Source: an optimization exercise on an open RTL-to-GDS flow (aim: small area). Production flows keep margins and buffers that such runs may drop.
In this exercise RTL edits were held to simulation tests only and were not proved equivalent to the original.
Some runs may be left out. An edit can pass the tests and still lose a function that they never use.
In runs 6 to 9 the design's own scripts or RTL, not TritonCTS, make the clock network.
No driver is modelled on the clock port, so clock power and skew are understated where the tree is cut down; a real chip needs a root buffer or a tree.
Power is estimated from default activity; no workload was simulated.

==> run_1/placement_by_type.png <==
Scale bar: 50 um.
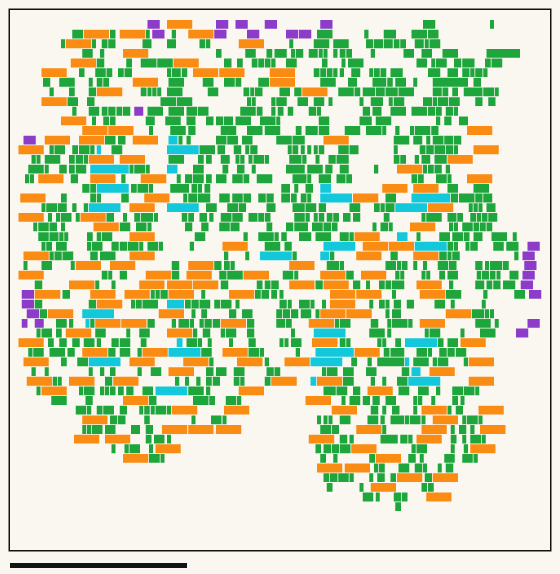
==> run_1/wires.png <==
Scale bar: 50 um. Two of the layers only.
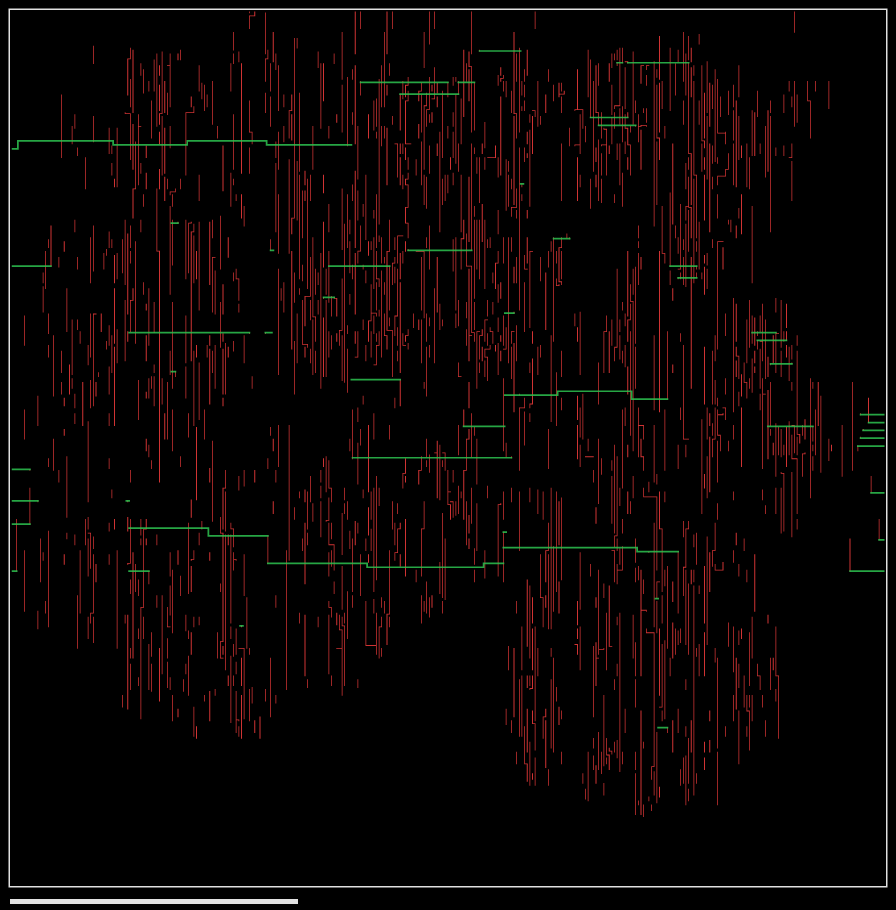
==> run_1/clock_tree.png <==
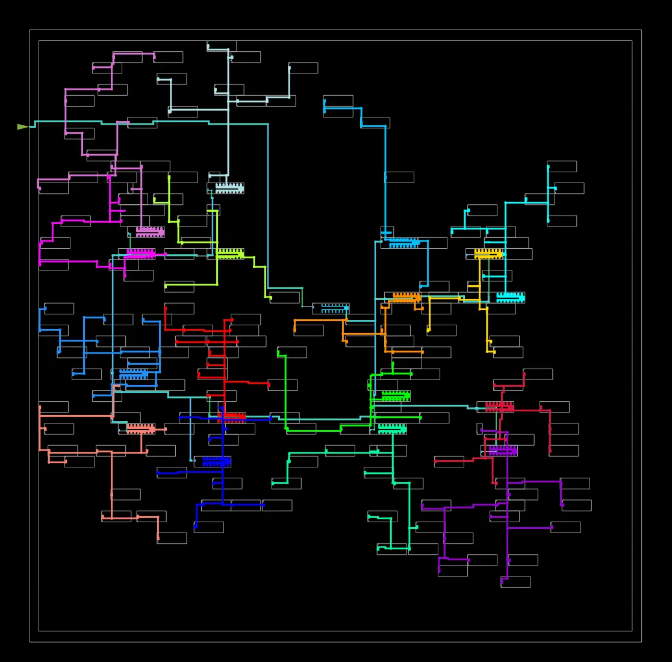
==> flow/design.v <==
module Decoder_7_segment(
    input [3:0] in,
    output reg [6:0] seg
    );
    always @(in)
    begin
        case(in)
            4'b0000: seg = 7'b0000001;  
            4'b0001: seg = 7'b1001111;  
            4'b0010: seg = 7'b0010010;  
            4'b0011: seg = 7'b0000110;  
            4'b0100: seg = 7'b1001100;  
            4'b0101: seg = 7'b0100100;  
            4'b0110: seg = 7'b0100000;  
            4'b0111: seg = 7'b0001111;  
            4'b1000: seg = 7'b0000000;  
            4'b1001: seg = 7'b0000100;  
            default: seg = 7'b1111111;  
        endcase
    end
endmodule
module binarytoBCD(
    input [11:0] binary,
    output reg [3:0] thos,
    output reg [3:0] hund,
    output reg [3:0] tens,
    output reg [3:0] ones
    );
    reg [11:0] bcd_data;
    always @(binary)
    begin
    bcd_data=binary;
    thos=bcd_data/1000;
    bcd_data=bcd_data%1000;
    hund=bcd_data/100;
    bcd_data=bcd_data%100;
    tens=bcd_data/10;
    ones=bcd_data%10;
    end
endmodule
module debounce(
    input clk_in, pb,    
    output reg pb_out,   
    input rst            
);
    reg [19:0] count;
    reg pb_sync_0, pb_sync_1, pb_stable;
    always @(posedge clk_in) begin
        if (rst) begin
        pb_sync_0 <= 1'b0;
        pb_sync_1 <= 1'b0;
        pb_stable <= 1'b0;
        count <= 0;
        end else begin
        pb_sync_0 <= pb;  
        pb_sync_1 <= pb_sync_0;
        if (pb_sync_1 == pb_stable)
            count <= 0;   
        else begin
            count <= count + 1;
            if (count > 100)  
                pb_stable <= pb_sync_1;
        end
        end
    end
    always @(posedge clk_in) begin
        if (rst)
        pb_out <= 1'b0;
        else
        pb_out <= (pb_sync_1 & ~pb_stable);  
    end
endmodule
 module sevenseg_driver(
        input clk,
        input clr,
        input [3:0] in1,
        input [3:0] in2,
        input [3:0] in3,
        input [3:0] in4,
        output reg [6:0] seg,
        output reg [3:0] an
        );
        wire[6:0] seg1,seg2,seg3,seg4;
        reg [9:0] segclk;  
        localparam LEFT=2'b00,MIDLEFT=2'b01,MIDRIGHT=2'b10,RIGHT=2'b11;
        reg [1:0] state;
        always @(posedge clk)
        begin
        if (clr==1)
        segclk<=0;
        else
        segclk<=segclk+1'b1;
        end
        always @(posedge clk)
        begin
        if (clr==1)
        begin
        seg<=7'b0000000;
        an<=4'b0000;
        state<=LEFT;
        end
        else if (segclk==10'h1FF)
        begin
        case(state)
        LEFT:
        begin
        seg<=seg1;
        an<=4'b0111;
        state<=MIDLEFT;
        end
        MIDLEFT:
        begin
        seg<=seg2;
        an<=4'b1011;
        state<=MIDRIGHT;
        end
        MIDRIGHT:
        begin
        seg<=seg3;
        an<=4'b1101;
        state<=RIGHT;
        end
        RIGHT:
        begin
        seg<=seg4;
        an<=4'b1110;
        state<=LEFT;
        end
        endcase
        end
        end
        Decoder_7_segment disp1(in1,seg1);
        Decoder_7_segment disp2(in2,seg2);
        Decoder_7_segment disp3(in3,seg3);
        Decoder_7_segment disp4(in4,seg4);
    endmodule
module digital_clock(
    input clk,
    input en,
    input rst,
    input srst,
    input hrup,
    input minup,
    output [3:0] s1,
    output [3:0] s2,
    output [3:0] m1,
    output [3:0] m2,
    output [3:0] h1,
    output [3:0] h2
    );
    reg [5:0] hour,min,sec;  
    integer clkc;
    localparam onesec=1_000;  
     always @(posedge clk)
     begin
     if (srst==1'b1)
     begin
     hour<=0;
     min<=0;
     sec<=0;
     clkc<=0;
     end
     else if (rst==1'b1)
     begin
     hour<=0;
     min<=0;
     sec<=0;
     end
     else if (minup==1'b1)
     begin
     if (min==6'd59)
     begin
     min<=0;
     end
     else
     begin
     min<=min+1'd1;
     end
     end
     else if (hrup==1'b1)
     begin
     if (hour==23)
     begin
     hour<=0;
     end
     else
     begin
     hour<=hour+1'd1;
     end
     end
     else if (en==1'b1)
        if (clkc==onesec)
        begin 
        clkc<=0;
        if (sec==6'd59)
        begin
    sec<=0;
    if (min==6'd59)
    begin min<=0;
    if (hour==6'd23)
    hour<=0;
     else
        hour<=hour+1'd1;
    end
    else
    min<=min+1'd1;
    end
    else
    sec<=sec+1'd1;
    end
    else
    clkc<=clkc+1;
    end
binarytoBCD secs(.binary(sec),.thos(),.hund(),.tens(s2),.ones(s1));
binarytoBCD mins(.binary(min),.thos(),.hund(),.tens(m2),.ones(m1));
binarytoBCD hours(.binary(hour),.thos(),.hund(),.tens(h2),.ones(h1));
endmodule
module Top_Module(
    input clk,  
    input rst,  
    input sw,  
    input btnC,  
    input btnU,  
    input btnR,  
    output [6:0] seg,
    output [3:0] an,
    output [7:0] led  
);
wire [3:0] s1, s2, m1, m2, h1, h2;
reg hrup, minup;
wire btnCclr, btnUclr, btnRclr;
reg btnCclr_prev, btnUclr_prev, btnRclr_prev;
debounce dbC(clk, btnC, btnCclr, rst);
debounce dbU(clk, btnU, btnUclr, rst);  
debounce dbR(clk, btnR, btnRclr, rst);  
sevenseg_driver seg7(clk, rst, h2, h1, m2, m1, seg, an);  
digital_clock clock(clk, sw, btnCclr, rst, hrup, minup, s1, s2, m1, m2, h1, h2);
always @(posedge clk)
begin
if (rst) begin
    btnUclr_prev <= 1'b0;
    btnRclr_prev <= 1'b0;
    hrup <= 1'b0;
    minup <= 1'b0;
end else begin
    btnUclr_prev <= btnUclr;  
    btnRclr_prev <= btnRclr;  
    if (btnUclr_prev == 1'b0 && btnUclr == 1'b1) 
        hrup <= 1'b1; 
    else 
        hrup <= 1'b0;
    if (btnRclr_prev == 1'b0 && btnRclr == 1'b1) 
        minup <= 1'b1; 
    else 
        minup <= 1'b0;
end
end
assign led[7:0] = {s2, s1};
endmodule
==> flow/run.sh <==
#!/bin/bash
# synth_recipe.tcl (not shown) runs the flow's synth.tcl, then flattens the netlist and writes it again
# the make line also repeats each setting of config.mk as NAME=value (left out here)
make -C /OpenROAD-flow-scripts/flow DESIGN_CONFIG=/design/flow/config.mk WORK_HOME=/design/flow/orfs CLKGATE_MAP_FILE= SYNTH_SCRIPT=/design/flow/synth_recipe.tcl finish
==> flow/config.mk <==
export PLATFORM = sky130hd
export DESIGN_NAME = Top_Module
export DESIGN_NICKNAME = Top_Module
export VERILOG_FILES = /design/flow/design.v
export SDC_FILE = /design/flow/constraint.sdc
export NUM_CORES = 4
export LEC_CHECK = 0
export CAP_MARGIN = 20
export CORE_MARGIN = 2
export CORE_UTILIZATION = 40
export SLEW_MARGIN = 20
==> flow/constraint.sdc <==
create_clock -name core_clock -period 10.0 [get_ports {clk}]
set_input_delay 2.0000 -clock core_clock [delete_from_list [all_inputs] [get_ports {clk}]]
set_output_delay 2.0000 -clock core_clock [all_outputs]
set_load 0.01 [all_outputs]
==> qor.yml, run 1 <==
status:
  status: "timing/DRC/antenna clean"
finish:
  nonClockBufferCount: 25
  inverters_excl_clock: 67
  fillers: 2149
  final_cell_area_mm2: 0.00977
  diodes: 0
  multi_input_area_mm2: 0.00535
  regArea_mm2: 0.00298
timing:
  holdWs_ns: 0.385
  worst_pin_slew_ns: 0.985
  finalCritPeriodShare: 0.607
  hold_viol_final: 0
global_routing:
  grt_pass1_wl_um: 30200
  use_met1: 0.213
  met3_usage: 0.0282
  antenna_found_initial: 0
clock_tree:
  cts.clk_slew.worst_paths_ns: 0.06
  ctsLongestPathBuffers: 2
  hold_buffers: 0
critical_path:
  cp_cell_sequence: "inv_1, ha_1, or2_2, ha_1, and3b_1, o21ai_0, o311ai_1, o21a_1, xnor2_1, ha_1, o311a_1, a22oi_1, clkdlybuf4s50_1"
  critPathArrivalTime_ns: 4.07
  crit_top_cell: "ha_1"
  cp-start-kind: "flop"
  crit_buf_inv: 2
  end_kind: "output port"
min_path:
  min_path_type: "flop to flop"
place:
  placed_cells: 1327
  place.gp.congestion: 0.795
pwr:
  p_leak_nw: 3.51
  pg_seq_mw: 0.601
  power.group.top: "clock"
  swShare: 0.213
  comb_power_mw: 0.0233
  vdd_drop_max_mv: 0.105
synthesis:
  synth_compound_area_frac: 0.148
  synth_top_area_frac: 0.339
  synth_flop_cell: "dfxtp_1"
  synth_nets: 1133
  yosysMostFrequentCell: "nor2_1"
  synth-edff-count: 0
  synthMuxAreaShare: 0.0178
  synth-warning-count: 9
detailed_routing:
  drc: 0
  via_per_inst: 5.23
floorplan:
  rows: 54
  chipWidth_um: 152
## Picture notes: placement_by_type.png
legend:
  combinational and other logic:
    colour: green
    cells: 873
    share_of_their_area: 59%
  other buffers and delay cells:
    colour: purple
    cells: 25
    share_of_their_area: 2.5%
  clock drivers and dummy loads:
    colour: cyan
    cells: 32
    share_of_their_area: 6.4%
  flops:
    colour: orange
    cells: 149
    share_of_their_area: 32%

## Picture notes: wires.png
legend:
  metal 2:
    colour: red
    wire_length: 7740 um
  metal 3:
    colour: green
    wire_length: 426 um

## Picture notes: clock_tree.png
cts bufs inserted: 17
final sequential cell count: 149
Sink Count: 149

## run 1: final timing paths
check | from | cells after the start | slack [ns] | end
setup / recovery | clock.sec[4] | 13 | 3.93 | led[3]
hold / removal | btnUclr_prev | 1 | 0.39 | hrup
setup reg to reg | clock.min[4] | 14 | 5.66 | seg7.seg[2]
hold reg to reg | btnUclr_prev | 1 | 0.39 | hrup
## run 1: state kept, by name, summed over array words and instances, names as in the netlist, 2 cells and up
signal	flops
dbU.count	20
seg7.seg	7
clock.clkc	32
dbR.count	20
seg7.segclk	10
clock.sec	6
clock.min	6
clock.hour	6
dbC.count	20
seg7.an	4
seg7.state	2
## run 1: kinds of logic (layout without fill, tap and decap cells)
family	after synthesis	in the layout
AND/OR/NAND/NOR	446	446
AO/OA/AOI/OAI	189	189
flip-flops	149	149
buffers and inverters	113	124
XOR/XNOR	93	93
adder cells (fa/ha/maj)	62	62
multiplexers	15	15
other	1	1
## run 1: layer usage
layer  vias to the layer above  part of all wire
met5                         -                 0
met4                         0             0.013
met3                        20             0.024
met2                        75              0.44
met1                      3295              0.52
li1                       3721                 -
==> run_1/layout.png <==
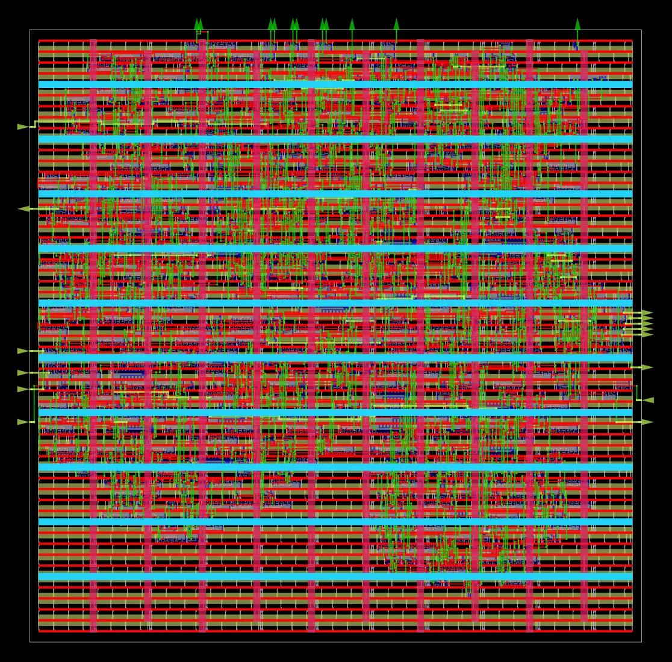

--- run 2 (changed files replaced; the others as in run 1) ---
==> flow/design.v <==
module Decoder_7_segment(
    input [3:0] in,
    output [6:0] seg
    );
    wire d3 = in[3], d2 = in[2], d1 = in[1], d0 = in[0];
    assign seg[6] = (~d3 & ~d2 & ~d1 & d0) | (d2 & ~d1 & ~d0);
    assign seg[5] = d2 & (d1 ^ d0);
    assign seg[4] = ~d2 & d1 & ~d0;
    assign seg[3] = (~d3 & ~d2 & ~d1 & d0) | (d2 & ~(d1 ^ d0));
    assign seg[2] = d0 | (d2 & ~d1);
    assign seg[1] = (~d2 & d1) | (d1 & d0) | (~d3 & ~d2 & d0);
    assign seg[0] = (~d3 & ~d2 & ~d1) | (d2 & d1 & d0);
endmodule
module debounce(
    input clk_in, pb,
    output reg pb_out,
    input rst
);
    reg [19:0] count;
    reg pb_sync_0, pb_sync_1, pb_stable;
    wire eq = (pb_sync_1 == pb_stable);
    wire gt = (|count[19:7]) |
              (count[6] & count[5] & (count[4] | count[3] | (count[2] & (count[1] | count[0]))));
    always @(posedge clk_in) begin
        count <= eq ? 20'd0 : count + 20'd1;
        if (rst) begin
            pb_sync_0 <= 1'b0;
            pb_sync_1 <= 1'b0;
            pb_stable <= 1'b0;
            pb_out <= 1'b0;
        end else begin
            pb_sync_0 <= pb;
            pb_sync_1 <= pb_sync_0;
            if (!eq && gt)
                pb_stable <= pb_sync_1;
            pb_out <= pb_sync_1 & ~pb_stable;
        end
    end
endmodule
module sevenseg_driver(
        input clk,
        input clr,
        input [3:0] in1,
        input [3:0] in2,
        input [3:0] in3,
        input [3:0] in4,
        output [6:0] seg,
        output [3:0] an
        );
        reg [11:0] cnt;
        reg started;
        reg [3:0] digit;
        wire load = &cnt[9:0];
        wire [1:0] st = cnt[11:10];
        reg [3:0] sel;
        always @(*) begin
            case (st)
                2'd0: sel = in1;
                2'd1: sel = in2;
                2'd2: sel = in3;
                default: sel = in4;
            endcase
        end
        always @(posedge clk) begin
            if (clr) begin
                cnt <= 12'h200;
                started <= 1'b0;
                digit <= 4'd8;
            end else begin
                cnt <= cnt + 12'd1;
                if (load) begin
                    started <= 1'b1;
                    digit <= sel;
                end
            end
        end
        assign an[3] = started & (st != 2'd1);
        assign an[2] = started & (st != 2'd2);
        assign an[1] = started & (st != 2'd3);
        assign an[0] = started & (st != 2'd0);
        Decoder_7_segment dec(digit, seg);
endmodule
module digital_clock(
    input clk,
    input en,         
    input srst,       
    input clr,        
    input hrup,
    input minup,
    output reg [3:0] s1,
    output reg [2:0] s2,
    output reg [3:0] m1,
    output reg [2:0] m2,
    output reg [3:0] h1,
    output reg [1:0] h2
    );
    reg [9:0] clkc;
    wire pre_end = &{clkc[9:5], clkc[3]};
    wire adv  = en & ~clr & ~minup & ~hrup;
    wire tick = adv & pre_end;
    wire s1_9 = s1[3] & s1[0];
    wire s2_5 = s2[2] & s2[0];
    wire m1_9 = m1[3] & m1[0];
    wire m2_5 = m2[2] & m2[0];
    wire h1_9 = h1[3] & h1[0];
    wire h_23 = h2[1] & h1[1] & h1[0];
    wire inc_s1 = tick;
    wire inc_s2 = tick & s1_9;
    wire inc_m1 = minup | (inc_s2 & s2_5);
    wire inc_m2 = inc_m1 & m1_9;
    wire inc_h  = (hrup & ~minup) | (inc_s2 & s2_5 & m1_9 & m2_5);
    wire clear = srst | clr;
    always @(posedge clk) begin
        if (srst)
            clkc <= 10'd0;
        else if (adv)
            clkc <= pre_end ? 10'd0 : clkc + 10'd1;
        if (clear) begin
            s1 <= 0; s2 <= 0; m1 <= 0; m2 <= 0; h1 <= 0; h2 <= 0;
        end else begin
            if (inc_s1) s1 <= s1_9 ? 4'd0 : s1 + 4'd1;
            if (inc_s2) s2 <= s2_5 ? 3'd0 : s2 + 3'd1;
            if (inc_m1) m1 <= m1_9 ? 4'd0 : m1 + 4'd1;
            if (inc_m2) m2 <= m2_5 ? 3'd0 : m2 + 3'd1;
            if (inc_h) begin
                if (h_23) begin
                    h1 <= 4'd0; h2 <= 2'd0;
                end else if (h1_9) begin
                    h1 <= 4'd0; h2 <= h2 + 2'd1;
                end else
                    h1 <= h1 + 4'd1;
            end
        end
    end
endmodule
module Top_Module(
    input clk,  
    input rst,  
    input sw,  
    input btnC,  
    input btnU,  
    input btnR,  
    output [6:0] seg,
    output [3:0] an,
    output [7:0] led  
);
wire [3:0] s1, m1, h1;
wire [2:0] s2, m2;
wire [1:0] h2;
reg hrup, minup;
wire btnCclr, btnUclr, btnRclr;
reg btnUclr_prev, btnRclr_prev;
debounce dbC(clk, btnC, btnCclr, rst);
debounce dbU(clk, btnU, btnUclr, rst);  
debounce dbR(clk, btnR, btnRclr, rst);  
sevenseg_driver seg7(clk, rst, {2'b00, h2}, h1, {1'b0, m2}, m1, seg, an);
digital_clock clock(clk, sw, rst, btnCclr, hrup, minup, s1, s2, m1, m2, h1, h2);
always @(posedge clk) begin
    btnUclr_prev <= btnUclr;
    btnRclr_prev <= btnRclr;
    if (rst) begin
        hrup <= 1'b0;
        minup <= 1'b0;
    end else begin
        hrup <= btnUclr & ~btnUclr_prev;
        minup <= btnRclr & ~btnRclr_prev;
    end
end
assign led[7:0] = {1'b0, s2, s1};
endmodule
==> flow/config.mk <==
export PLATFORM = sky130hd
export DESIGN_NAME = Top_Module
export DESIGN_NICKNAME = Top_Module
export VERILOG_FILES = /design/flow/design.v
export SDC_FILE = /design/flow/constraint.sdc
export NUM_CORES = 4
export LEC_CHECK = 0
export CAP_MARGIN = 20
export CORE_MARGIN = 2
export CORE_UTILIZATION = 60
export CTS_BUF_LIST = sky130_fd_sc_hd__clkbuf_8
export CTS_CLUSTER_DIAMETER = 200
export CTS_CLUSTER_SIZE = 40
export SLEW_MARGIN = 20
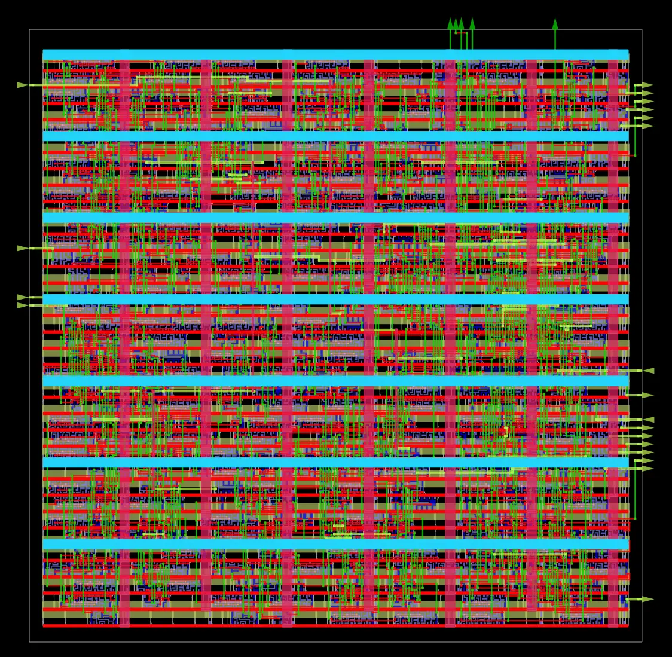
(run_2/layout.png)
final standard cell area without fillers: 0.00642 mm2
row cnt: 35
overall die area: 0.0104 mm2
Die Y: 102 um
final cell utilization of the core: 0.691

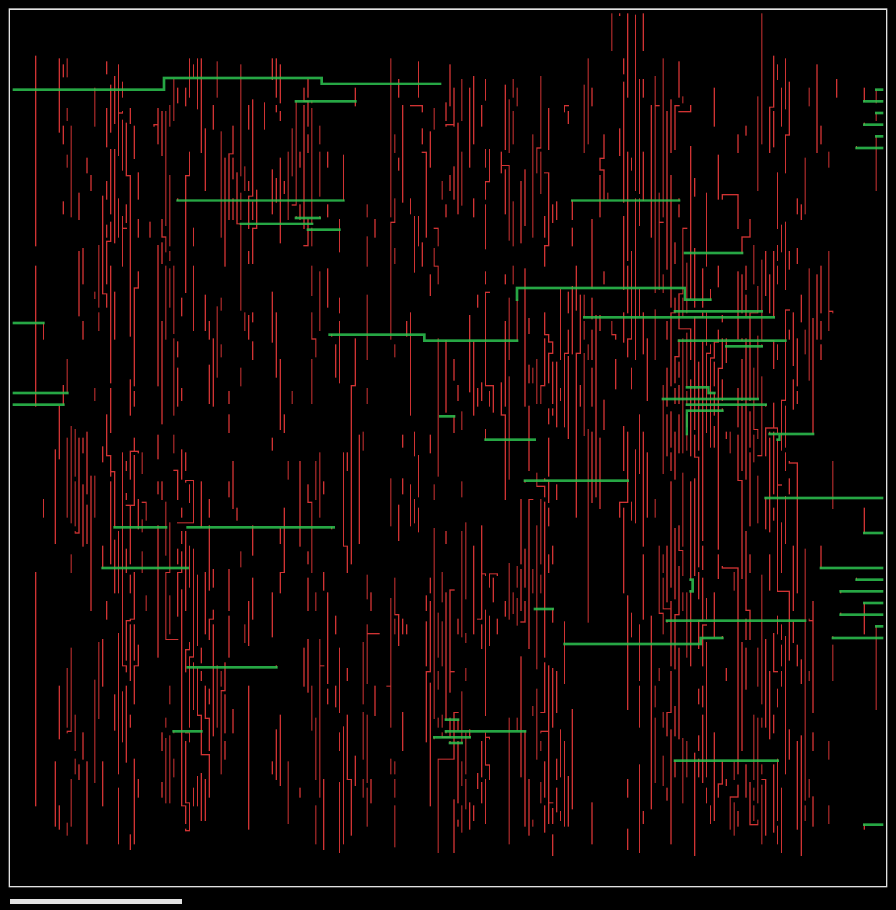
(run_2/wires.png)
Scale bar: 20 um. Two of the layers only.
legend:
  metal 2:
    colour: red
    wire_length: 5120 um
  metal 3:
    colour: green
    wire_length: 449 um

==> run 2 against run 1 <==
Compared with the run above: global-route usage rose by 6.8 points; synthesized area fell by 34%; clock skew fell by 0.0018 ns; register-to-register slack improved by 2.1 ns; hold slack got worse by 0.040 ns; routed wire length fell by 39%; die area fell by 55%; sequential power fell by 17%; core utilization rose by 24 points.
==> qor.yml, run 2 <==
status:
  status: "timing/DRC/antenna clean"
critical_path:
  end_kind: "output port"
  critPathArrivalTime_ns: 1.93  # -2.14 ns
  reg2reg_to: "clock.h1[2]"
  cp_slowest_cell: "clkdlybuf4s50_1"
  cp_top_family: "buffers and inverters"
  crit_path_start: "seg7.digit[0]"
  cp.depth: 4  # -9
  path_class: "flop to output port"
  worstReg2RegStart: "minup"
  cp-start-kind: "flop"
  critPathMaxFanout: 7
  worstRegToRegCells: 4  # -10
  cp-endpoint: "seg[3]"
  crit_buf_inv: 1  # -1
  cp_cell_sequence: "ha_1, nand2b_1, o31ai_1, clkdlybuf4s50_1"
  r2r_setup_slack_ns: 7.79  # +2.13 ns
synthesis:
  synthMuxAreaShare: 0.0292  # +0.0115
  synth_flop_cell: "dfxtp_1"
  syn_area_per_cell_um2: 8.90
  seq_area_frac_synth: 0.426
  synthTopCellsByArea: "dfxtp_1 (43%), xor2_1 (5.2%), nor2_1 (4.5%)"
  yosysTopAreaCell: "dfxtp_1"
  synth_nets: 672  # -41%
  synth_top_family_by_area: "simple AND/OR/NAND/NOR gates"
  syn_inst: 649
  ys_seq_elements: 123
  synth-edff-count: 0  # unchanged
  async_flop_share: 0
  yosysMostFrequentCell: "dfxtp_1"
  synth_top_area_frac: 0.426  # +0.0873
  synth-warning-count: 4  # -5
  synth_compound_area_frac: 0.107  # -0.0405
  yosysUniqueCellTypes: 63
detailed_routing:
  top_layer_used: "met4"
  final_antenna_net_count: 0
  drc: 0  # unchanged
  wl_met1_um: 5050  # -45%
  postRouteWirelength_um: 10700
  via_per_inst: 5.74  # +9.7%
  wl_met3_um: 448  # +5.2%
  dr.first_iter.drc_count: 181
  wire_per_inst_um: 13.3
  num_vias: 4640
  dr_wl_met2_um: 5120  # -34%
timing:
  finalCritPeriodShare: 0.393  # -0.214
  tns_ns: 0
  clock_skew_ns: 0.00916
  fmax_ghz: 0.254
  rsz0062_at_grt: "no"
  relSlewSlack: 0.389
  hold_viol_final: 0  # unchanged
  min_period_ns: 3.93
  worst_pin_slew_ns: 0.913  # -0.0723 ns
floorplan:
  initial_core_util: 0.622
  io_pins: 25
  chipWidth_um: 102  # -33%
finish:
  area_growth_pct: 11.1
  fin_nets: 689
  post_route_cells_drive_above_1_share: 0.0722
  final_common_cell: "dfxtp_1"
  multi_input_area_mm2: 0.00314  # -41%
  reg.largest.list: "dbC.count (20), dbR.count (20), dbU.count (20)"
  diodes: 0  # unchanged
  stdcell_count: 808
  fillers: 792  # -63%
  regArea_mm2: 0.00246  # -17%
clock_tree:
  cts.clk_slew.worst_paths_ns: 0.07  # about the same
  insertion_delay_ns: 0.43
  cts_buffers: 17  # unchanged
  hold_buffers: 0  # unchanged
  clock_sinks: 123  # -17%
  cts_root_buf: "clkbuf_8"
  cts_tree: "built"
  ctsLongestPathBuffers: 2  # unchanged
  post_cts_resized: 0
  postCtsSetupRepairBufs: 0
  htree_levels: 4
place:
  place.gp.congestion: 0.855  # +7.6%
  placed_cells: 776  # -42%
pwr:
  p_leak_nw: 2.08  # -41%
  vdd_drop_max_mv: 0.112  # +6.3%
global_routing:
  antenna_found_initial: 0  # unchanged
  met2_usage: 0.365
  use_met1: 0.276  # +0.0621
  grt_util_all_layers: 0.219
  grt_max_degree: 41
  grt_pass1_wl_um: 18300  # -39%
  met3_usage: 0.0581  # +0.0300
job:
  cap_violations: 0
min_path:
  hold_start: "dbU.pb_out"
  min_to: "btnUclr_prev"
  worstHoldPathCells: 0  # -1
  min_path_type: "flop to flop"
## run 2: cell count changes after synthesis, moves of 9 or more
cell and change:
buf_2 -9, xor2_1 -16, o21ai_0 -20, o31ai_1 +12, and3_1 -21, ha_1 -42, nor2b_1 -11, a21oi_1 -12
nor2_1 -80, dfxtp_1 -26, xnor2_1 -23, inv_1 -46, nand2_1 -20
## run 2: metrics by stage
step / power (mW) / setup WS [ns] / instance area [um2] / hold WS (ns)
finish: 0.898 / 6.07 / 6420 / 0.346
global route: 0.934 / 5.93 / 6420 / 0.353
CTS: 0.907 / 6.04 / 6420 / 0.348
detailed placement: 0.532 / 5.83 / 6070 / 0.328
global placement: 0.531 / 5.87 / 6070 / 0.329
floorplan: 0.526 / 6.42 / 5780 / 0.323
## run 2: final cells by class
class	count	area share
Clock buffer	18	0.0386
Clock inverter	14	0.0158
Inverter	17	0.00994
Multi-Input combinational cell	482	0.489
Sequential cell	123	0.384
Tap cell	129	0.0252
Timing Repair Buffer	25	0.0382
## run 2: where the power goes
part	total [mW]	switching, mW	internal [mW]	leakage (nW)
Clock	0.378	0.200	0.177	0.178
Sequential	0.498	0.00373	0.494	0.994
Combinational	0.0222	0.0134	0.00879	0.913
==> run_2/placement_by_type.png <==
Scale bar: 20 um.
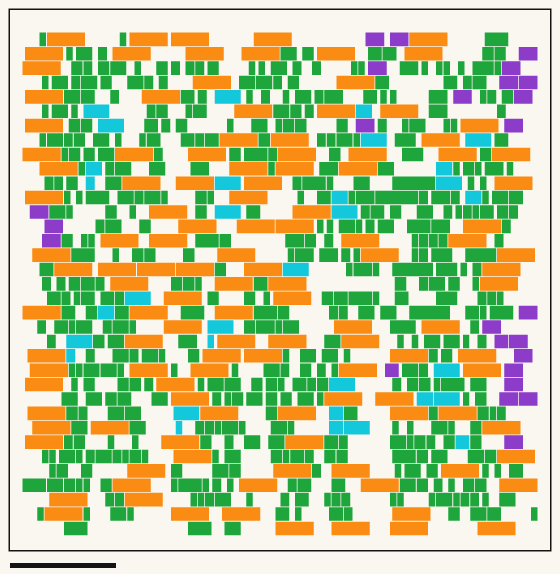

==> inputs of run 3 (changes only) <==
--- a/flow/config.mk
+++ b/flow/config.mk
@@ -9,6 +9,3 @@
 export CORE_MARGIN = 2
-export CORE_UTILIZATION = 60
-export CTS_BUF_LIST = sky130_fd_sc_hd__clkbuf_8
-export CTS_CLUSTER_DIAMETER = 200
-export CTS_CLUSTER_SIZE = 40
+export CORE_UTILIZATION = 40
 export SLEW_MARGIN = 20
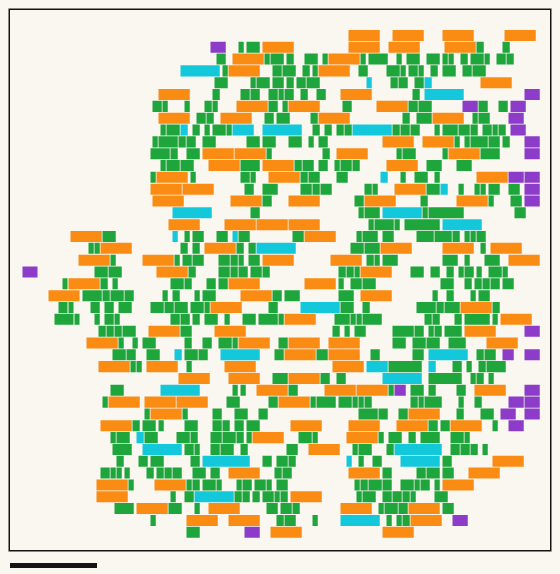
(run_3/placement_by_type.png)
Scale bar: 20 um.
legend:
  other buffers and delay cells:
    colour: purple
    cells: 25
    share_of_their_area: 3.8%
  combinational and other logic:
    colour: green
    cells: 499
    share_of_their_area: 49%
  flops:
    colour: orange
    cells: 123
    share_of_their_area: 38%
  clock drivers and dummy loads:
    colour: cyan
    cells: 32
    share_of_their_area: 8.7%

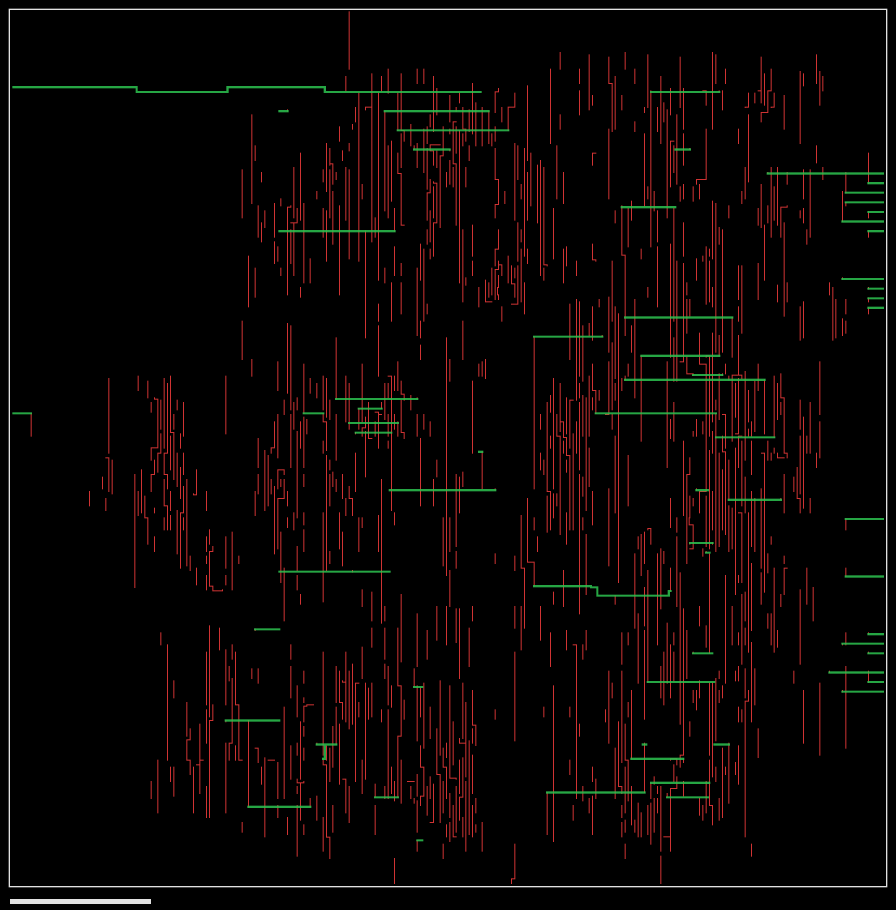
(run_3/wires.png)
Scale bar: 20 um. Two of the layers only.
legend:
  metal 2:
    colour: red
    wire_length: 4960 um
  metal 3:
    colour: green
    wire_length: 488 um

==> run 3 against run 2 <==
Compared with the run above: still clean on timing, DRC and antenna; combinational power about the same; routed wire length increased by 2.6%; die area increased by 48%; synthesized area unchanged; synthesized cell count unchanged; register-to-register slack improved by 0.02 ns; first-iteration DRC count increased by 65%; setup slack improved by 0.0073 ns; largest cell class unchanged; largest power group is now clock.
==> qor.yml, run 3 <==
pwr:
  power_mw: 1.11  # +23%
  pwr-share-clk: 0.528  # +0.107
  vdd_drop_max_mv: 0.121  # +7.9%
  combPwrFrac: 0.020  # -0.005
  swShare: 0.204  # -0.0386
  p_int_mw: 0.880  # +29%
  pg_seq_mw: 0.499  # about the same
  comb_power_mw: 0.0225  # about the same
  p_clk_mw: 0.584  # +54%
  switchingPower_mw: 0.225  # +3.5%
  p_seq_frac: 0.451  # -0.104
  p_leak_nw: 2.19  # +5.1%
clock_tree:
  ctsLongestPathBuffers: 2  # unchanged
  cts.clk_slew.worst_paths_ns: 0.05  # -0.02 ns
  htree_levels: 4  # unchanged
  insertion_delay_ns: 0.41  # -0.02 ns
  postCtsSetupRepairBufs: 0  # unchanged
  post_cts_resized: 0  # unchanged
  cts_tree: "built"
  hold_buffers: 0  # unchanged
  clock_sinks: 123  # unchanged
  cts_root_buf: "clkbuf_16"
  cts_buffers: 17  # unchanged
critical_path:
  critPathMaxFanout: 10  # +3
  path_class: "flop to output port"
  crit_buf_inv: 1  # unchanged
  cp_slowest_cell: "clkdlybuf4s50_1"
  cp_top_family: "buffers and inverters"
  end_kind: "output port"
  critPathArrivalTime_ns: 1.92  # about the same
  cp_cell_sequence: "mux2_2, nor2_1, clkdlybuf4s50_1"
  cp-start-kind: "flop"
place:
  dp_slack_ns: 5.84  # +0.0148 ns
  placed_cells: 827  # +6.6%
  place.gp.congestion: 0.816  # -4.6%
  place_area_mm2: 0.00613  # +1.1%
timing:
  holdWs_ns: 0.343  # -0.00329 ns
  relSlewSlack: 0.413  # +0.0238
  rsz0062_at_grt: "no"
  worst_pin_slew_ns: 0.878  # -0.0355 ns
  hold_viol_final: 0  # unchanged
  tns_ns: 0  # unchanged
  finalCritPeriodShare: 0.392  # -0.000728
  fmax_ghz: 0.255  # +0.19%
  clock_skew_ns: 0.00404  # -0.00512 ns
  worst_slack_ns: 6.08  # +0.00728 ns
  min_period_ns: 3.92  # -0.00728 ns
global_routing:
  grt_max_degree: 41  # unchanged
  grt_pass1_wl_um: 19100  # +4.2%
  grt_util_all_layers: 0.157  # -0.0620
  antenna_found_initial: 0  # unchanged
synthesis:
  yosysTopAreaCell: "dfxtp_1"
  synth-warning-count: 4  # unchanged
  syn_inst: 649  # unchanged
  synthTopCellsByCount: "dfxtp_1 (123), nor2_1 (70), nand2_1 (46)"
  async_flop_share: 0  # unchanged
  synth_nets: 672  # unchanged
  synthTopCellsByArea: "dfxtp_1 (43%), xor2_1 (5.2%), nor2_1 (4.5%)"
  synth_top_area_frac: 0.426  # unchanged
  yosysUniqueCellTypes: 63  # unchanged
  yosysMostFrequentCell: "dfxtp_1"
  synth-edff-count: 0  # unchanged
  syn_area_per_cell_um2: 8.90  # unchanged
  synth_flop_cell: "dfxtp_1"
  seq_area_frac_synth: 0.426  # unchanged
  ys_seq_elements: 123  # unchanged
detailed_routing:
  wire_per_inst_um: 12.8  # -3.5%
  num_vias: 4636  # -0.086%
  dr.first_iter.drc_count: 298  # +65%
  via_per_inst: 5.40  # -6.0%
  final_antenna_net_count: 0  # unchanged
  drc: 0  # unchanged
  postRouteWirelength_um: 11000  # +2.6%
finish:
  clock_buffers: 23  # +5
  buffer_area_frac: 0.0366  # -0.00159
  reg.largest.list: "dbC.count (20), dbR.count (20), dbU.count (20)"
  fillers: 1315  # +66%
  post_route_cells_drive_above_1_share: 0.0692  # -0.00295
  dominant_cells: "multi-input combinational cells"
  regArea_mm2: 0.00246  # unchanged
  final_cell_area_mm2: 0.00670  # +4.3%
  diodes: 0  # unchanged
  fin_nets: 689  # unchanged
  nonClockBufferCount: 25  # unchanged
  final_common_cell: "dfxtp_1"
  area_growth_pct: 15.9
  multi_input_area_share: 0.468  # -0.0203
  final_core_util: 0.479  # -0.213
  stdcell_count: 859  # +6.3%
  multi_input_area_mm2: 0.00314  # unchanged
  sh_seq_area: 0.368  # -0.0159
  design.seq.count: 123  # unchanged
floorplan:
  die_h_um: 124  # +22%
  rows: 43  # +23%
  initial_core_util: 0.413  # -0.209
  chipWidth_um: 124  # +22%
  dieArea_mm2: 0.0154  # +48%
  taps: 180  # +40%
  io_pins: 25  # unchanged
status:
  status: "timing/DRC/antenna clean"
job:
  cap_violations: 0  # unchanged
min_path:
  min_path_type: "flop to flop"
-- run 3: changes by cell type in the layout (fill, tap and decap cells not counted), sizes merged --
| cell | before | now |
|---|---|---|
| clkbuf | 18 | 23 |
| clkinv | 8 | 7 |
| inv | 20 | 17 |
| clkinvlp | 3 | 0 |
| bufinv | 0 | 2 |
-- run 3: cells by family (layout without fill, tap and decap cells) --
group | count (synthesis) | in the layout | share of synthesized area
mux | 14 | 14 | 0.0292
xor+xnor | 53 | 53 | 0.0804
buf+inv | 44 | 74 | 0.0308
compound gates | 93 | 93 | 0.107
flops | 123 | 123 | 0.426
other cells | 1 | 1 | 0.000649
simple gates | 304 | 304 | 0.289
fa+ha+maj | 17 | 17 | 0.0368
-- run 3: final timing paths --
path / start / end / slack (ns) / depth (start not counted)
min: dbR.pb_out / btnRclr_prev / 0.34 / 0
max: seg7.digit[2] / seg[6] / 6.08 / 3
min reg2reg: dbR.pb_out / btnRclr_prev / 0.34 / 0
max reg2reg: minup / clock.h1[2] / 7.81 / 4
-- run 3: metal layers --
metal | global-route usage | routed length [um]
met5 | 0 | 0
met4 | 0.0850 | 202
met3 | 0.0472 | 487
met2 | 0.244 | 4960
met1 | 0.195 | 5370
==> run_3/layout.png <==
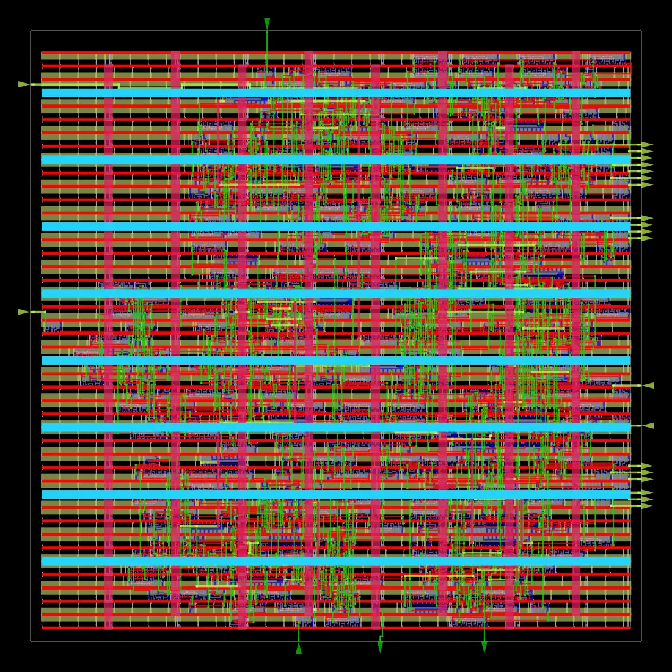

==> inputs of run 4 (changes only) <==
--- a/flow/design.v
+++ b/flow/design.v
@@ -18,9 +18,14 @@
 );
+    localparam [19:0] P = 20'hAAAAA;
     reg [19:0] count;
+    reg past;
     reg pb_sync_0, pb_sync_1, pb_stable;
     wire eq = (pb_sync_1 == pb_stable);
-    wire gt = (|count[19:7]) |
-              (count[6] & count[5] & (count[4] | count[3] | (count[2] & (count[1] | count[0]))));
+    wire [19:0] s = count ^ P;
+    wire z = ~|s[18:0];
+    wire fb = s[19] ^ s[16] ^ z;
+    wire hit = s[19] & s[14];
     always @(posedge clk_in) begin
-        count <= eq ? 20'd0 : count + 20'd1;
+        count <= eq ? P : ({s[18:0], fb} ^ P);
+        past <= ~eq & (past ? ~z : hit);
         if (rst) begin
@@ -33,3 +38,3 @@
             pb_sync_1 <= pb_sync_0;
-            if (!eq && gt)
+            if (!eq && past)
                 pb_stable <= pb_sync_1;
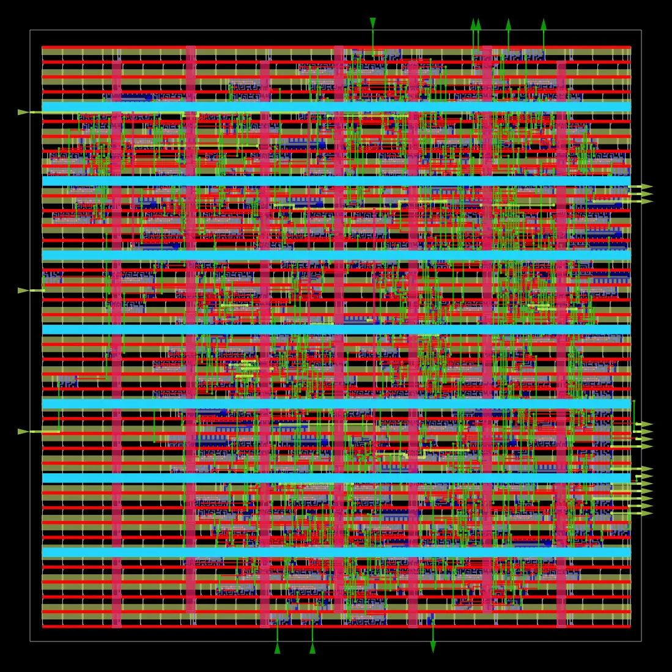
(run_4/layout.png)
Ports: 25
final cell utilization of the core: 0.493
row cnt: 39

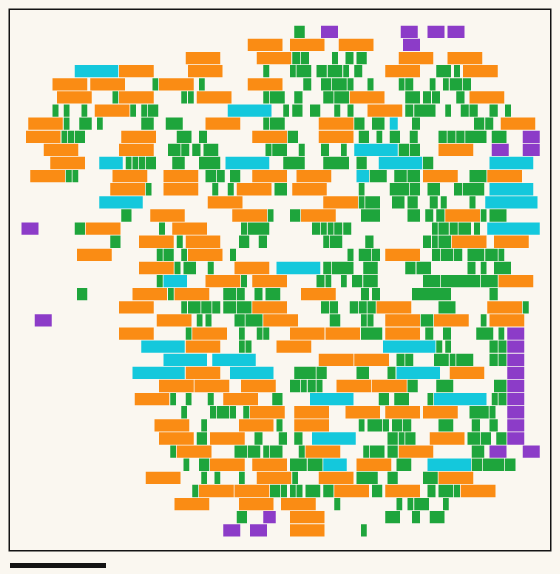
(run_4/placement_by_type.png)
Scale bar: 20 um.
legend:
  other buffers and delay cells:
    colour: purple
    cells: 24
    share_of_their_area: 4.4%
  clock drivers and dummy loads:
    colour: cyan
    cells: 27
    share_of_their_area: 12%
  flops:
    colour: orange
    cells: 126
    share_of_their_area: 46%
  combinational and other logic:
    colour: green
    cells: 346
    share_of_their_area: 38%

==> run 4 against run 3 <==
Compared with the run above: routed wire length is 26% lower; via count is 27% lower; clock power is 11% higher; critical path depth is 2 higher; synthesized cell count is 24% lower; maximum frequency is 1.4% lower.
==> qor.yml, run 4 <==
status:
  status: "timing/DRC/antenna clean"
finish:
  area_growth_pct: 20.6
  fillers: 1082  # -18%
  final_cell_area_mm2: 0.00563  # -16%
  diodes: 0  # unchanged
  stdcell_count: 666  # -22%
synthesis:
  yosysMostFrequentCell: "dfxtp_1"
  synth_flop_cell: "dfxtp_1"
  syn_inst: 493  # -24%
  synth-warning-count: 4  # unchanged
  synth_nets: 510  # -24%
  yosysTopAreaCell: "dfxtp_1"
  synth_top_area_frac: 0.541  # +0.115
  synth-edff-count: 0  # unchanged
  ys_seq_elements: 126  # +2.4%
  synthTopCellsByArea: "dfxtp_1 (54%), nor2_1 (4.7%), nand2_1 (4.0%)"
  async_flop_share: 0  # unchanged
detailed_routing:
  num_vias: 3396  # -27%
  postRouteWirelength_um: 8160  # -26%
  drc: 0  # unchanged
  final_antenna_net_count: 0  # unchanged
  via_per_inst: 5.10  # -5.5%
  dr.first_iter.drc_count: 188  # -37%
clock_tree:
  clock_sinks: 126  # +2.4%
  cts.clk_slew.worst_paths_ns: 0.05  # about the same
  ctsLongestPathBuffers: 2  # unchanged
  cts_tree: "built"
  insertion_delay_ns: 0.40  # about the same
  htree_levels: 4  # unchanged
global_routing:
  antenna_found_initial: 0  # unchanged
  grt_max_degree: 36  # -12%
place:
  place.gp.congestion: 0.821  # +0.67%
  place_area_mm2: 0.00500  # -19%
  dp_slack_ns: 5.61  # -0.232 ns
  placed_cells: 639  # -23%
pwr:
  p_clk_mw: 0.649  # +11%
  swShare: 0.180  # -0.0239
  power_mw: 1.18  # +7.2%
  vdd_drop_max_mv: 0.151  # +25%
  comb_power_mw: 0.0232  # +3%
critical_path:
  crit_buf_inv: 1  # unchanged
  cp_top_family: "simple AND/OR/NAND/NOR gates"
  path_class: "input pin to flop"
  critPathArrivalTime_ns: 4.30  # +2.38 ns
  crit_path_start: "sw"
  r2r_setup_slack_ns: 7.68  # -0.13 ns
  cp-endpoint: "clock.m1[3]"
  worstRegToRegCells: 4  # unchanged
  reg2reg_to: "clock.m1[3]"
  end_kind: "flop"
  cp_cell_sequence: "clkdlybuf4s50_1, or4b_1, o41a_1, or4_1, a21oi_1"
  cp.depth: 5  # +2
  cp_slowest_cell: "or4b_1"
min_path:
  hold_start: "dbU.pb_out"
floorplan:
  chipWidth_um: 112  # -9.8%
  dieArea_mm2: 0.0125  # -19%
timing:
  relSlewSlack: 0.491  # +0.0786
  rsz0062_at_grt: "no"
  tns_ns: 0  # unchanged
  worst_slack_ns: 6.02  # -0.0549 ns
  worst_pin_slew_ns: 0.753  # -0.124 ns
  finalCritPeriodShare: 0.398  # +0.00549
## run 4: cell count changes after synthesis, moves of 7 or more
cell and change:
o31ai_1 -11, nor2b_1 -7, and4_1 -11, nand3_1 -20, nor2_1 -12, nand4_1 -12
xor2_1 -25, xnor2_1 -8
## run 4: cell type report
cell class | count | area [um2] | share of cell area
repair buffers | 24 | 238 | 0.0423
multi-input cells | 331 | 2000 | 0.356
flip-flops and latches | 126 | 2520 | 0.448
well taps | 143 | 179 | 0.0318
clock inverters | 7 | 163 | 0.0289
clock buffers | 20 | 467 | 0.0830
inverters | 15 | 56.3 | 0.0100
## run 4: layer usage
metal,vias to the layer above,global-route usage,part of all wire
li1,1756,-,-
met1,1581,0.174,0.49
met2,49,0.215,0.46
met3,10,0.0533,0.036
met4,0,0.0610,0.014
met5,-,0,0
## run 4: cell families (layout without fill, tap and decap cells)
family / Yosys count / count (layout) / synth area share
mux: 11 / 11 / 0.0292
buf+inv: 36 / 66 / 0.0301
fa+ha+maj: 11 / 11 / 0.0295
simple gates: 215 / 215 / 0.238
compound gates: 73 / 73 / 0.0939
xor+xnor: 20 / 20 / 0.0376
flops: 126 / 126 / 0.541
other cells: 1 / 1 / 0.000804
==> run_4/wires.png <==
Scale bar: 20 um. Two of the layers only.
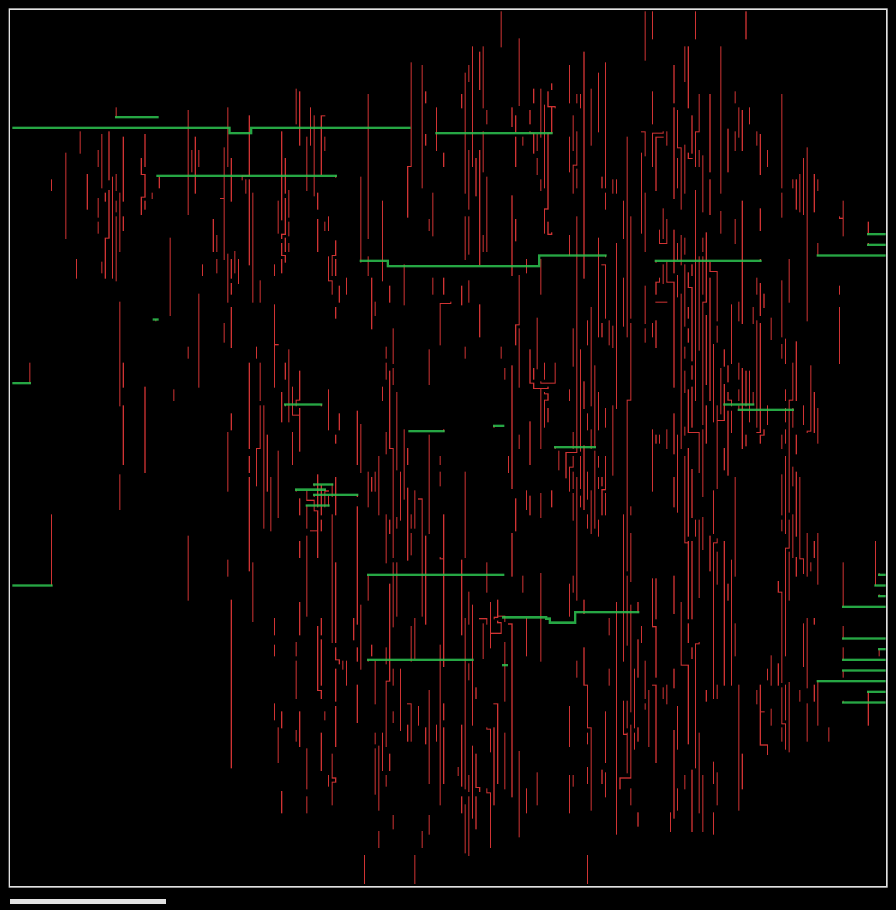

==> inputs of run 5 (changes only) <==
--- a/flow/design.v
+++ b/flow/design.v
@@ -52,35 +52,24 @@
         output [6:0] seg,
-        output [3:0] an
+        output reg [3:0] an
         );
-        reg [11:0] cnt;
-        reg started;
+        localparam [9:0] P = 10'h2AA;
+        reg [9:0] segclk;
         reg [3:0] digit;
-        wire load = &cnt[9:0];
-        wire [1:0] st = cnt[11:10];
-        reg [3:0] sel;
-        always @(*) begin
-            case (st)
-                2'd0: sel = in1;
-                2'd1: sel = in2;
-                2'd2: sel = in3;
-                default: sel = in4;
-            endcase
-        end
+        wire [9:0] s = segclk ^ P;
+        wire z = ~|s[8:0];
+        wire fb = s[9] ^ s[6] ^ z;
+        wire load = (s == 10'h084);
+        wire first = ~(an[3] | an[2]);
+        wire [3:0] sel = ({4{~an[0] | first}} & in1) | ({4{~an[3] & ~first}} & in2) |
+                         ({4{~an[2] & ~first}} & in3) | ({4{~an[1] & ~first}} & in4);
         always @(posedge clk) begin
+            segclk <= clr ? P : ({s[8:0], fb} ^ P);
             if (clr) begin
-                cnt <= 12'h200;
-                started <= 1'b0;
+                an <= 4'b0000;
                 digit <= 4'd8;
-            end else begin
-                cnt <= cnt + 12'd1;
-                if (load) begin
-                    started <= 1'b1;
-                    digit <= sel;
-                end
+            end else if (load) begin
+                an <= first ? 4'b0111 : {an[0], an[3:1]};
+                digit <= sel;
             end
         end
-        assign an[3] = started & (st != 2'd1);
-        assign an[2] = started & (st != 2'd2);
-        assign an[1] = started & (st != 2'd3);
-        assign an[0] = started & (st != 2'd0);
         Decoder_7_segment dec(digit, seg);
@@ -102,3 +91,4 @@
     reg [9:0] clkc;
-    wire pre_end = &{clkc[9:5], clkc[3]};
+    localparam [9:0] OFS = 10'd23;
+    wire pre_end = &clkc;
     wire adv  = en & ~clr & ~minup & ~hrup;
@@ -119,5 +109,5 @@
         if (srst)
-            clkc <= 10'd0;
+            clkc <= OFS;
         else if (adv)
-            clkc <= pre_end ? 10'd0 : clkc + 10'd1;
+            clkc <= pre_end ? OFS : clkc + 10'd1;
         if (clear) begin
--- a/flow/config.mk
+++ b/flow/config.mk
@@ -9,3 +9,6 @@
 export CORE_MARGIN = 2
-export CORE_UTILIZATION = 40
+export CORE_UTILIZATION = 75
+export CTS_BUF_LIST = sky130_fd_sc_hd__clkbuf_8
+export CTS_CLUSTER_DIAMETER = 100
+export CTS_CLUSTER_SIZE = 30
 export SLEW_MARGIN = 20
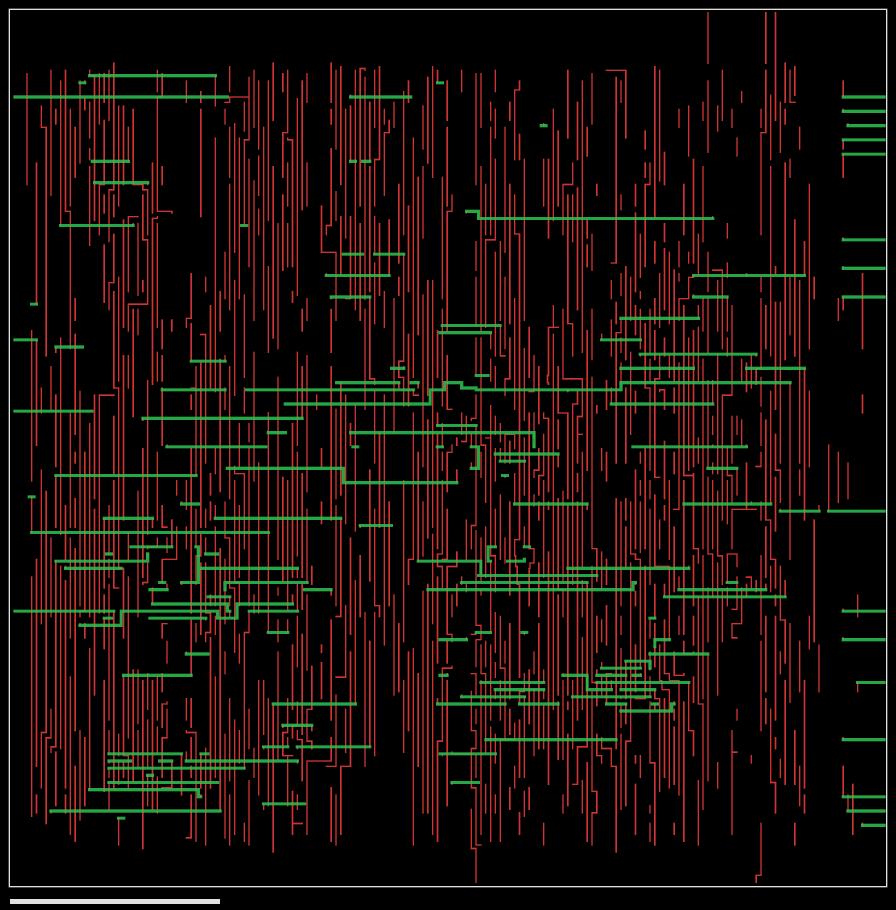
(run_5/wires.png)
Scale bar: 20 um. Two of the layers only.
legend:
  metal 2:
    colour: red
    wire_length: 5820 um
  metal 3:
    colour: green
    wire_length: 891 um

==> run 5 against run 4 <==
Compared with the run above: still clean; flip-flop and latch count increased by 1; via count up 18%; total power down 13%; count of clock-buffer cells in the layout shrank 3; combinational power grew 56%; register-to-register slack lost 0.04 ns; setup slack gained 0.039 ns; non-clock buffer count unchanged; first-iteration DRC count grew 110%; global-route usage rose by 22 points; critical endpoint is now seg[3].
==> qor.yml, run 5 <==
global_routing:
  use_met1: 0.419  # +0.245
  grt-busiest-layer: "met2"
  met3_usage: 0.0795  # +0.0262
  grt_max_degree: 35  # -2.8%
  met2_usage: 0.609  # +0.394
finish:
  regArea_mm2: 0.00254  # +0.79%
  clock_buffers: 17  # -15%
  fillers: 266  # -75%
  dominant_cells: "sequential cells"
  diodes: 0  # unchanged
  clock_area_frac: 0.0791  # -0.0328
  design.seq.count: 127  # +0.79%
  buffer_area_frac: 0.0440  # +0.00169
  multi_input_area_share: 0.381  # +0.0249
  nMultiInputCombCells: 341  # +3.0%
  nonClockBufferCount: 24  # unchanged
  area_growth_pct: 14.3
pwr:
  p_clk_mw: 0.479  # -26%
  vdd_drop_max_mv: 0.244  # +61%
  swShare: 0.246  # +0.0661
  power_mw: 1.03  # -13%
place:
  place.gp.congestion: 0.880  # +7.2%
  placed_cells: 580  # -9.2%
  dp_slack_ns: 5.80  # +0.189 ns
clock_tree:
  clock_sinks: 127  # +0.79%
  insertion_delay_ns: 0.43  # +0.03 ns
  cts.clk_slew.worst_paths_ns: 0.08  # +0.03 ns
detailed_routing:
  num_vias: 4006  # +18%
  via_per_inst: 6.55  # +28%
  drc: 0  # unchanged
  wl_met3_um: 891  # +210%
  final_antenna_net_count: 0  # unchanged
  dr_wl_met2_um: 5820  # +57%
  wl_met1_um: 4560  # +13%
timing:
  relSlewSlack: 0.297  # -0.195
  worst_slack_ns: 6.06  # +0.0387 ns
critical_path:
  path_class: "flop to output port"
  cp_slowest_cell: "clkdlybuf4s50_1"
  cp_top_family: "buffers and inverters"
  cp_cell_sequence: "ha_1, nand2b_1, o31ai_1, clkdlybuf4s50_1"
  reg2reg_to: "clock.m2[1]"
synthesis:
  ys_seq_elements: 127  # +0.79%
  synth-edff-count: 0  # unchanged
  yosysTopAreaCell: "dfxtp_1"
  synth_nets: 516  # +1.2%
  synth_top_area_frac: 0.537  # -0.00364
  synthTopCellsByArea: "dfxtp_1 (54%), nand2_1 (5.2%), nor2_1 (4.6%)"
status:
  status: "timing/DRC/antenna clean"
min_path:
  hold_start: "dbR.pb_out"
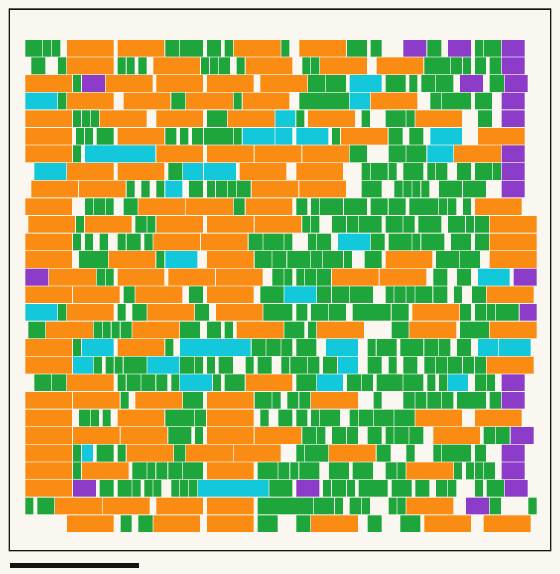
(run_5/placement_by_type.png)
Scale bar: 20 um.
row cnt: 28
Seq area share: 0.470
core area: 0.00603 mm2
final standard cell area without fillers: 0.00541 mm2
final cell utilization of the core: 0.898

[run 5: cell types whose count changed after synthesis, sizes merged, moves of 3 or more]
cell    previous run  this run
a21oi             29        24
clkbuf            19        15
nand2             50        65
nand3             15        11
nor2b             10        13
nor3              12         8
nor4               2         5
o21a               7         1
o21ai             17        14
xor2               9         5
[run 5: logic make-up (layout without fill, tap and decap cells)]
family                     Yosys count  count (layout)  share of synthesized area
AOI/OAI and AO/OA                   73              73                     0.0989
xor gates and xnor gates            14              14                     0.0259
muxes                               10              10                     0.0214
other                                1               1                   0.000792
and+or+nand+nor                    233             233                      0.261
buffers and inverters               32              69                     0.0283
adders and majority gates           10              10                     0.0264
DFF                                127             127                      0.537
[run 5: worst max path at each step]
| stage | from | end | slack (ns) | cells past startpoint |
|---|---|---|---|---|
| 2_1_floorplan | sw | clock.s2[0] | 6.53 | 5 |
| 3_3_place_gp | sw | clock.m2[1] | 5.90 | 5 |
| 3_5_place_dp | sw | clock.m2[1] | 5.80 | 5 |
| 4_1_cts | seg7.digit[1] | seg[3] | 6.04 | 4 |
| 5_1_grt | seg7.digit[1] | seg[3] | 5.92 | 4 |
| 6_report | seg7.digit[1] | seg[3] | 6.06 | 4 |
==> run_5/clk_routes.png <==
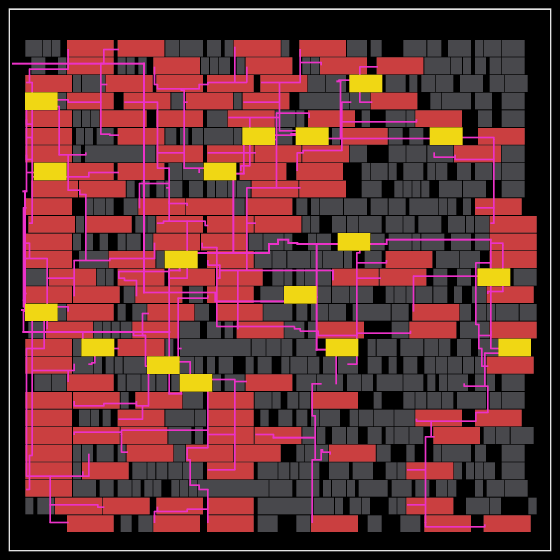

==> run 6: a larger rewrite; changed files in full <==
removed: flow/run.sh
==> flow/design.v <==
module Decoder_7_segment(
    input [3:0] in,
    output [6:0] seg
    );
    wire d3 = in[3], d2 = in[2], d1 = in[1], d0 = in[0];
    assign seg[6] = (~d3 & ~d2 & ~d1 & d0) | (d2 & ~d1 & ~d0);
    assign seg[5] = d2 & (d1 ^ d0);
    assign seg[4] = ~d2 & d1 & ~d0;
    assign seg[3] = (~d3 & ~d2 & ~d1 & d0) | (d2 & ~(d1 ^ d0));
    assign seg[2] = d0 | (d2 & ~d1);
    assign seg[1] = (~d2 & d1) | (d1 & d0) | (~d3 & ~d2 & d0);
    assign seg[0] = (~d3 & ~d2 & ~d1) | (d2 & d1 & d0);
endmodule
module debounce(
    input clk_in, pb,
    output reg pb_out,
    input rst
);
    localparam [19:0] P = 20'hAAAAA;
    reg [19:0] count;
    reg past;
    reg pb_sync_0, pb_sync_1, pb_stable;
    wire eq = (pb_sync_1 == pb_stable);
    wire [19:0] s = count ^ P;
    wire z = ~|s[18:0];
    wire fb = s[19] ^ s[16] ^ z;
    wire hit = s[19] & s[14];
    always @(posedge clk_in) begin
        count <= eq ? P : ({s[18:0], fb} ^ P);
        past <= ~eq & (past ? ~z : hit);
        if (rst) begin
            pb_sync_0 <= 1'b0;
            pb_sync_1 <= 1'b0;
            pb_stable <= 1'b0;
            pb_out <= 1'b0;
        end else begin
            pb_sync_0 <= pb;
            pb_sync_1 <= pb_sync_0;
            if (!eq && past)
                pb_stable <= pb_sync_1;
            pb_out <= pb_sync_1 & ~pb_stable;
        end
    end
endmodule
module sevenseg_driver(
        input clk,
        input clr,
        input [3:0] in1,
        input [3:0] in2,
        input [3:0] in3,
        input [3:0] in4,
        output [6:0] seg,
        output [3:0] an
        );
        reg [11:0] cnt;
        reg started;
        reg [3:0] digit;
        wire load = &cnt[9:0];
        wire [1:0] st = cnt[11:10];
        reg [3:0] sel;
        always @(*) begin
            case (st)
                2'd0: sel = in1;
                2'd1: sel = in2;
                2'd2: sel = in3;
                default: sel = in4;
            endcase
        end
        always @(posedge clk) begin
            if (clr) begin
                cnt <= 12'h200;
                started <= 1'b0;
                digit <= 4'd8;
            end else begin
                cnt <= cnt + 12'd1;
                if (load) begin
                    started <= 1'b1;
                    digit <= sel;
                end
            end
        end
        assign an[3] = started & (st != 2'd1);
        assign an[2] = started & (st != 2'd2);
        assign an[1] = started & (st != 2'd3);
        assign an[0] = started & (st != 2'd0);
        Decoder_7_segment dec(digit, seg);
endmodule
module digital_clock(
    input clk,
    input en,         
    input srst,       
    input clr,        
    input hrup,
    input minup,
    output reg [3:0] s1,
    output reg [2:0] s2,
    output reg [3:0] m1,
    output reg [2:0] m2,
    output reg [3:0] h1,
    output reg [1:0] h2
    );
    reg [9:0] clkc;
    wire pre_end = &{clkc[9:5], clkc[3]};
    wire adv  = en & ~clr & ~minup & ~hrup;
    wire tick = adv & pre_end;
    wire s1_9 = s1[3] & s1[0];
    wire s2_5 = s2[2] & s2[0];
    wire m1_9 = m1[3] & m1[0];
    wire m2_5 = m2[2] & m2[0];
    wire h1_9 = h1[3] & h1[0];
    wire h_23 = h2[1] & h1[1] & h1[0];
    wire inc_s1 = tick;
    wire inc_s2 = tick & s1_9;
    wire inc_m1 = minup | (inc_s2 & s2_5);
    wire inc_m2 = inc_m1 & m1_9;
    wire inc_h  = (hrup & ~minup) | (inc_s2 & s2_5 & m1_9 & m2_5);
    wire clear = srst | clr;
    always @(posedge clk) begin
        if (srst)
            clkc <= 10'd0;
        else if (adv)
            clkc <= pre_end ? 10'd0 : clkc + 10'd1;
        if (clear) begin
            s1 <= 0; s2 <= 0; m1 <= 0; m2 <= 0; h1 <= 0; h2 <= 0;
        end else begin
            if (inc_s1) s1 <= s1_9 ? 4'd0 : s1 + 4'd1;
            if (inc_s2) s2 <= s2_5 ? 3'd0 : s2 + 3'd1;
            if (inc_m1) m1 <= m1_9 ? 4'd0 : m1 + 4'd1;
            if (inc_m2) m2 <= m2_5 ? 3'd0 : m2 + 3'd1;
            if (inc_h) begin
                if (h_23) begin
                    h1 <= 4'd0; h2 <= 2'd0;
                end else if (h1_9) begin
                    h1 <= 4'd0; h2 <= h2 + 2'd1;
                end else
                    h1 <= h1 + 4'd1;
            end
        end
    end
endmodule
module Top_Module(
    input clk,  
    input rst,  
    input sw,  
    input btnC,  
    input btnU,  
    input btnR,  
    output [6:0] seg,
    output [3:0] an,
    output [7:0] led  
);
wire [3:0] s1, m1, h1;
wire [2:0] s2, m2;
wire [1:0] h2;
reg hrup, minup;
wire btnCclr, btnUclr, btnRclr;
reg btnUclr_prev, btnRclr_prev;
debounce dbC(clk, btnC, btnCclr, rst);
debounce dbU(clk, btnU, btnUclr, rst);  
debounce dbR(clk, btnR, btnRclr, rst);  
sevenseg_driver seg7(clk, rst, {2'b00, h2}, h1, {1'b0, m2}, m1, seg, an);
digital_clock clock(clk, sw, rst, btnCclr, hrup, minup, s1, s2, m1, m2, h1, h2);
always @(posedge clk) begin
    btnUclr_prev <= btnUclr;
    btnRclr_prev <= btnRclr;
    if (rst) begin
        hrup <= 1'b0;
        minup <= 1'b0;
    end else begin
        hrup <= btnUclr & ~btnUclr_prev;
        minup <= btnRclr & ~btnRclr_prev;
    end
end
assign led[7:0] = {1'b0, s2, s1};
endmodule
==> flow/flow/run.sh <==
#!/bin/bash
# Own layout flow:
#  1. the standard synthesis (kept as std_1_2_yosys.v for reference);
#  3. the standard ORFS layout from floorplan to finish, with a smaller clock
#     tree built by manual_cts.tcl and the smallest buffer on the ports.
# Each tool's output goes to a log file in this folder.
set -euo pipefail
W=$PWD
F=$W/flow
R=$W/orfs/results/$FLOW_PLATFORM/Top_Module/base
L=$W/orfs/logs/$FLOW_PLATFORM/Top_Module/base

bash standard.sh synth > $W/log_std_synth.txt 2>&1
cp $R/1_2_yosys.v $W/std_1_2_yosys.v
cp $L/1_2_yosys.log $W/log_std_yosys.txt

export OWN_ABC_SCRIPT=$F/area.abc
bash standard.sh SYNTH_SCRIPT=$F/own_synth.tcl ADDER_MAP_FILE= do-yosys > $W/log_own_synth.txt 2>&1 || true
cp $L/1_2_yosys.log $W/log_own_yosys.txt || true

regs() { grep -oE '^\s*sky130_fd_sc_hd__(df|sdf|edf)[a-z0-9_]* +[^ ]+' "$1" | sed -E 's/_[0-9]+ / /; s/^\s*//' | sort; }
if [[ -s $R/1_2_yosys.v ]] && diff <(regs $W/std_1_2_yosys.v) <(regs $R/1_2_yosys.v) > $W/log_reg_diff.txt; then
  echo "own synthesis: registers match ($(regs $R/1_2_yosys.v | wc -l))"
else
  echo "own synthesis: registers differ or synthesis failed; using the standard netlist"
  cp $W/std_1_2_yosys.v $R/1_2_yosys.v
fi
touch $R/1_2_yosys.v

export OWN_CTS_CELL=${OWN_CTS_CELL:-sky130_fd_sc_hd__clkbuf_8}
export OWN_CTS_ROOT=${OWN_CTS_ROOT:-sky130_fd_sc_hd__clkbuf_8}
export OWN_RESULTS=$R
export PLATFORM_DIR=$FLOW_HOME/platforms/$FLOW_PLATFORM
LIMIT=${OWN_SLEW_LIMIT_PS:-115}
ok=0
bash standard.sh "BUFFER_PORTS_ARGS=-buffer_cell sky130_fd_sc_hd__buf_1" place > $W/log_orfs_place.txt 2>&1
for fan in ${OWN_CTS_FANS:-18 14 11 8}; do
  export OWN_CTS_MAXFAN=$fan
  bash standard.sh clean_cts clean_route clean_finish > /dev/null 2>&1 || true
  bash standard.sh \
    "PRE_CTS_TCL=$F/manual_cts.tcl" \
    "BUFFER_PORTS_ARGS=-buffer_cell sky130_fd_sc_hd__buf_1" \
    finish > $W/log_orfs_layout_fan$fan.txt 2>&1 || continue
  openroad -no_init -exit $F/clk_slew.tcl > $W/log_clk_slew_fan$fan.txt 2>&1 || continue
  slew=$(awk '/^OWN_CLK_SLEW_PS/ {print $2}' $W/log_clk_slew_fan$fan.txt)
  echo "manual clock tree, at most $fan sinks per buffer: worst clock-pin slew $slew ps"
  if awk -v s="$slew" -v l="$LIMIT" 'BEGIN { exit !(s > 0 && s <= l) }'; then ok=1; break; fi
done
if [[ $ok == 0 ]]; then
  echo "manual clock trees too slow; using TritonCTS"
  bash standard.sh clean_cts clean_route clean_finish > /dev/null 2>&1 || true
  bash standard.sh \
    "BUFFER_PORTS_ARGS=-buffer_cell sky130_fd_sc_hd__buf_1" \
    finish > $W/log_orfs_layout_tritoncts.txt 2>&1
fi
==> flow/flow/area.abc <==
strash
&get -n
&fraig -x
&put
scorr
dc2
strash
&get -n
&dch -f
&nf -R 1000
&put
==> flow/flow/clk_slew.tcl <==
set P $::env(PLATFORM_DIR)
set R $::env(OWN_RESULTS)
read_lef $P/lef/sky130_fd_sc_hd.tlef
read_lef $P/lef/sky130_fd_sc_hd_merged.lef
read_liberty $P/lib/sky130_fd_sc_hd__tt_025C_1v80.lib
read_db $R/6_final.odb
read_sdc $R/6_final.sdc
source $P/setRC.tcl
read_spef $R/6_final.spef
set_propagated_clock [all_clocks]
set worst 0
foreach pin [all_registers -clock_pins -edge_triggered] {
  foreach edge {rise fall} {
    foreach a {min max} {
      set worst [expr { max($worst, [sta::time_ui_sta [get_property $pin slew_${a}_$edge]] * 1e12) }]
    }
  }
}
puts "OWN_CLK_SLEW_PS $worst"
puts "OWN_SETUP_WS [worst_slack -max]"
puts "OWN_HOLD_WS [worst_slack -min]"
==> flow/flow/manual_cts.tcl <==
# Clock tree for a small design, used instead of TritonCTS (ORFS's PRE_CTS_TCL
# hook): the flip-flops are split into groups of at most OWN_CTS_MAXFAN by
# position (k-means with a size cap),
# each group is driven by one clock buffer of type OWN_CTS_CELL placed at the
# group's centre, and the clock port drives only those buffers. ORFS's own
# clock_tree_synthesis call is then skipped; the rest of its CTS step (detailed
# placement, timing repair) runs as usual.
set maxfan [expr { [info exists ::env(OWN_CTS_MAXFAN)] ? $::env(OWN_CTS_MAXFAN) : 16 }]
set cell [expr { [info exists ::env(OWN_CTS_CELL)] ? $::env(OWN_CTS_CELL) : "sky130_fd_sc_hd__clkbuf_8" }]

set block [ord::get_db_block]
set clknet [[$block findBTerm clk] getNet]

# sinks: every instance pin on the clock net
set sinks {}
foreach it [$clknet getITerms] {
  set inst [$it getInst]
  set bb [$inst getBBox]
  lappend sinks [list $it [expr { ([$bb xMin] + [$bb xMax]) / 2.0 }] [expr { ([$bb yMin] + [$bb yMax]) / 2.0 }]]
}
set n [llength $sinks]
set k [expr { ($n + $maxfan - 1) / $maxfan }]
set cap [expr { ($n + $k - 1) / $k }]
puts "manual CTS: $n sinks, $k buffers of $cell, at most $cap sinks each"

# k-means, started from sinks spread along x
set sorted [lsort -real -index 1 $sinks]
set cx {}; set cy {}
for { set j 0 } { $j < $k } { incr j } {
  set s [lindex $sorted [expr { int(($j + 0.5) * $n / $k) }]]
  lappend cx [lindex $s 1]; lappend cy [lindex $s 2]
}
for { set iter 0 } { $iter < 50 } { incr iter } {
  # nearest centre with room left, sinks with the most to lose placed first
  set order {}
  set idx 0
  foreach s $sinks {
    set ds {}
    for { set j 0 } { $j < $k } { incr j } {
      lappend ds [list $j [expr { abs([lindex $s 1] - [lindex $cx $j]) + abs([lindex $s 2] - [lindex $cy $j]) }]]
    }
    set ds [lsort -real -index 1 $ds]
    set regret [expr { $k > 1 ? [lindex $ds 1 1] - [lindex $ds 0 1] : 0 }]
    lappend order [list $idx $regret $ds]
    incr idx
  }
  set order [lsort -real -decreasing -index 1 $order]
  set assign [lrepeat $n 0]
  set load [lrepeat $k 0]
  foreach o $order {
    foreach d [lindex $o 2] {
      set j [lindex $d 0]
      if { [lindex $load $j] < $cap } {
        lset assign [lindex $o 0] $j
        lset load $j [expr { [lindex $load $j] + 1 }]
        break
      }
    }
  }
  set nx {}; set ny {}
  for { set j 0 } { $j < $k } { incr j } {
    set sx 0.0; set sy 0.0; set c 0
    foreach s $sinks a $assign {
      if { $a == $j } { set sx [expr { $sx + [lindex $s 1] }]; set sy [expr { $sy + [lindex $s 2] }]; incr c }
    }
    if { $c > 0 } { lappend nx [expr { $sx / $c }]; lappend ny [expr { $sy / $c }] } else { lappend nx [lindex $cx $j]; lappend ny [lindex $cy $j] }
  }
  set cx $nx; set cy $ny
}

set master [[ord::get_db] findMaster $cell]
set drv $clknet
if { $k > 4 } {
  set rcell [expr { [info exists ::env(OWN_CTS_ROOT)] ? $::env(OWN_CTS_ROOT) : "sky130_fd_sc_hd__clkbuf_8" }]
  set root [odb::dbInst_create $block [[ord::get_db] findMaster $rcell] "clkbuf_own_root"]
  set drv [odb::dbNet_create $block "clknet_own_root"]
  $drv setSigType CLOCK
  [$root findITerm A] connect $clknet
  [$root findITerm X] connect $drv
  set sx 0.0; set sy 0.0
  foreach x $cx y $cy { set sx [expr { $sx + $x }]; set sy [expr { $sy + $y }] }
  $root setLocation [expr { int($sx / $k) }] [expr { int($sy / $k) }]
  $root setPlacementStatus PLACED
}
for { set j 0 } { $j < $k } { incr j } {
  set buf [odb::dbInst_create $block $master "clkbuf_own_$j"]
  set net [odb::dbNet_create $block "clknet_own_$j"]
  $net setSigType CLOCK
  [$buf findITerm A] connect $drv
  [$buf findITerm X] connect $net
  set c 0
  foreach s $sinks a $assign {
    if { $a == $j } {
      set it [lindex $s 0]
      $it disconnect
      $it connect $net
      incr c
    }
  }
  $buf setLocation [expr { int([lindex $cx $j]) }] [expr { int([lindex $cy $j]) }]
  $buf setPlacementStatus PLACED
  puts "manual CTS: buffer $j drives $c sinks at [expr { int([lindex $cx $j]) }] [expr { int([lindex $cy $j]) }]"
}
$clknet setSigType CLOCK

set_propagated_clock [all_clocks]
proc clock_tree_synthesis { args } {
  puts "manual CTS: clock_tree_synthesis skipped"
}
proc repair_clock_inverters { args } {}
==> flow/flow/own_synth.tcl <==
# The standard synthesis (synth_recipe.tcl, ORFS's synth.tcl) with only the ABC
# script of the combinational mapping replaced by an area-oriented one. The
# registers are mapped before ABC runs, so they keep the standard names and cells.
proc abc {args} {
  set i [lsearch -exact $args -script]
  if { $i >= 0 } {
    lset args [expr { $i + 1 }] $::env(OWN_ABC_SCRIPT)
  }
  yosys abc {*}$args
}
source [file join [file dirname [file dirname [file normalize [info script]]]] synth_recipe.tcl]
==> flow/standard.sh <==
#!/bin/bash
# synth_recipe.tcl (not shown) runs the flow's synth.tcl, then flattens the netlist and writes it again
# the make line also repeats each setting of config.mk as NAME=value (left out here)
make -C /OpenROAD-flow-scripts/flow DESIGN_CONFIG=/design/flow/config.mk WORK_HOME=/design/flow/orfs CLKGATE_MAP_FILE= SYNTH_SCRIPT=/design/flow/synth_recipe.tcl "${@:-finish}"
==> flow/config.mk <==
export PLATFORM = sky130hd
export DESIGN_NAME = Top_Module
export DESIGN_NICKNAME = Top_Module
export VERILOG_FILES = /design/flow/design.v
export SDC_FILE = /design/flow/constraint.sdc
export NUM_CORES = 4
export LEC_CHECK = 0
export CAP_MARGIN = 20
export CORE_MARGIN = 2
export CORE_UTILIZATION = 70
export SLEW_MARGIN = 20
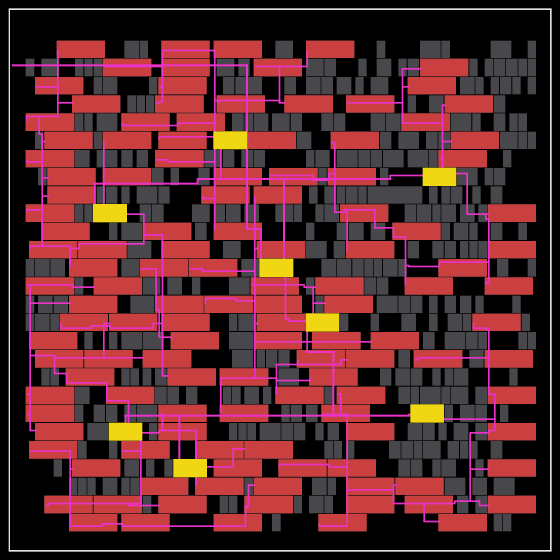
(run_6/clk_routes.png)
legend:
  flip-flops:
    colour: red
    count: 126
  clock wires:
    colour: magenta
    length: 1070 um
  clock drivers:
    colour: yellow
    count: 8
routed clock nets: 9

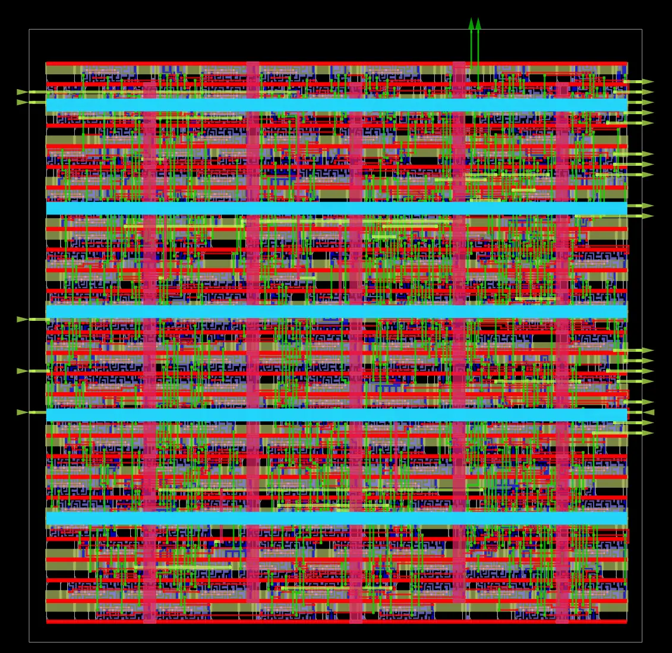
(run_6/layout.png)
Die Y: 80.7 um
final standard cell area without fillers: 0.00440 mm2

==> run 6 against run 5 <==
Compared with the run above: still clean; core utilization down 11 points; cell count down 13%; cell area down 19%; hold slack worse by 0.012 ns; die area down 6.5%; global-route usage down 14 points; sequential share of layout area up 10 points; clock power down 57%.
==> qor.yml, run 6 <==
status:
  status: "timing/DRC/antenna clean"
timing:
  clock_skew_ns: 0.00747
  drv_slew: 0
  worst_slack_ns: 6.35  # +0.293 ns
  min_period_ns: 3.65
  holdWs_ns: 0.356
  relSlewSlack: 0.457  # +0.161
  hold_viol_final: 0
  finalSetupViolCount: 0
  fmax_ghz: 0.274
  tns_ns: 0
synthesis:
  synth_compound_area_frac: 0.0967  # -0.00220
  synthSimpleGateAreaFrac: 0.235  # -0.0259
  ys_seq_elements: 126  # -0.79%
  syn_area_per_cell_um2: 9.61
  synthTopCellsByArea: "dfxtp_1 (61%), nor2_1 (5.9%), a21oi_1 (5.1%)"
  yosysTopAreaCell: "dfxtp_1"
  synth-edff-count: 0  # unchanged
  synth_nets: 434  # -16%
  synth_top_area_frac: 0.613  # +0.0757
  synthMuxAreaShare: 0.0128  # -0.00865
  synth-xor-area-share: 0.0362  # +0.0103
  syn_inst: 428
  syn_area_mm2: 0.00412
  synth_top_family_by_area: "simple AND/OR/NAND/NOR gates"
  seq_area_frac_synth: 0.613
  yosys.area_share.adder: 0  # -0.0264
  yosysUniqueCellTypes: 34
clock_tree:
  insertion_delay_ns: 0.36  # -0.07 ns
  post_cts_resized: 0
  postCtsSetupRepairBufs: 0
  cts.clk_slew.worst_paths_ns: 0.10  # +0.02 ns
critical_path:
  cp_cell_sequence: "buf_1, and3_1, and3_1, and3_1, a21oi_1, nor2b_1, and3_1, xnor2_1, nor2_1"
  cp_slowest_cell: "nor2b_1"
  end_kind: "flop"
  crit_required_ns: 10.25
  critPathArrivalTime_ns: 3.90
  cp-start-kind: "input pin"
  path_class: "input pin to flop"
  critPathMaxStageDelay_ns: 0.38
  r2r_setup_slack_ns: 7.52
global_routing:
  met2_usage: 0.375  # -0.234
  grt_util_all_layers: 0.213
  grt.overflow.total: 0
  met3_usage: 0.0247  # -0.0548
  use_met1: 0.289  # -0.130
  grt-busiest-layer: "met2"
  grt_max_degree: 39  # +11%
detailed_routing:
  top_layer_used: "met4"
  num_vias: 2969  # -26%
  drc: 0  # unchanged
  via_per_inst: 5.59  # -15%
  dr_wl_met2_um: 3120  # -46%
  final_antenna_net_count: 0  # unchanged
  postRouteWirelength_um: 6810
  wl_met1_um: 3300  # -28%
  wl_met3_um: 322  # -64%
floorplan:
  io_pins: 25
  coreArea_mm2: 0.00561  # -6.9%
  rows: 27  # -3.6%
finish:
  area_growth_pct: 6.96
  post_route_cells_drive_above_1_share: 0.0218
  layout_common_cells: "dfxtp_1 (126), nor2_1 (65), nand2_1 (51), a21oi_1 (42), nor3_1 (28)"
  stdcell_count: 531
  fillers: 405  # +52%
  fin_nets: 467
  diodes: 0  # unchanged
place:
  dp_slack_ns: 6.01  # +0.209 ns
  placed_cells: 523  # -9.8%
  dp_hpwl_um: 4790
  place.gp.congestion: 0.833  # -5.4%
pwr:
  vdd_drop_max_mv: 0.142  # -42%
  power_mw: 0.733  # -29%
  p_leak_nw: 1.65
job:
  cap_violations: 0
run 6: critical path: cells and delay by family:
kind,cells,cell delay [ns]
AOI/OAI and AO/OA,1,0.12
xor gates and xnor gates,1,0.13
buffers and inverters,1,0.09
and+or+nand+nor,6,1.55
run 6: layout make-up:
cell class,instances,area (um2),share of cell area
timing repair buffer,24,93.8,0.0213
inverter,4,15.0,0.00341
sequential,126,2520,0.573
buffer,8,110,0.0250
multi-input combinational,297,1570,0.357
tap,72,90.1,0.0205
run 6: report_power, final:
part	switching, mW	internal, mW
clock network	0.133	0.0729
registers	0.00322	0.506
logic	0.0118	0.00587
run 6: final timing paths:
kind / from / to / cells after the start
worst min-delay path: dbR.pb_out / btnRclr_prev / 0
worst min register to register: dbR.pb_out / btnRclr_prev / 0
worst max register to register: clock.clkc[3] / clock.m2[1] / 9
worst max-delay path: sw / clock.m2[1] / 9
run 6: per-stage QoR:
step | util | instance area, um2
2_1_floorplan | - | 4120
4_1_cts | 0.785 | 4400
3_5_place_dp | 0.765 | 4290
6_report | 0.785 | 4400
3_3_place_gp | 0.765 | 4290
5_1_grt | 0.785 | 4400
==> run_6/wires.png <==
Scale bar: 20 um. Two of the layers only.
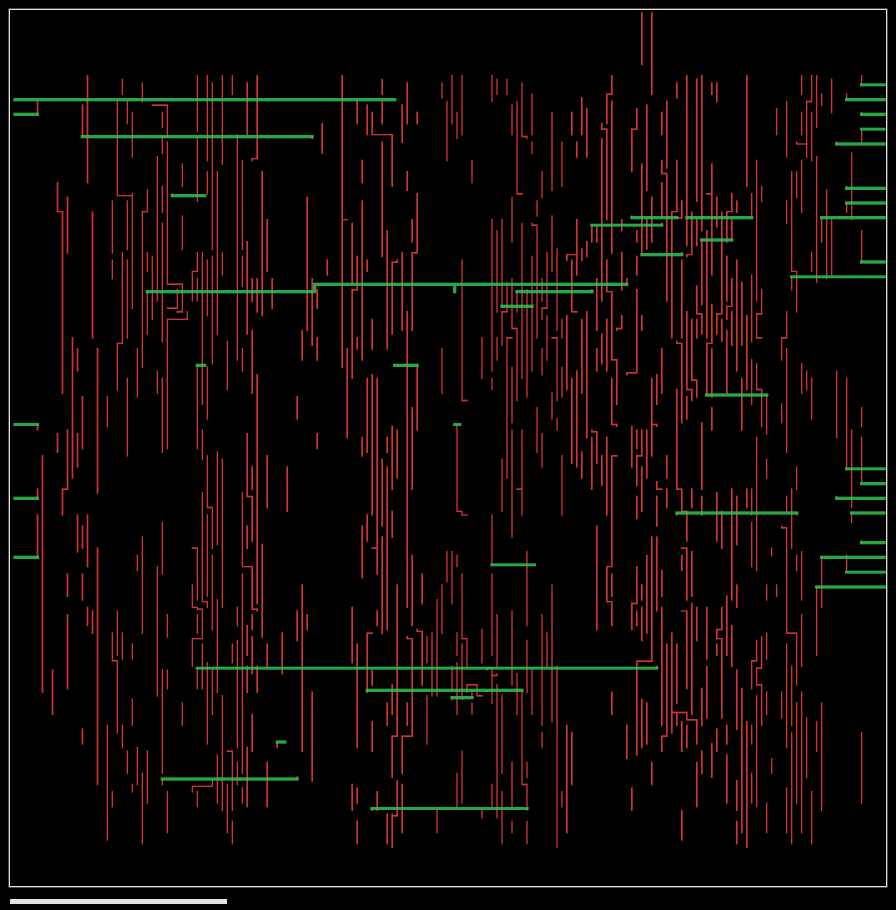

==> inputs of run 7 (changes only) <==
--- a/flow/flow/run.sh
+++ b/flow/flow/run.sh
@@ -33,6 +33,6 @@
 export PLATFORM_DIR=$FLOW_HOME/platforms/$FLOW_PLATFORM
-LIMIT=${OWN_SLEW_LIMIT_PS:-115}
+LIMIT=${OWN_SLEW_LIMIT_PS:-120}
 ok=0
 bash standard.sh "BUFFER_PORTS_ARGS=-buffer_cell sky130_fd_sc_hd__buf_1" place > $W/log_orfs_place.txt 2>&1
-for fan in ${OWN_CTS_FANS:-18 14 11 8}; do
+for fan in ${OWN_CTS_FANS:-20 18 16 14 12 10}; do
   export OWN_CTS_MAXFAN=$fan
==> flow/flow/area.abc (replaced) <==
strash
&get -n
&fraig -x
&put
scorr
dc2
strash
&get -n
&deepsyn -T 60
&put
strash
&get -n
&dch -f
&nf -R 1000
&put
strash
&get -n
&dch -f
&nf -R 1000
&put
--- a/flow/config.mk
+++ b/flow/config.mk
@@ -9,3 +9,3 @@
 export CORE_MARGIN = 2
-export CORE_UTILIZATION = 70
+export CORE_UTILIZATION = 75
 export SLEW_MARGIN = 20
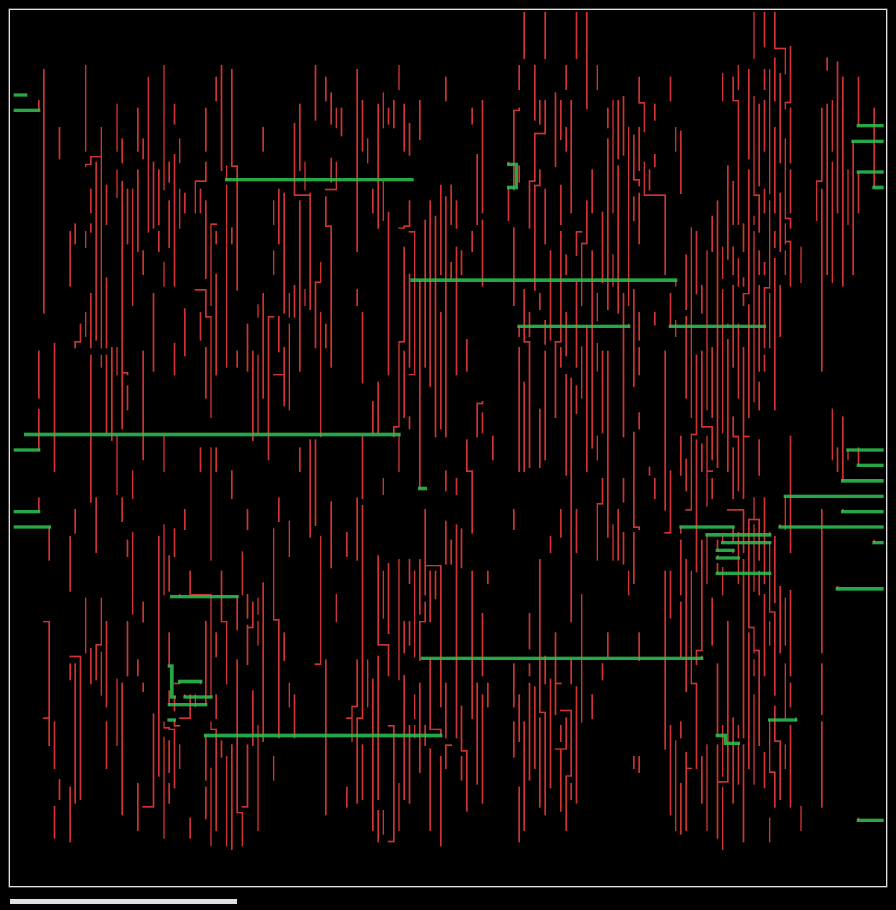
(run_7/wires.png)
Scale bar: 20 um. Two of the layers only.
legend:
  metal 2:
    colour: red
    wire_length: 3380 um
  metal 3:
    colour: green
    wire_length: 236 um

==> run 7 against run 6 <==
Compared with the run above: routed wire length is 1.0% lower; register-to-register slack worse by 1.3 ns; cell area is 2.3% lower; setup slack worse by 1.4 ns; cell count is 4.9% lower; die area is 8.5% lower; clock skew is 0.0026 ns higher; sequential power hardly changed; synthesized area is 2.4% lower; sequential share of layout area is 1.4 points higher; first-iteration DRC count is 5.1% higher; maximum frequency is 28% lower.
==> qor.yml, run 7 <==
critical_path:
  end_kind: "flop"
  worstRegToRegCells: 14  # +5
  critPathMaxFanout: 7
  critPathArrivalTime_ns: 5.35  # +1.45 ns
  crit_required_ns: 10.30  # +0.05 ns
  path_class: "input pin to flop"
  cp-start-kind: "input pin"
synthesis:
  yosysMostFrequentCell: "dfxtp_1"
  synth_nets: 410  # -5.5%
  synthTopCellsByCount: "dfxtp_1 (126), nor2_1 (68), nand2_1 (42)"
  synth_compound_area_frac: 0.0960  # -0.000736
  synthTopCellsByArea: "dfxtp_1 (63%), nor2_1 (6.4%), a21oi_1 (4.6%)"
  syn_inst: 404  # -5.6%
  synthMuxAreaShare: 0.0215  # +0.00873
  synthSimpleGateAreaFrac: 0.233  # -0.00169
  yosysUniqueCellTypes: 34  # unchanged
  synth-warning-count: 4
  synth_top_area_frac: 0.628  # +0.0151
  synth_top_family_by_area: "simple AND/OR/NAND/NOR gates"
  yosys.area_share.adder: 0  # unchanged
  yosysTopAreaCell: "dfxtp_1"
  syn_area_mm2: 0.00402  # -2.4%
  async_flop_share: 0
  ys_seq_elements: 126  # unchanged
  synth-xor-area-share: 0.0174  # -0.0187
  synth-edff-count: 0  # unchanged
  syn_area_per_cell_um2: 9.94  # +3.4%
  synth_flop_cell: "dfxtp_1"
  seq_area_frac_synth: 0.628  # +0.0151
floorplan:
  initial_core_util: 0.781
  coreArea_mm2: 0.00514  # -8.3%
  io_pins: 25  # unchanged
clock_tree:
  cts.clk_slew.worst_paths_ns: 0.11  # about the same
  insertion_delay_ns: 0.36  # about the same
  postCtsSetupRepairBufs: 0  # unchanged
  hold_buffers: 0
  post_cts_resized: 0  # unchanged
finish:
  area_growth_pct: 7.07
  diodes: 0  # unchanged
  fin_nets: 443  # -5.1%
  final_core_util: 0.837  # +0.0517
  regArea_mm2: 0.00252  # unchanged
  fillers: 323  # -20%
  multi_input_area_mm2: 0.00148  # -5.6%
  final_cell_area_mm2: 0.00430  # -2.3%
  layout_common_cells: "dfxtp_1 (126), nor2_1 (68), nand2_1 (42), a21oi_1 (37), nor3_1 (24)"
  post_route_cells_drive_above_1_share: 0.0253  # +0.00350
  final_common_cell: "dfxtp_1"
  reg.largest.list: "dbC.count (20), dbR.count (20), dbU.count (20)"
timing:
  finalSetupViolCount: 0  # unchanged
  relSlewSlack: 0.437  # -0.0208
  rsz0062_at_grt: "no"
  drv_slew: 0  # unchanged
  tns_ns: 0  # unchanged
  fmax_ghz: 0.198  # -28%
  worst_slack_ns: 4.96  # -1.40 ns
  clock_skew_ns: 0.0101  # +0.00262 ns
  finalCritPeriodShare: 0.504
  hold_viol_final: 0  # unchanged
  worst_pin_slew_ns: 0.842
  min_period_ns: 5.04  # +1.40 ns
  holdWs_ns: 0.351  # -0.00493 ns
place:
  portBuffers: 23
  place.gp.congestion: 0.817  # -1.8%
  dp_hpwl_um: 4730  # -1.1%
  place_area_mm2: 0.00419  # -2.4%
  placed_cells: 497  # -5.0%
  dp_slack_ns: 4.65  # -1.37 ns
global_routing:
  grt_util_all_layers: 0.225  # +0.0124
  met2_usage: 0.409  # +0.0337
  use_met1: 0.298  # +0.00846
  grt_pass1_wl_um: 11500
  grt-busiest-layer: "met2"
  grt.overflow.total: 0  # unchanged
  grt_pass1_vias: 2677
  grt_max_degree: 31  # -21%
  met3_usage: 0.0259  # +0.00116
  antenna_found_initial: 0
detailed_routing:
  final_antenna_net_count: 0  # unchanged
  postRouteWirelength_um: 6740  # -1.0%
  dr.first_iter.drc_count: 123
  top_layer_used: "met4"
  wire_per_inst_um: 13.3
  first_pass_iters: 4
  wl_met3_um: 236  # -27%
  drc: 0  # unchanged
  wl_met1_um: 3060  # -7.2%
  num_vias: 2873  # -3.2%
  dr_wl_met2_um: 3380  # +8.3%
  via_per_inst: 5.69  # +1.7%
status:
  status: "timing/DRC/antenna clean"
pwr:
  switchingPower_mw: 0.149  # about the same
  pwr-share-clk: 0.282  # about the same
  p_leak_nw: 1.64  # -0.35%
  p_seq_frac: 0.694  # about the same
  power_mw: 0.734  # about the same
  swShare: 0.203  # about the same
  p_int_mw: 0.585  # about the same
  combPwrFrac: 0.024  # about the same
  pg_seq_mw: 0.509  # about the same
  comb_power_mw: 0.0178  # about the same
  powerDensity_mw_per_mm2: 171
  vdd_drop_max_mv: 0.157  # +11%
  p_clk_mw: 0.207  # about the same
  power.group.top: "sequential cells"
job:
  cap_violations: 0  # unchanged
min_path:
  min_path_type: "flop to flop"
  worstHoldPathCells: 0  # unchanged
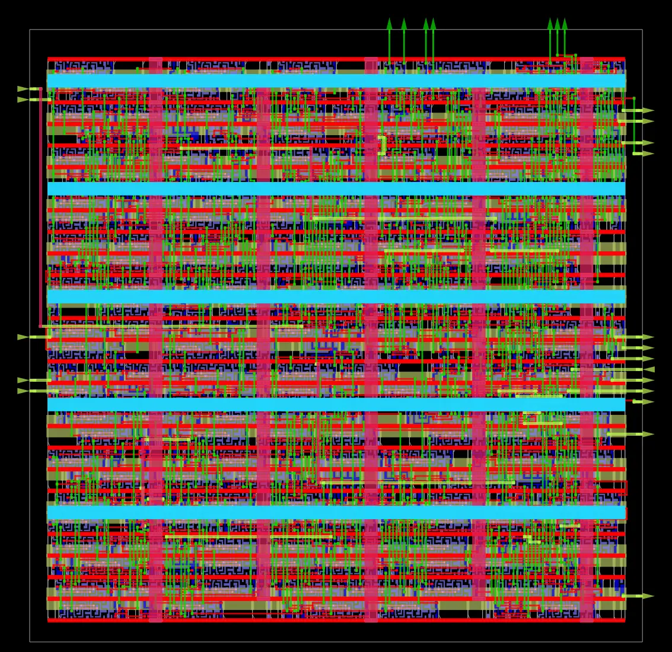
(run_7/layout.png)
Final Non-Filler Cells: 505
Die W: 77.2 um
overall die area: 0.00596 mm2
row cnt: 26

==> run 7: changes by cell type in the layout (fill, tap and decap cells not counted), sizes merged, moves of 3 or more <==
cell and change:
nor2b +3, xnor2 -7, and2 +4, nor3 -4, a22o +6, o21a +4
nor2 +3, clkinv -3, nand3 -7, a21oi -5, a221oi -4, nand2 -9
==> run 7: critical path: stages <==
cell and delay, ns:
buf_1 0.07, nor4b_1 0.64, nand2_1 0.15, nor2_1 0.36
and3_1 0.27, a21oi_1 0.09, nor2b_1 0.34, and3_1 0.31
a21oi_1 0.09, nor2_1 0.13, and2_0 0.31, nand2_1 0.12
nor4_1 0.26, nor2_1 0.07, a21oi_1 0.12
==> run 7: area by class of cell <==
class | instances | share of cell area
inverters | 1 | 0.000873
plain buffers | 8 | 0.0256
flip-flops and latches | 126 | 0.587
well taps | 70 | 0.0204
multi-input cells | 276 | 0.345
repair buffers | 24 | 0.0218
==> run 7: final timing paths <==
kind	start	end	slack, ns
hold / removal	dbR.pb_out	btnRclr_prev	0.35
hold reg to reg	dbR.pb_out	btnRclr_prev	0.35
setup / recovery	sw	clock.h1[2]	4.96
setup reg to reg	minup	clock.h1[2]	6.27
==> run_7/placement_by_type.png <==
Scale bar: 20 um.
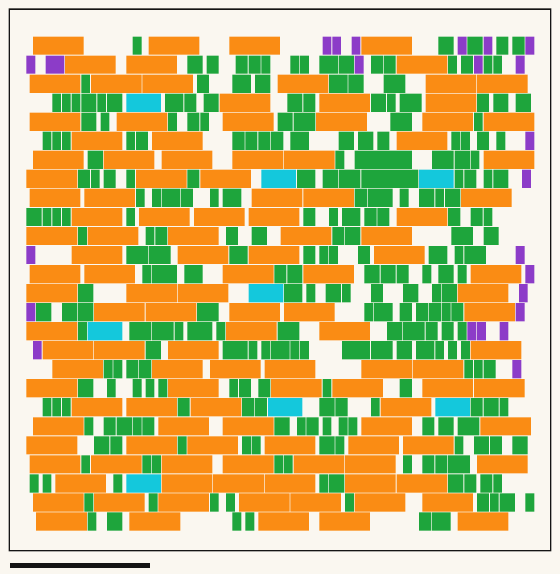

==> inputs of run 8 (changes only) <==
--- a/flow/flow/run.sh
+++ b/flow/flow/run.sh
@@ -29,4 +29,4 @@
 
-export OWN_CTS_CELL=${OWN_CTS_CELL:-sky130_fd_sc_hd__clkbuf_8}
-export OWN_CTS_ROOT=${OWN_CTS_ROOT:-sky130_fd_sc_hd__clkbuf_8}
+export OWN_CTS_CELL=${OWN_CTS_CELL:-sky130_fd_sc_hd__inv_8}
+export OWN_CTS_ROOT=${OWN_CTS_ROOT:-sky130_fd_sc_hd__inv_8}
 export OWN_RESULTS=$R
@@ -36,3 +36,3 @@
 bash standard.sh "BUFFER_PORTS_ARGS=-buffer_cell sky130_fd_sc_hd__buf_1" place > $W/log_orfs_place.txt 2>&1
-for fan in ${OWN_CTS_FANS:-20 18 16 14 12 10}; do
+for fan in ${OWN_CTS_FANS:-23 20 18 16 14 12}; do
   export OWN_CTS_MAXFAN=$fan
--- a/flow/flow/manual_cts.tcl
+++ b/flow/flow/manual_cts.tcl
@@ -71,4 +71,16 @@
 set master [[ord::get_db] findMaster $cell]
+# input and output pin of a buffer or inverter cell
+proc io_iterms { inst } {
+  set in ""; set out ""
+  foreach it [$inst getITerms] {
+    if { [$it getSigType] ne "SIGNAL" } { continue }
+    if { [$it getIoType] eq "INPUT" } { set in $it }
+    if { [$it getIoType] eq "OUTPUT" } { set out $it }
+  }
+  return [list $in $out]
+}
 set drv $clknet
-if { $k > 4 } {
+# (an inverting group cell always gets an inverting root, so the flip-flops see
+# the clock's own polarity)
+if { $k > 4 || [string match "*inv*" $cell] } {
   set rcell [expr { [info exists ::env(OWN_CTS_ROOT)] ? $::env(OWN_CTS_ROOT) : "sky130_fd_sc_hd__clkbuf_8" }]
@@ -77,4 +89,5 @@
   $drv setSigType CLOCK
-  [$root findITerm A] connect $clknet
-  [$root findITerm X] connect $drv
+  lassign [io_iterms $root] rin rout
+  $rin connect $clknet
+  $rout connect $drv
   set sx 0.0; set sy 0.0
@@ -88,4 +101,5 @@
   $net setSigType CLOCK
-  [$buf findITerm A] connect $drv
-  [$buf findITerm X] connect $net
+  lassign [io_iterms $buf] bin bout
+  $bin connect $drv
+  $bout connect $net
   set c 0
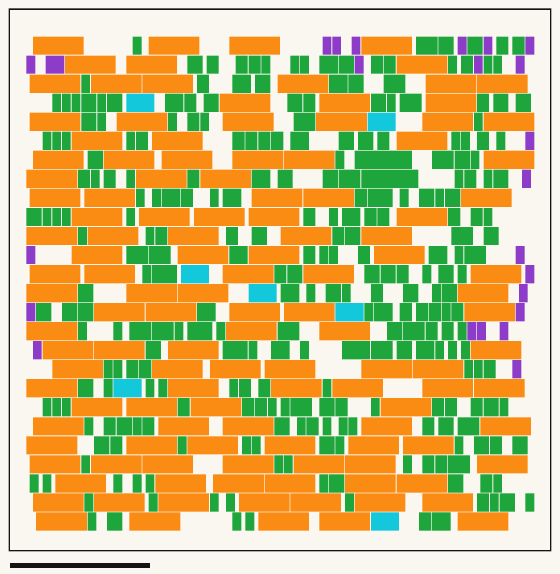
(run_8/placement_by_type.png)
Scale bar: 20 um.
final standard cell area without fillers: 0.00427 mm2
core area: 0.00514 mm2

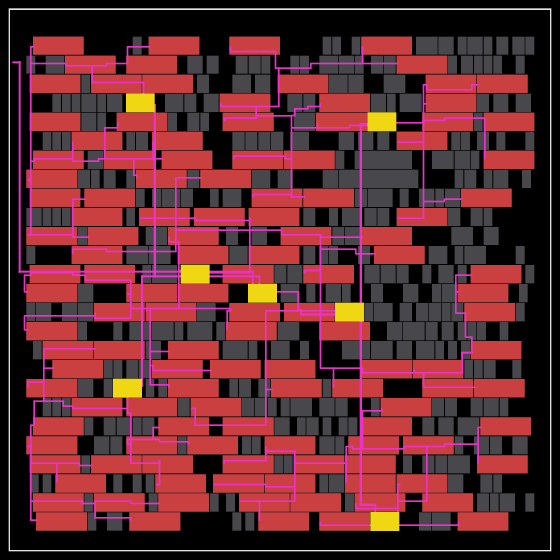
(run_8/clk_routes.png)
legend:
  clock drivers:
    colour: yellow
    count: 7
  flip-flops:
    colour: red
    count: 126
  clock wires:
    colour: magenta
    length: 1040 um
flops lie: all over the die
routed clock nets: 8

==> run 8 against run 7 <==
Compared with the run above: first-iteration DRC count rose by 15%; core utilization down 0.61 points; setup slack lost 0.18 ns; combinational power about the same; largest power group unchanged; critical path type unchanged; clock skew increased by 0.0044 ns; clock power down 9.7%; still clean; register-to-register slack about the same; global-route usage fell by 0.23 points; routed wire length decreased by 1.8%.
==> qor.yml, run 8 <==
finish:
  fin_nets: 442  # -0.23%
  layout_common_cells: "dfxtp_1 (126), nor2_1 (68), nand2_1 (42), a21oi_1 (37), nor3_1 (24)"
  stdcell_count: 504  # -0.20%
  final_core_util: 0.831  # -0.00609
  post_route_cells_drive_above_1_share: 0.0230  # -0.00225
timing:
  fmax_ghz: 0.191  # -3.4%
  rsz0062_at_grt: "no"
  worst_pin_slew_ns: 0.858  # +0.0157 ns
  relSlewSlack: 0.426  # -0.0105
  worst_slack_ns: 4.78  # -0.178 ns
  drv_slew: 0  # unchanged
  min_period_ns: 5.22  # +0.178 ns
  holdWs_ns: 0.352  # +0.000155 ns
  tns_ns: 0  # unchanged
  clock_skew_ns: 0.0145  # +0.00441 ns
  hold_viol_final: 0  # unchanged
  finalSetupViolCount: 0  # unchanged
status:
  status: "timing/DRC/antenna clean"
critical_path:
  critPathArrivalTime_ns: 5.34  # about the same
  cp-start-kind: "input pin"
  path_class: "input pin to flop"
  worstRegToRegCells: 14  # unchanged
  end_kind: "flop"
  cp_slowest_cell: "nor4b_1"
synthesis:
  seq_area_frac_synth: 0.628  # unchanged
  synth-warning-count: 4  # unchanged
  async_flop_share: 0  # unchanged
  synth_top_area_frac: 0.628  # unchanged
  synthTopCellsByCount: "dfxtp_1 (126), nor2_1 (68), nand2_1 (42)"
  synth-edff-count: 0  # unchanged
  syn_area_per_cell_um2: 9.94  # unchanged
  syn_inst: 404  # unchanged
  yosysTopAreaCell: "dfxtp_1"
  synth_nets: 410  # unchanged
  syn_area_mm2: 0.00402  # unchanged
pwr:
  powerDensity_mw_per_mm2: 167  # -2.1%
  vdd_drop_max_mv: 0.138  # -12%
floorplan:
  dieArea_mm2: 0.00596  # unchanged
  io_pins: 25  # unchanged
  chipWidth_um: 77.2  # unchanged
  initial_core_util: 0.781  # unchanged
place:
  dp_hpwl_um: 4730  # unchanged
  placed_cells: 497  # unchanged
  place_area_mm2: 0.00419  # unchanged
  dp_slack_ns: 4.65  # unchanged
  place.gp.congestion: 0.817  # unchanged
detailed_routing:
  drc: 0  # unchanged
  num_vias: 2834  # -1.4%
  via_per_inst: 5.62  # -1.2%
  final_antenna_net_count: 0  # unchanged
  dr_wl_met2_um: 3220  # -4.6%
  wire_per_inst_um: 13.1  # -1.6%
global_routing:
  met2_usage: 0.409  # unchanged
  grt_pass1_vias: 2687  # +0.37%
  grt_util_all_layers: 0.223  # -0.00233
  grt-busiest-layer: "met2"
  antenna_found_initial: 0  # unchanged
  grt.overflow.total: 0  # unchanged
job:
  cap_violations: 0  # unchanged
min_path:
  min_path_type: "flop to flop"
clock_tree:
  post_cts_resized: 0  # unchanged
-- run 8: cell counts after synthesis --
No cell type changed its count.
-- run 8: path summary, 6_finish.rpt --
kind               from      endpoint
max                  sw   clock.h1[2]
min          dbR.pb_out  btnRclr_prev
max reg2reg        hrup   clock.h1[2]
min reg2reg  dbR.pb_out  btnRclr_prev
-- run 8: worst max-delay path, delay by kind of cell --
kind,cells,cell delay [ns]
and+or+nand+nor,11,2.96
buffers and inverters,1,0.07
AOI/OAI and AO/OA,3,0.30
-- run 8: area by class of cell --
class,instances,area [um2]
Fill cell,331,871
Inverter,8,82.6
Multi-Input combinational cell,276,1480
Sequential cell,126,2520
Tap cell,70,87.6
Timing Repair Buffer,24,93.8
-- run 8: cells by family after synthesis --
| logic type | synth area share |
|---|---|
| AOI/OAI and AO/OA | 0.0960 |
| xor gates and xnor gates | 0.0174 |
| buffers and inverters | 0.00280 |
| DFF | 0.628 |
| muxes | 0.0215 |
| other | 0.000934 |
| and+or+nand+nor | 0.233 |
-- run 8: where the power goes --
part	switching, mW	internal (mW)
logic	0.0115	0.00628
clock network	0.161	0.0260
registers	0.00291	0.506
==> run_8/layout.png <==
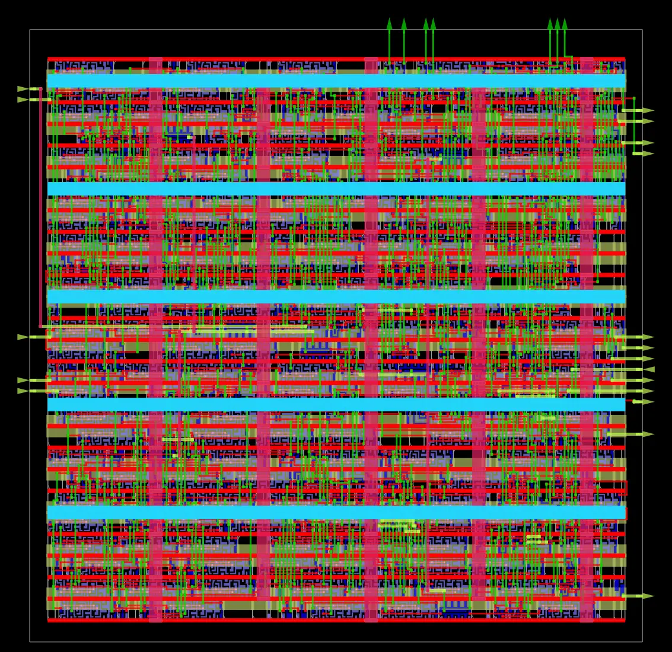

==> inputs of run 9 (changes only) <==
--- a/flow/design.v
+++ b/flow/design.v
@@ -52,35 +52,24 @@
         output [6:0] seg,
-        output [3:0] an
+        output reg [3:0] an
         );
-        reg [11:0] cnt;
-        reg started;
+        localparam [9:0] P = 10'h2AA;
+        reg [9:0] segclk;
         reg [3:0] digit;
-        wire load = &cnt[9:0];
-        wire [1:0] st = cnt[11:10];
-        reg [3:0] sel;
-        always @(*) begin
-            case (st)
-                2'd0: sel = in1;
-                2'd1: sel = in2;
-                2'd2: sel = in3;
-                default: sel = in4;
-            endcase
-        end
+        wire [9:0] s = segclk ^ P;
+        wire z = ~|s[8:0];
+        wire fb = s[9] ^ s[6] ^ z;
+        wire load = (s == 10'h084);
+        wire first = ~(an[3] | an[2]);
+        wire [3:0] sel = ({4{~an[0] | first}} & in1) | ({4{~an[3] & ~first}} & in2) |
+                         ({4{~an[2] & ~first}} & in3) | ({4{~an[1] & ~first}} & in4);
         always @(posedge clk) begin
+            segclk <= clr ? P : ({s[8:0], fb} ^ P);
             if (clr) begin
-                cnt <= 12'h200;
-                started <= 1'b0;
+                an <= 4'b0000;
                 digit <= 4'd8;
-            end else begin
-                cnt <= cnt + 12'd1;
-                if (load) begin
-                    started <= 1'b1;
-                    digit <= sel;
-                end
+            end else if (load) begin
+                an <= first ? 4'b0111 : {an[0], an[3:1]};
+                digit <= sel;
             end
         end
-        assign an[3] = started & (st != 2'd1);
-        assign an[2] = started & (st != 2'd2);
-        assign an[1] = started & (st != 2'd3);
-        assign an[0] = started & (st != 2'd0);
         Decoder_7_segment dec(digit, seg);
--- a/flow/flow/run.sh
+++ b/flow/flow/run.sh
@@ -3,2 +3,6 @@
 #  1. the standard synthesis (kept as std_1_2_yosys.v for reference);
+#  2. the same synthesis again with an area-oriented ABC script for the
+#     combinational logic (own_synth.tcl, area.abc), once per ABC seed; the
+#     smallest netlist whose registers match the standard synthesis (names and
+#     cells) is used, or the standard netlist if none does;
 #  3. the standard ORFS layout from floorplan to finish, with a smaller clock
@@ -16,11 +20,33 @@
 
-export OWN_ABC_SCRIPT=$F/area.abc
-bash standard.sh SYNTH_SCRIPT=$F/own_synth.tcl ADDER_MAP_FILE= do-yosys > $W/log_own_synth.txt 2>&1 || true
-cp $L/1_2_yosys.log $W/log_own_yosys.txt || true
-
+# Own synthesis, once per ABC random seed (in parallel, each in its own ORFS
+# work folder); the smallest netlist whose registers match the standard
+# synthesis is used.
 regs() { grep -oE '^\s*sky130_fd_sc_hd__(df|sdf|edf)[a-z0-9_]* +[^ ]+' "$1" | sed -E 's/_[0-9]+ / /; s/^\s*//' | sort; }
-if [[ -s $R/1_2_yosys.v ]] && diff <(regs $W/std_1_2_yosys.v) <(regs $R/1_2_yosys.v) > $W/log_reg_diff.txt; then
-  echo "own synthesis: registers match ($(regs $R/1_2_yosys.v | wc -l))"
+for S in ${OWN_SYNTH_SEEDS:-1 2 3 4}; do
+  H=$W/syn_s$S
+  mkdir -p $H
+  sed "s/&deepsyn -T 60/\&deepsyn -T 60 -S $S/" $F/area.abc > $H/area.abc
+  OWN_ABC_SCRIPT=$H/area.abc bash standard.sh WORK_HOME=$H SYNTH_SCRIPT=$F/own_synth.tcl ADDER_MAP_FILE= \
+    $H/results/$FLOW_PLATFORM/Top_Module/base/1_2_yosys.v > $W/log_own_synth_s$S.txt 2>&1 &
+done
+wait || true
+best=""; best_area=""
+for S in ${OWN_SYNTH_SEEDS:-1 2 3 4}; do
+  H=$W/syn_s$S
+  v=$H/results/$FLOW_PLATFORM/Top_Module/base/1_2_yosys.v
+  st=$H/reports/$FLOW_PLATFORM/Top_Module/base/synth_stat.txt
+  cp $H/logs/$FLOW_PLATFORM/Top_Module/base/1_2_yosys.log $W/log_own_yosys_s$S.txt 2>/dev/null || true
+  [[ -s $v && -s $st ]] || { echo "own synthesis seed $S: failed"; continue; }
+  if ! diff <(regs $W/std_1_2_yosys.v) <(regs $v) > $W/log_reg_diff_s$S.txt; then
+    echo "own synthesis seed $S: registers differ from the standard synthesis"; continue
+  fi
+  a=$(awk '/Chip area for module/ {print $NF}' $st | tail -1)
+  echo "own synthesis seed $S: area $a, registers match ($(regs $v | wc -l))"
+  if [[ -z $best_area ]] || awk -v a="$a" -v b="$best_area" 'BEGIN { exit !(a < b) }'; then best=$v; best_area=$a; fi
+done
+if [[ -n $best ]]; then
+  echo "using $best ($best_area)"
+  cp $best $R/1_2_yosys.v
 else
-  echo "own synthesis: registers differ or synthesis failed; using the standard netlist"
+  echo "no own synthesis usable; using the standard netlist"
   cp $W/std_1_2_yosys.v $R/1_2_yosys.v
@@ -36,3 +62,3 @@
 bash standard.sh "BUFFER_PORTS_ARGS=-buffer_cell sky130_fd_sc_hd__buf_1" place > $W/log_orfs_place.txt 2>&1
-for fan in ${OWN_CTS_FANS:-23 20 18 16 14 12}; do
+for fan in ${OWN_CTS_FANS:-26 23 20 18 16 14}; do
   export OWN_CTS_MAXFAN=$fan
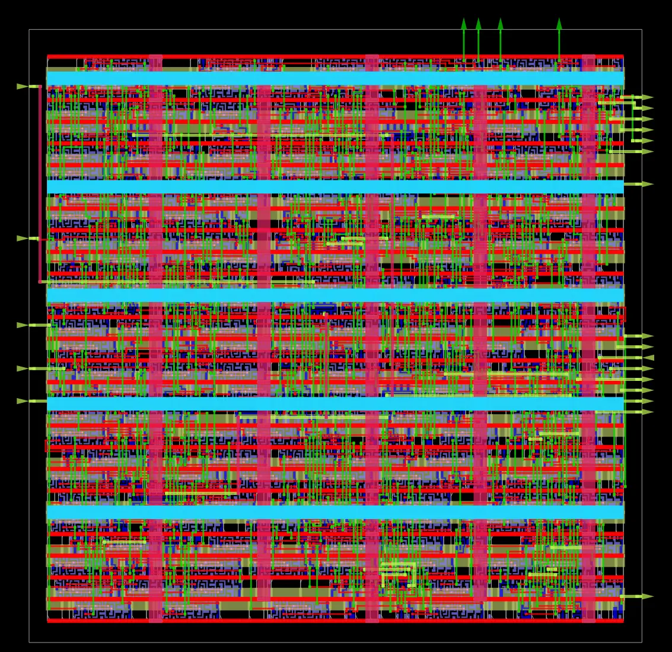
(run_9/layout.png)
final cell utilization of the core: 0.829
Die Y: 76.8 um
Die W: 76.8 um

==> run 9 against run 8 <==
Compared with the run above: clock power is essentially flat; via count fell by 1.8%; hold slack better by 0.0055 ns; critical path depth is the same; total power increased by 0.63%; cell area down 0.85%; still clean; highest routed layer unchanged; combinational power barely moved; synthesized cell count grew 1.5%; cell count increased by 1.2%; first-iteration DRC count is 27% lower.
==> qor.yml, run 9 <==
detailed_routing:
  via_per_inst: 5.46  # -2.9%
  num_vias: 2784  # -1.8%
  final_antenna_net_count: 0  # unchanged
  wire_per_inst_um: 12.7  # -3.1%
finish:
  layout_common_cells: "dfxtp_1 (127), nor2_1 (75), nand2_1 (53), a21oi_1 (25), buf_1 (23)"
  post_route_cells_drive_above_1_share: 0.0182  # -0.00486
  final_common_cell: "dfxtp_1"
  final_cell_area_mm2: 0.00423  # -0.85%
  fillers: 320  # -3.3%
  fin_nets: 448  # +1.4%
  stdcell_count: 510  # +1.2%
place:
  place.gp.congestion: 0.802  # -1.8%
  dp_hpwl_um: 4690  # -0.94%
  dp_slack_ns: 4.66  # +0.0151 ns
  place_area_mm2: 0.00415  # -0.87%
  placed_cells: 503  # +1.2%
timing:
  tns_ns: 0  # unchanged
  min_period_ns: 5.19  # -0.0332 ns
  clock_skew_ns: 0.0146  # +0.000114 ns
  fmax_ghz: 0.193  # +0.64%
  drv_slew: 0  # unchanged
  finalSetupViolCount: 0  # unchanged
  hold_viol_final: 0  # unchanged
  holdWs_ns: 0.357  # +0.00551 ns
  rsz0062_at_grt: "no"
  finalCritPeriodShare: 0.519
  relSlewSlack: 0.443  # +0.0169
floorplan:
  io_pins: 25  # unchanged
  coreArea_mm2: 0.00511  # -0.63%
  dieArea_mm2: 0.00591  # -0.87%
  initial_core_util: 0.779  # -0.00213
pwr:
  combPwrFrac: 0.025  # about the same
  switchingPower_mw: 0.175  # about the same
  powerDensity_mw_per_mm2: 170  # +1.5%
  swShare: 0.244  # -0.00169
  p_leak_nw: 1.57
  p_seq_frac: 0.715  # +0.002
  vdd_drop_max_mv: 0.153  # +10%
  p_int_mw: 0.543  # +0.86%
synthesis:
  syn_area_mm2: 0.00398  # -0.90%
  synth_nets: 416  # +1.5%
  syn_inst: 410  # +1.5%
  syn_area_per_cell_um2: 9.71  # -2.4%
  synth-warning-count: 4  # unchanged
global_routing:
  grt.overflow.total: 0  # unchanged
  antenna_found_initial: 0  # unchanged
  grt_util_all_layers: 0.221  # -0.00175
  grt_pass1_vias: 2654  # -1.2%
critical_path:
  path_class: "input pin to flop"
  cp-start-kind: "input pin"
  critPathMaxFanout: 7
  crit_buf_inv: 1  # unchanged
  critPathArrivalTime_ns: 5.28  # -0.06 ns
  cp_top_family: "simple AND/OR/NAND/NOR gates"
  worstReg2RegStart: "hrup"
  crit_path_start: "sw"
  end_kind: "flop"
  critPathMaxStageDelay_ns: 0.56
  cp_slowest_cell: "nor4b_1"
status:
  status: "timing/DRC/antenna clean"
job:
  cap_violations: 0  # unchanged
clock_tree:
  post_cts_resized: 0  # unchanged
min_path:
  hold_start: "dbU.pb_out"
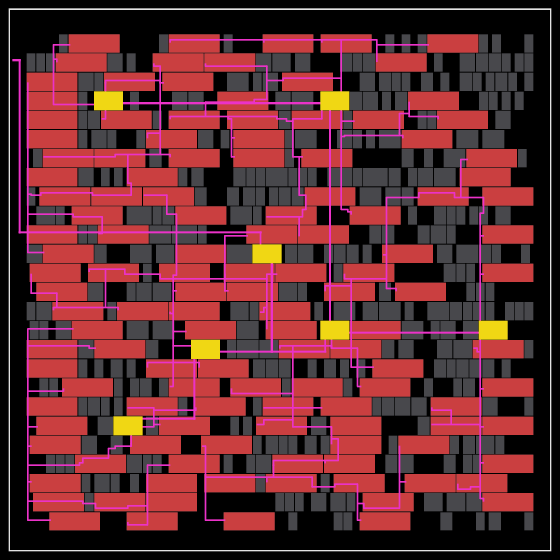
(run_9/clk_routes.png)
legend:
  flip-flops:
    colour: red
    count: 127
  clock wires:
    colour: magenta
    length: 1030 um
  clock drivers:
    colour: yellow
    count: 7
flops lie: all over the die

run 9: power by group through the flow:
stage	Combinational (mW)	Clock, mW	Sequential, mW
after global placement	0.0175	0	0.525
after CTS	0.0182	0.189	0.513
final	0.0181	0.186	0.513
after detailed placement	0.0181	0	0.525
after floorplan	0.0130	0	0.524
after global routing	0.0206	0.207	0.514
run 9: metal layers:
layer	wire, um	global-route usage	vias up	part of all wire
li1	-	-	1445	-
met1	3010	0.289	1275	0.46
met2	3150	0.412	56	0.49
met3	246	0.0212	8	0.038
met4	79	0.0218	0	0.012
met5	0	0	-	0
run 9: area by class of cell:
type                       count  area (um2)  share of cell area
sequential                   127        2540               0.601
timing repair buffer          24        93.8              0.0222
tap                           70        87.6              0.0207
inverter                      15         109              0.0257
multi-input combinational    274        1400               0.331
run 9: path summary, 6_finish.rpt:
path	endpoint	slack (ns)	depth (start not counted)
setup / recovery	clock.h1[2]	4.81	15
setup reg to reg	clock.h1[2]	6.31	14
hold / removal	btnUclr_prev	0.36	0
hold reg to reg	btnUclr_prev	0.36	0

## Gallery

Clock tree after CTS.
picture 1
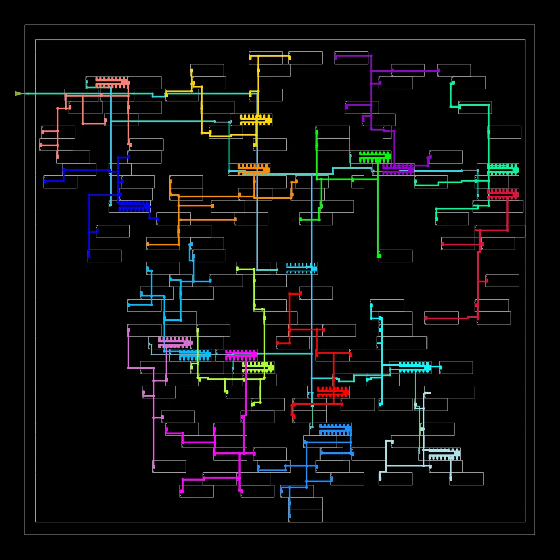
picture 2
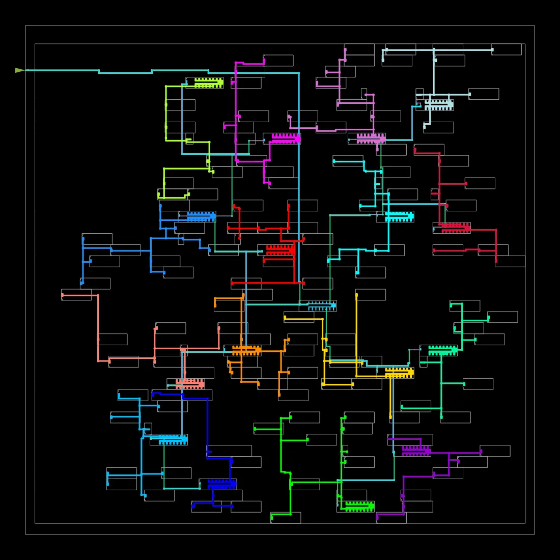
picture 3
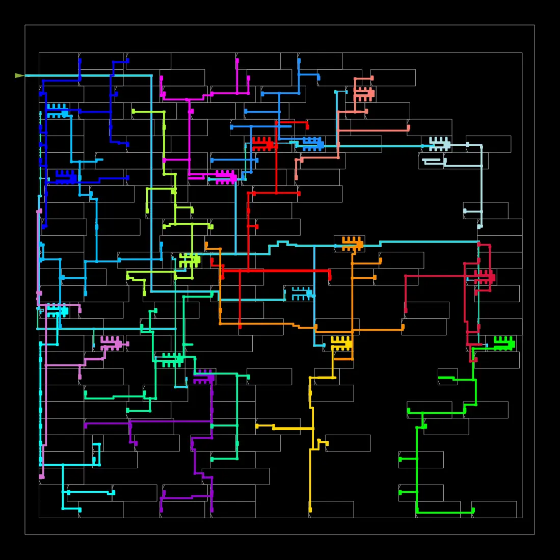
picture 4
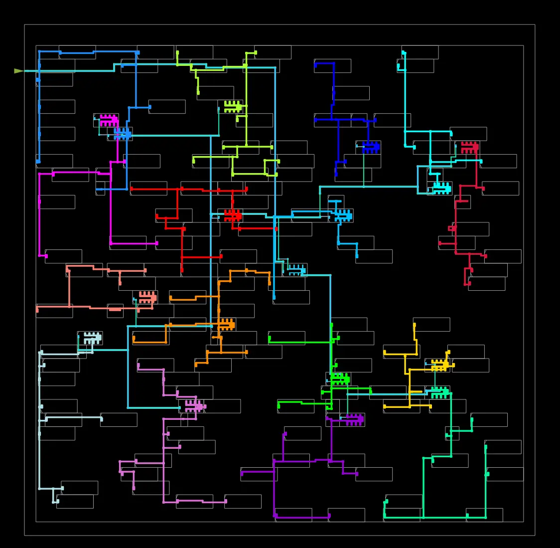
picture 3: run 5
picture 1: run 4
picture 4: run 2
picture 2: run 3


==> layout pictures side by side <==
Routed clock nets over the placement.
Plate I
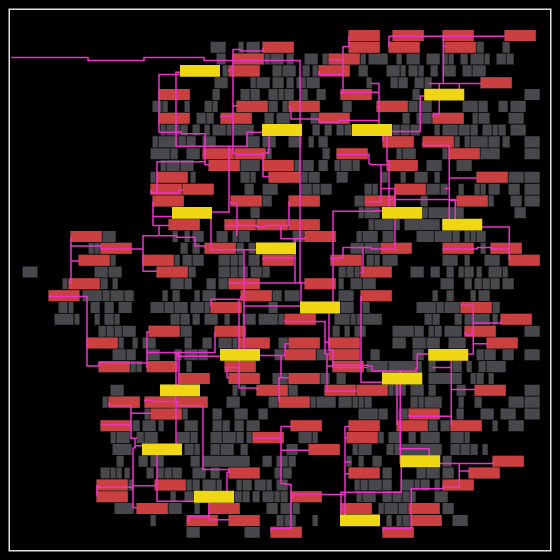
Plate II
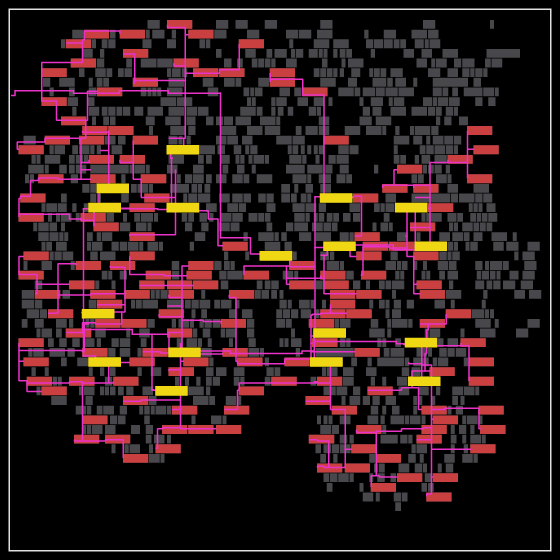
Plate III
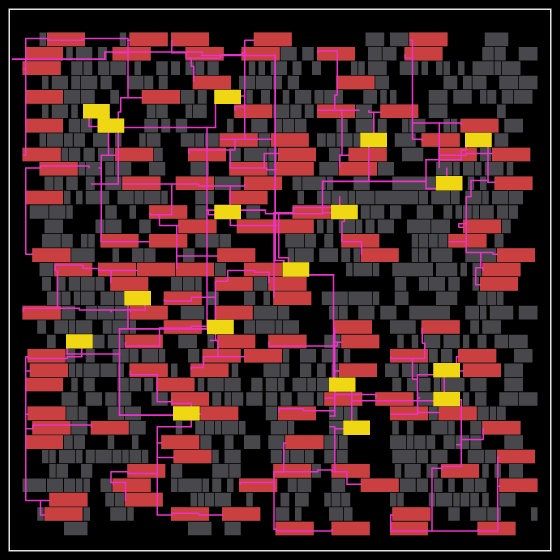
Plate IV
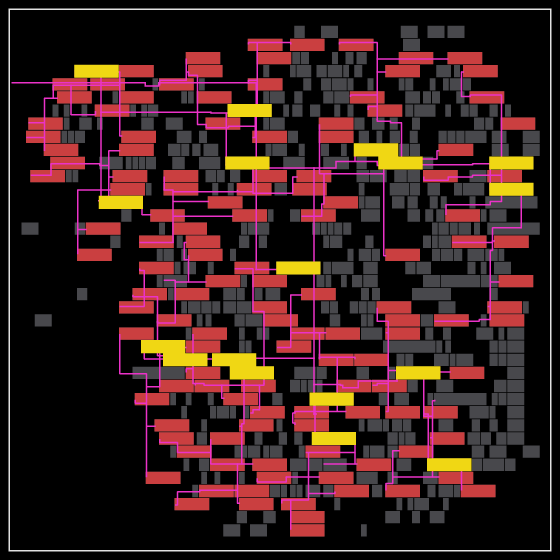
Plate III -> run 2
Plate II -> run 1
Plate IV -> run 4
Plate I -> run 3
Of these, most sequential cells: Plate II

## port drivers added, routing unchanged
No port has a modelled driver above. Below, the same layouts with a new extraction and two added sets of constraints.
Step 1: set_driving_cell puts a clkbuf_16 on clk and a buf_2 on each other input, an assumption about the parent block.
Step 2, shift: input delay + t, output delay - t, t = (earliest + latest rising clock arrival at the registers) / 2. This alone moves slack from input paths to output paths.
a / b / c = no drivers / after step 1 / after step 2; a / b = the first two.
run | t (ns) | slack for setup (ns) | hold slack, ns | latest minus earliest clock arrival (ns)
run 1 | 0.460 | 3.926 / 3.884 / 4.343 | 0.385 / 0.385 / 0.385 | 0.014 / 0.015
run 2 | 0.462 | 6.068 / 6.035 / 5.788 | 0.346 / 0.346 / 0.346 | 0.009 / 0.009
run 3 | 0.455 | 6.076 / 6.034 / 5.780 | 0.343 / 0.343 / 0.343 | 0.007 / 0.007
run 4 | 0.431 | 6.021 / 6.034 / 5.603 | 0.343 / 0.343 / 0.343 | 0.006 / 0.006
run 5 | 0.461 | 6.059 / 6.026 / 5.732 | 0.368 / 0.368 / 0.368 | 0.013 / 0.013
run 6 | 0.382 | 6.353 / 6.353 / 5.972 | 0.356 / 0.356 / 0.356 | 0.008 / 0.009
run 7 | 0.384 | 4.956 / 4.951 / 4.567 | 0.351 / 0.351 / 0.351 | 0.010 / 0.010
run 8 | 0.227 | 4.778 / 4.793 / 4.566 | 0.352 / 0.352 / 0.352 | 0.015 / 0.015
run 9 | 0.228 | 4.811 / 4.831 / 4.603 | 0.357 / 0.357 / 0.357 | 0.017 / 0.017
After both steps every run listed still meets setup and hold. The setup slack of run 4, which loses most, moves by +0.013 ns with the drivers and by -0.418 ns with both steps.
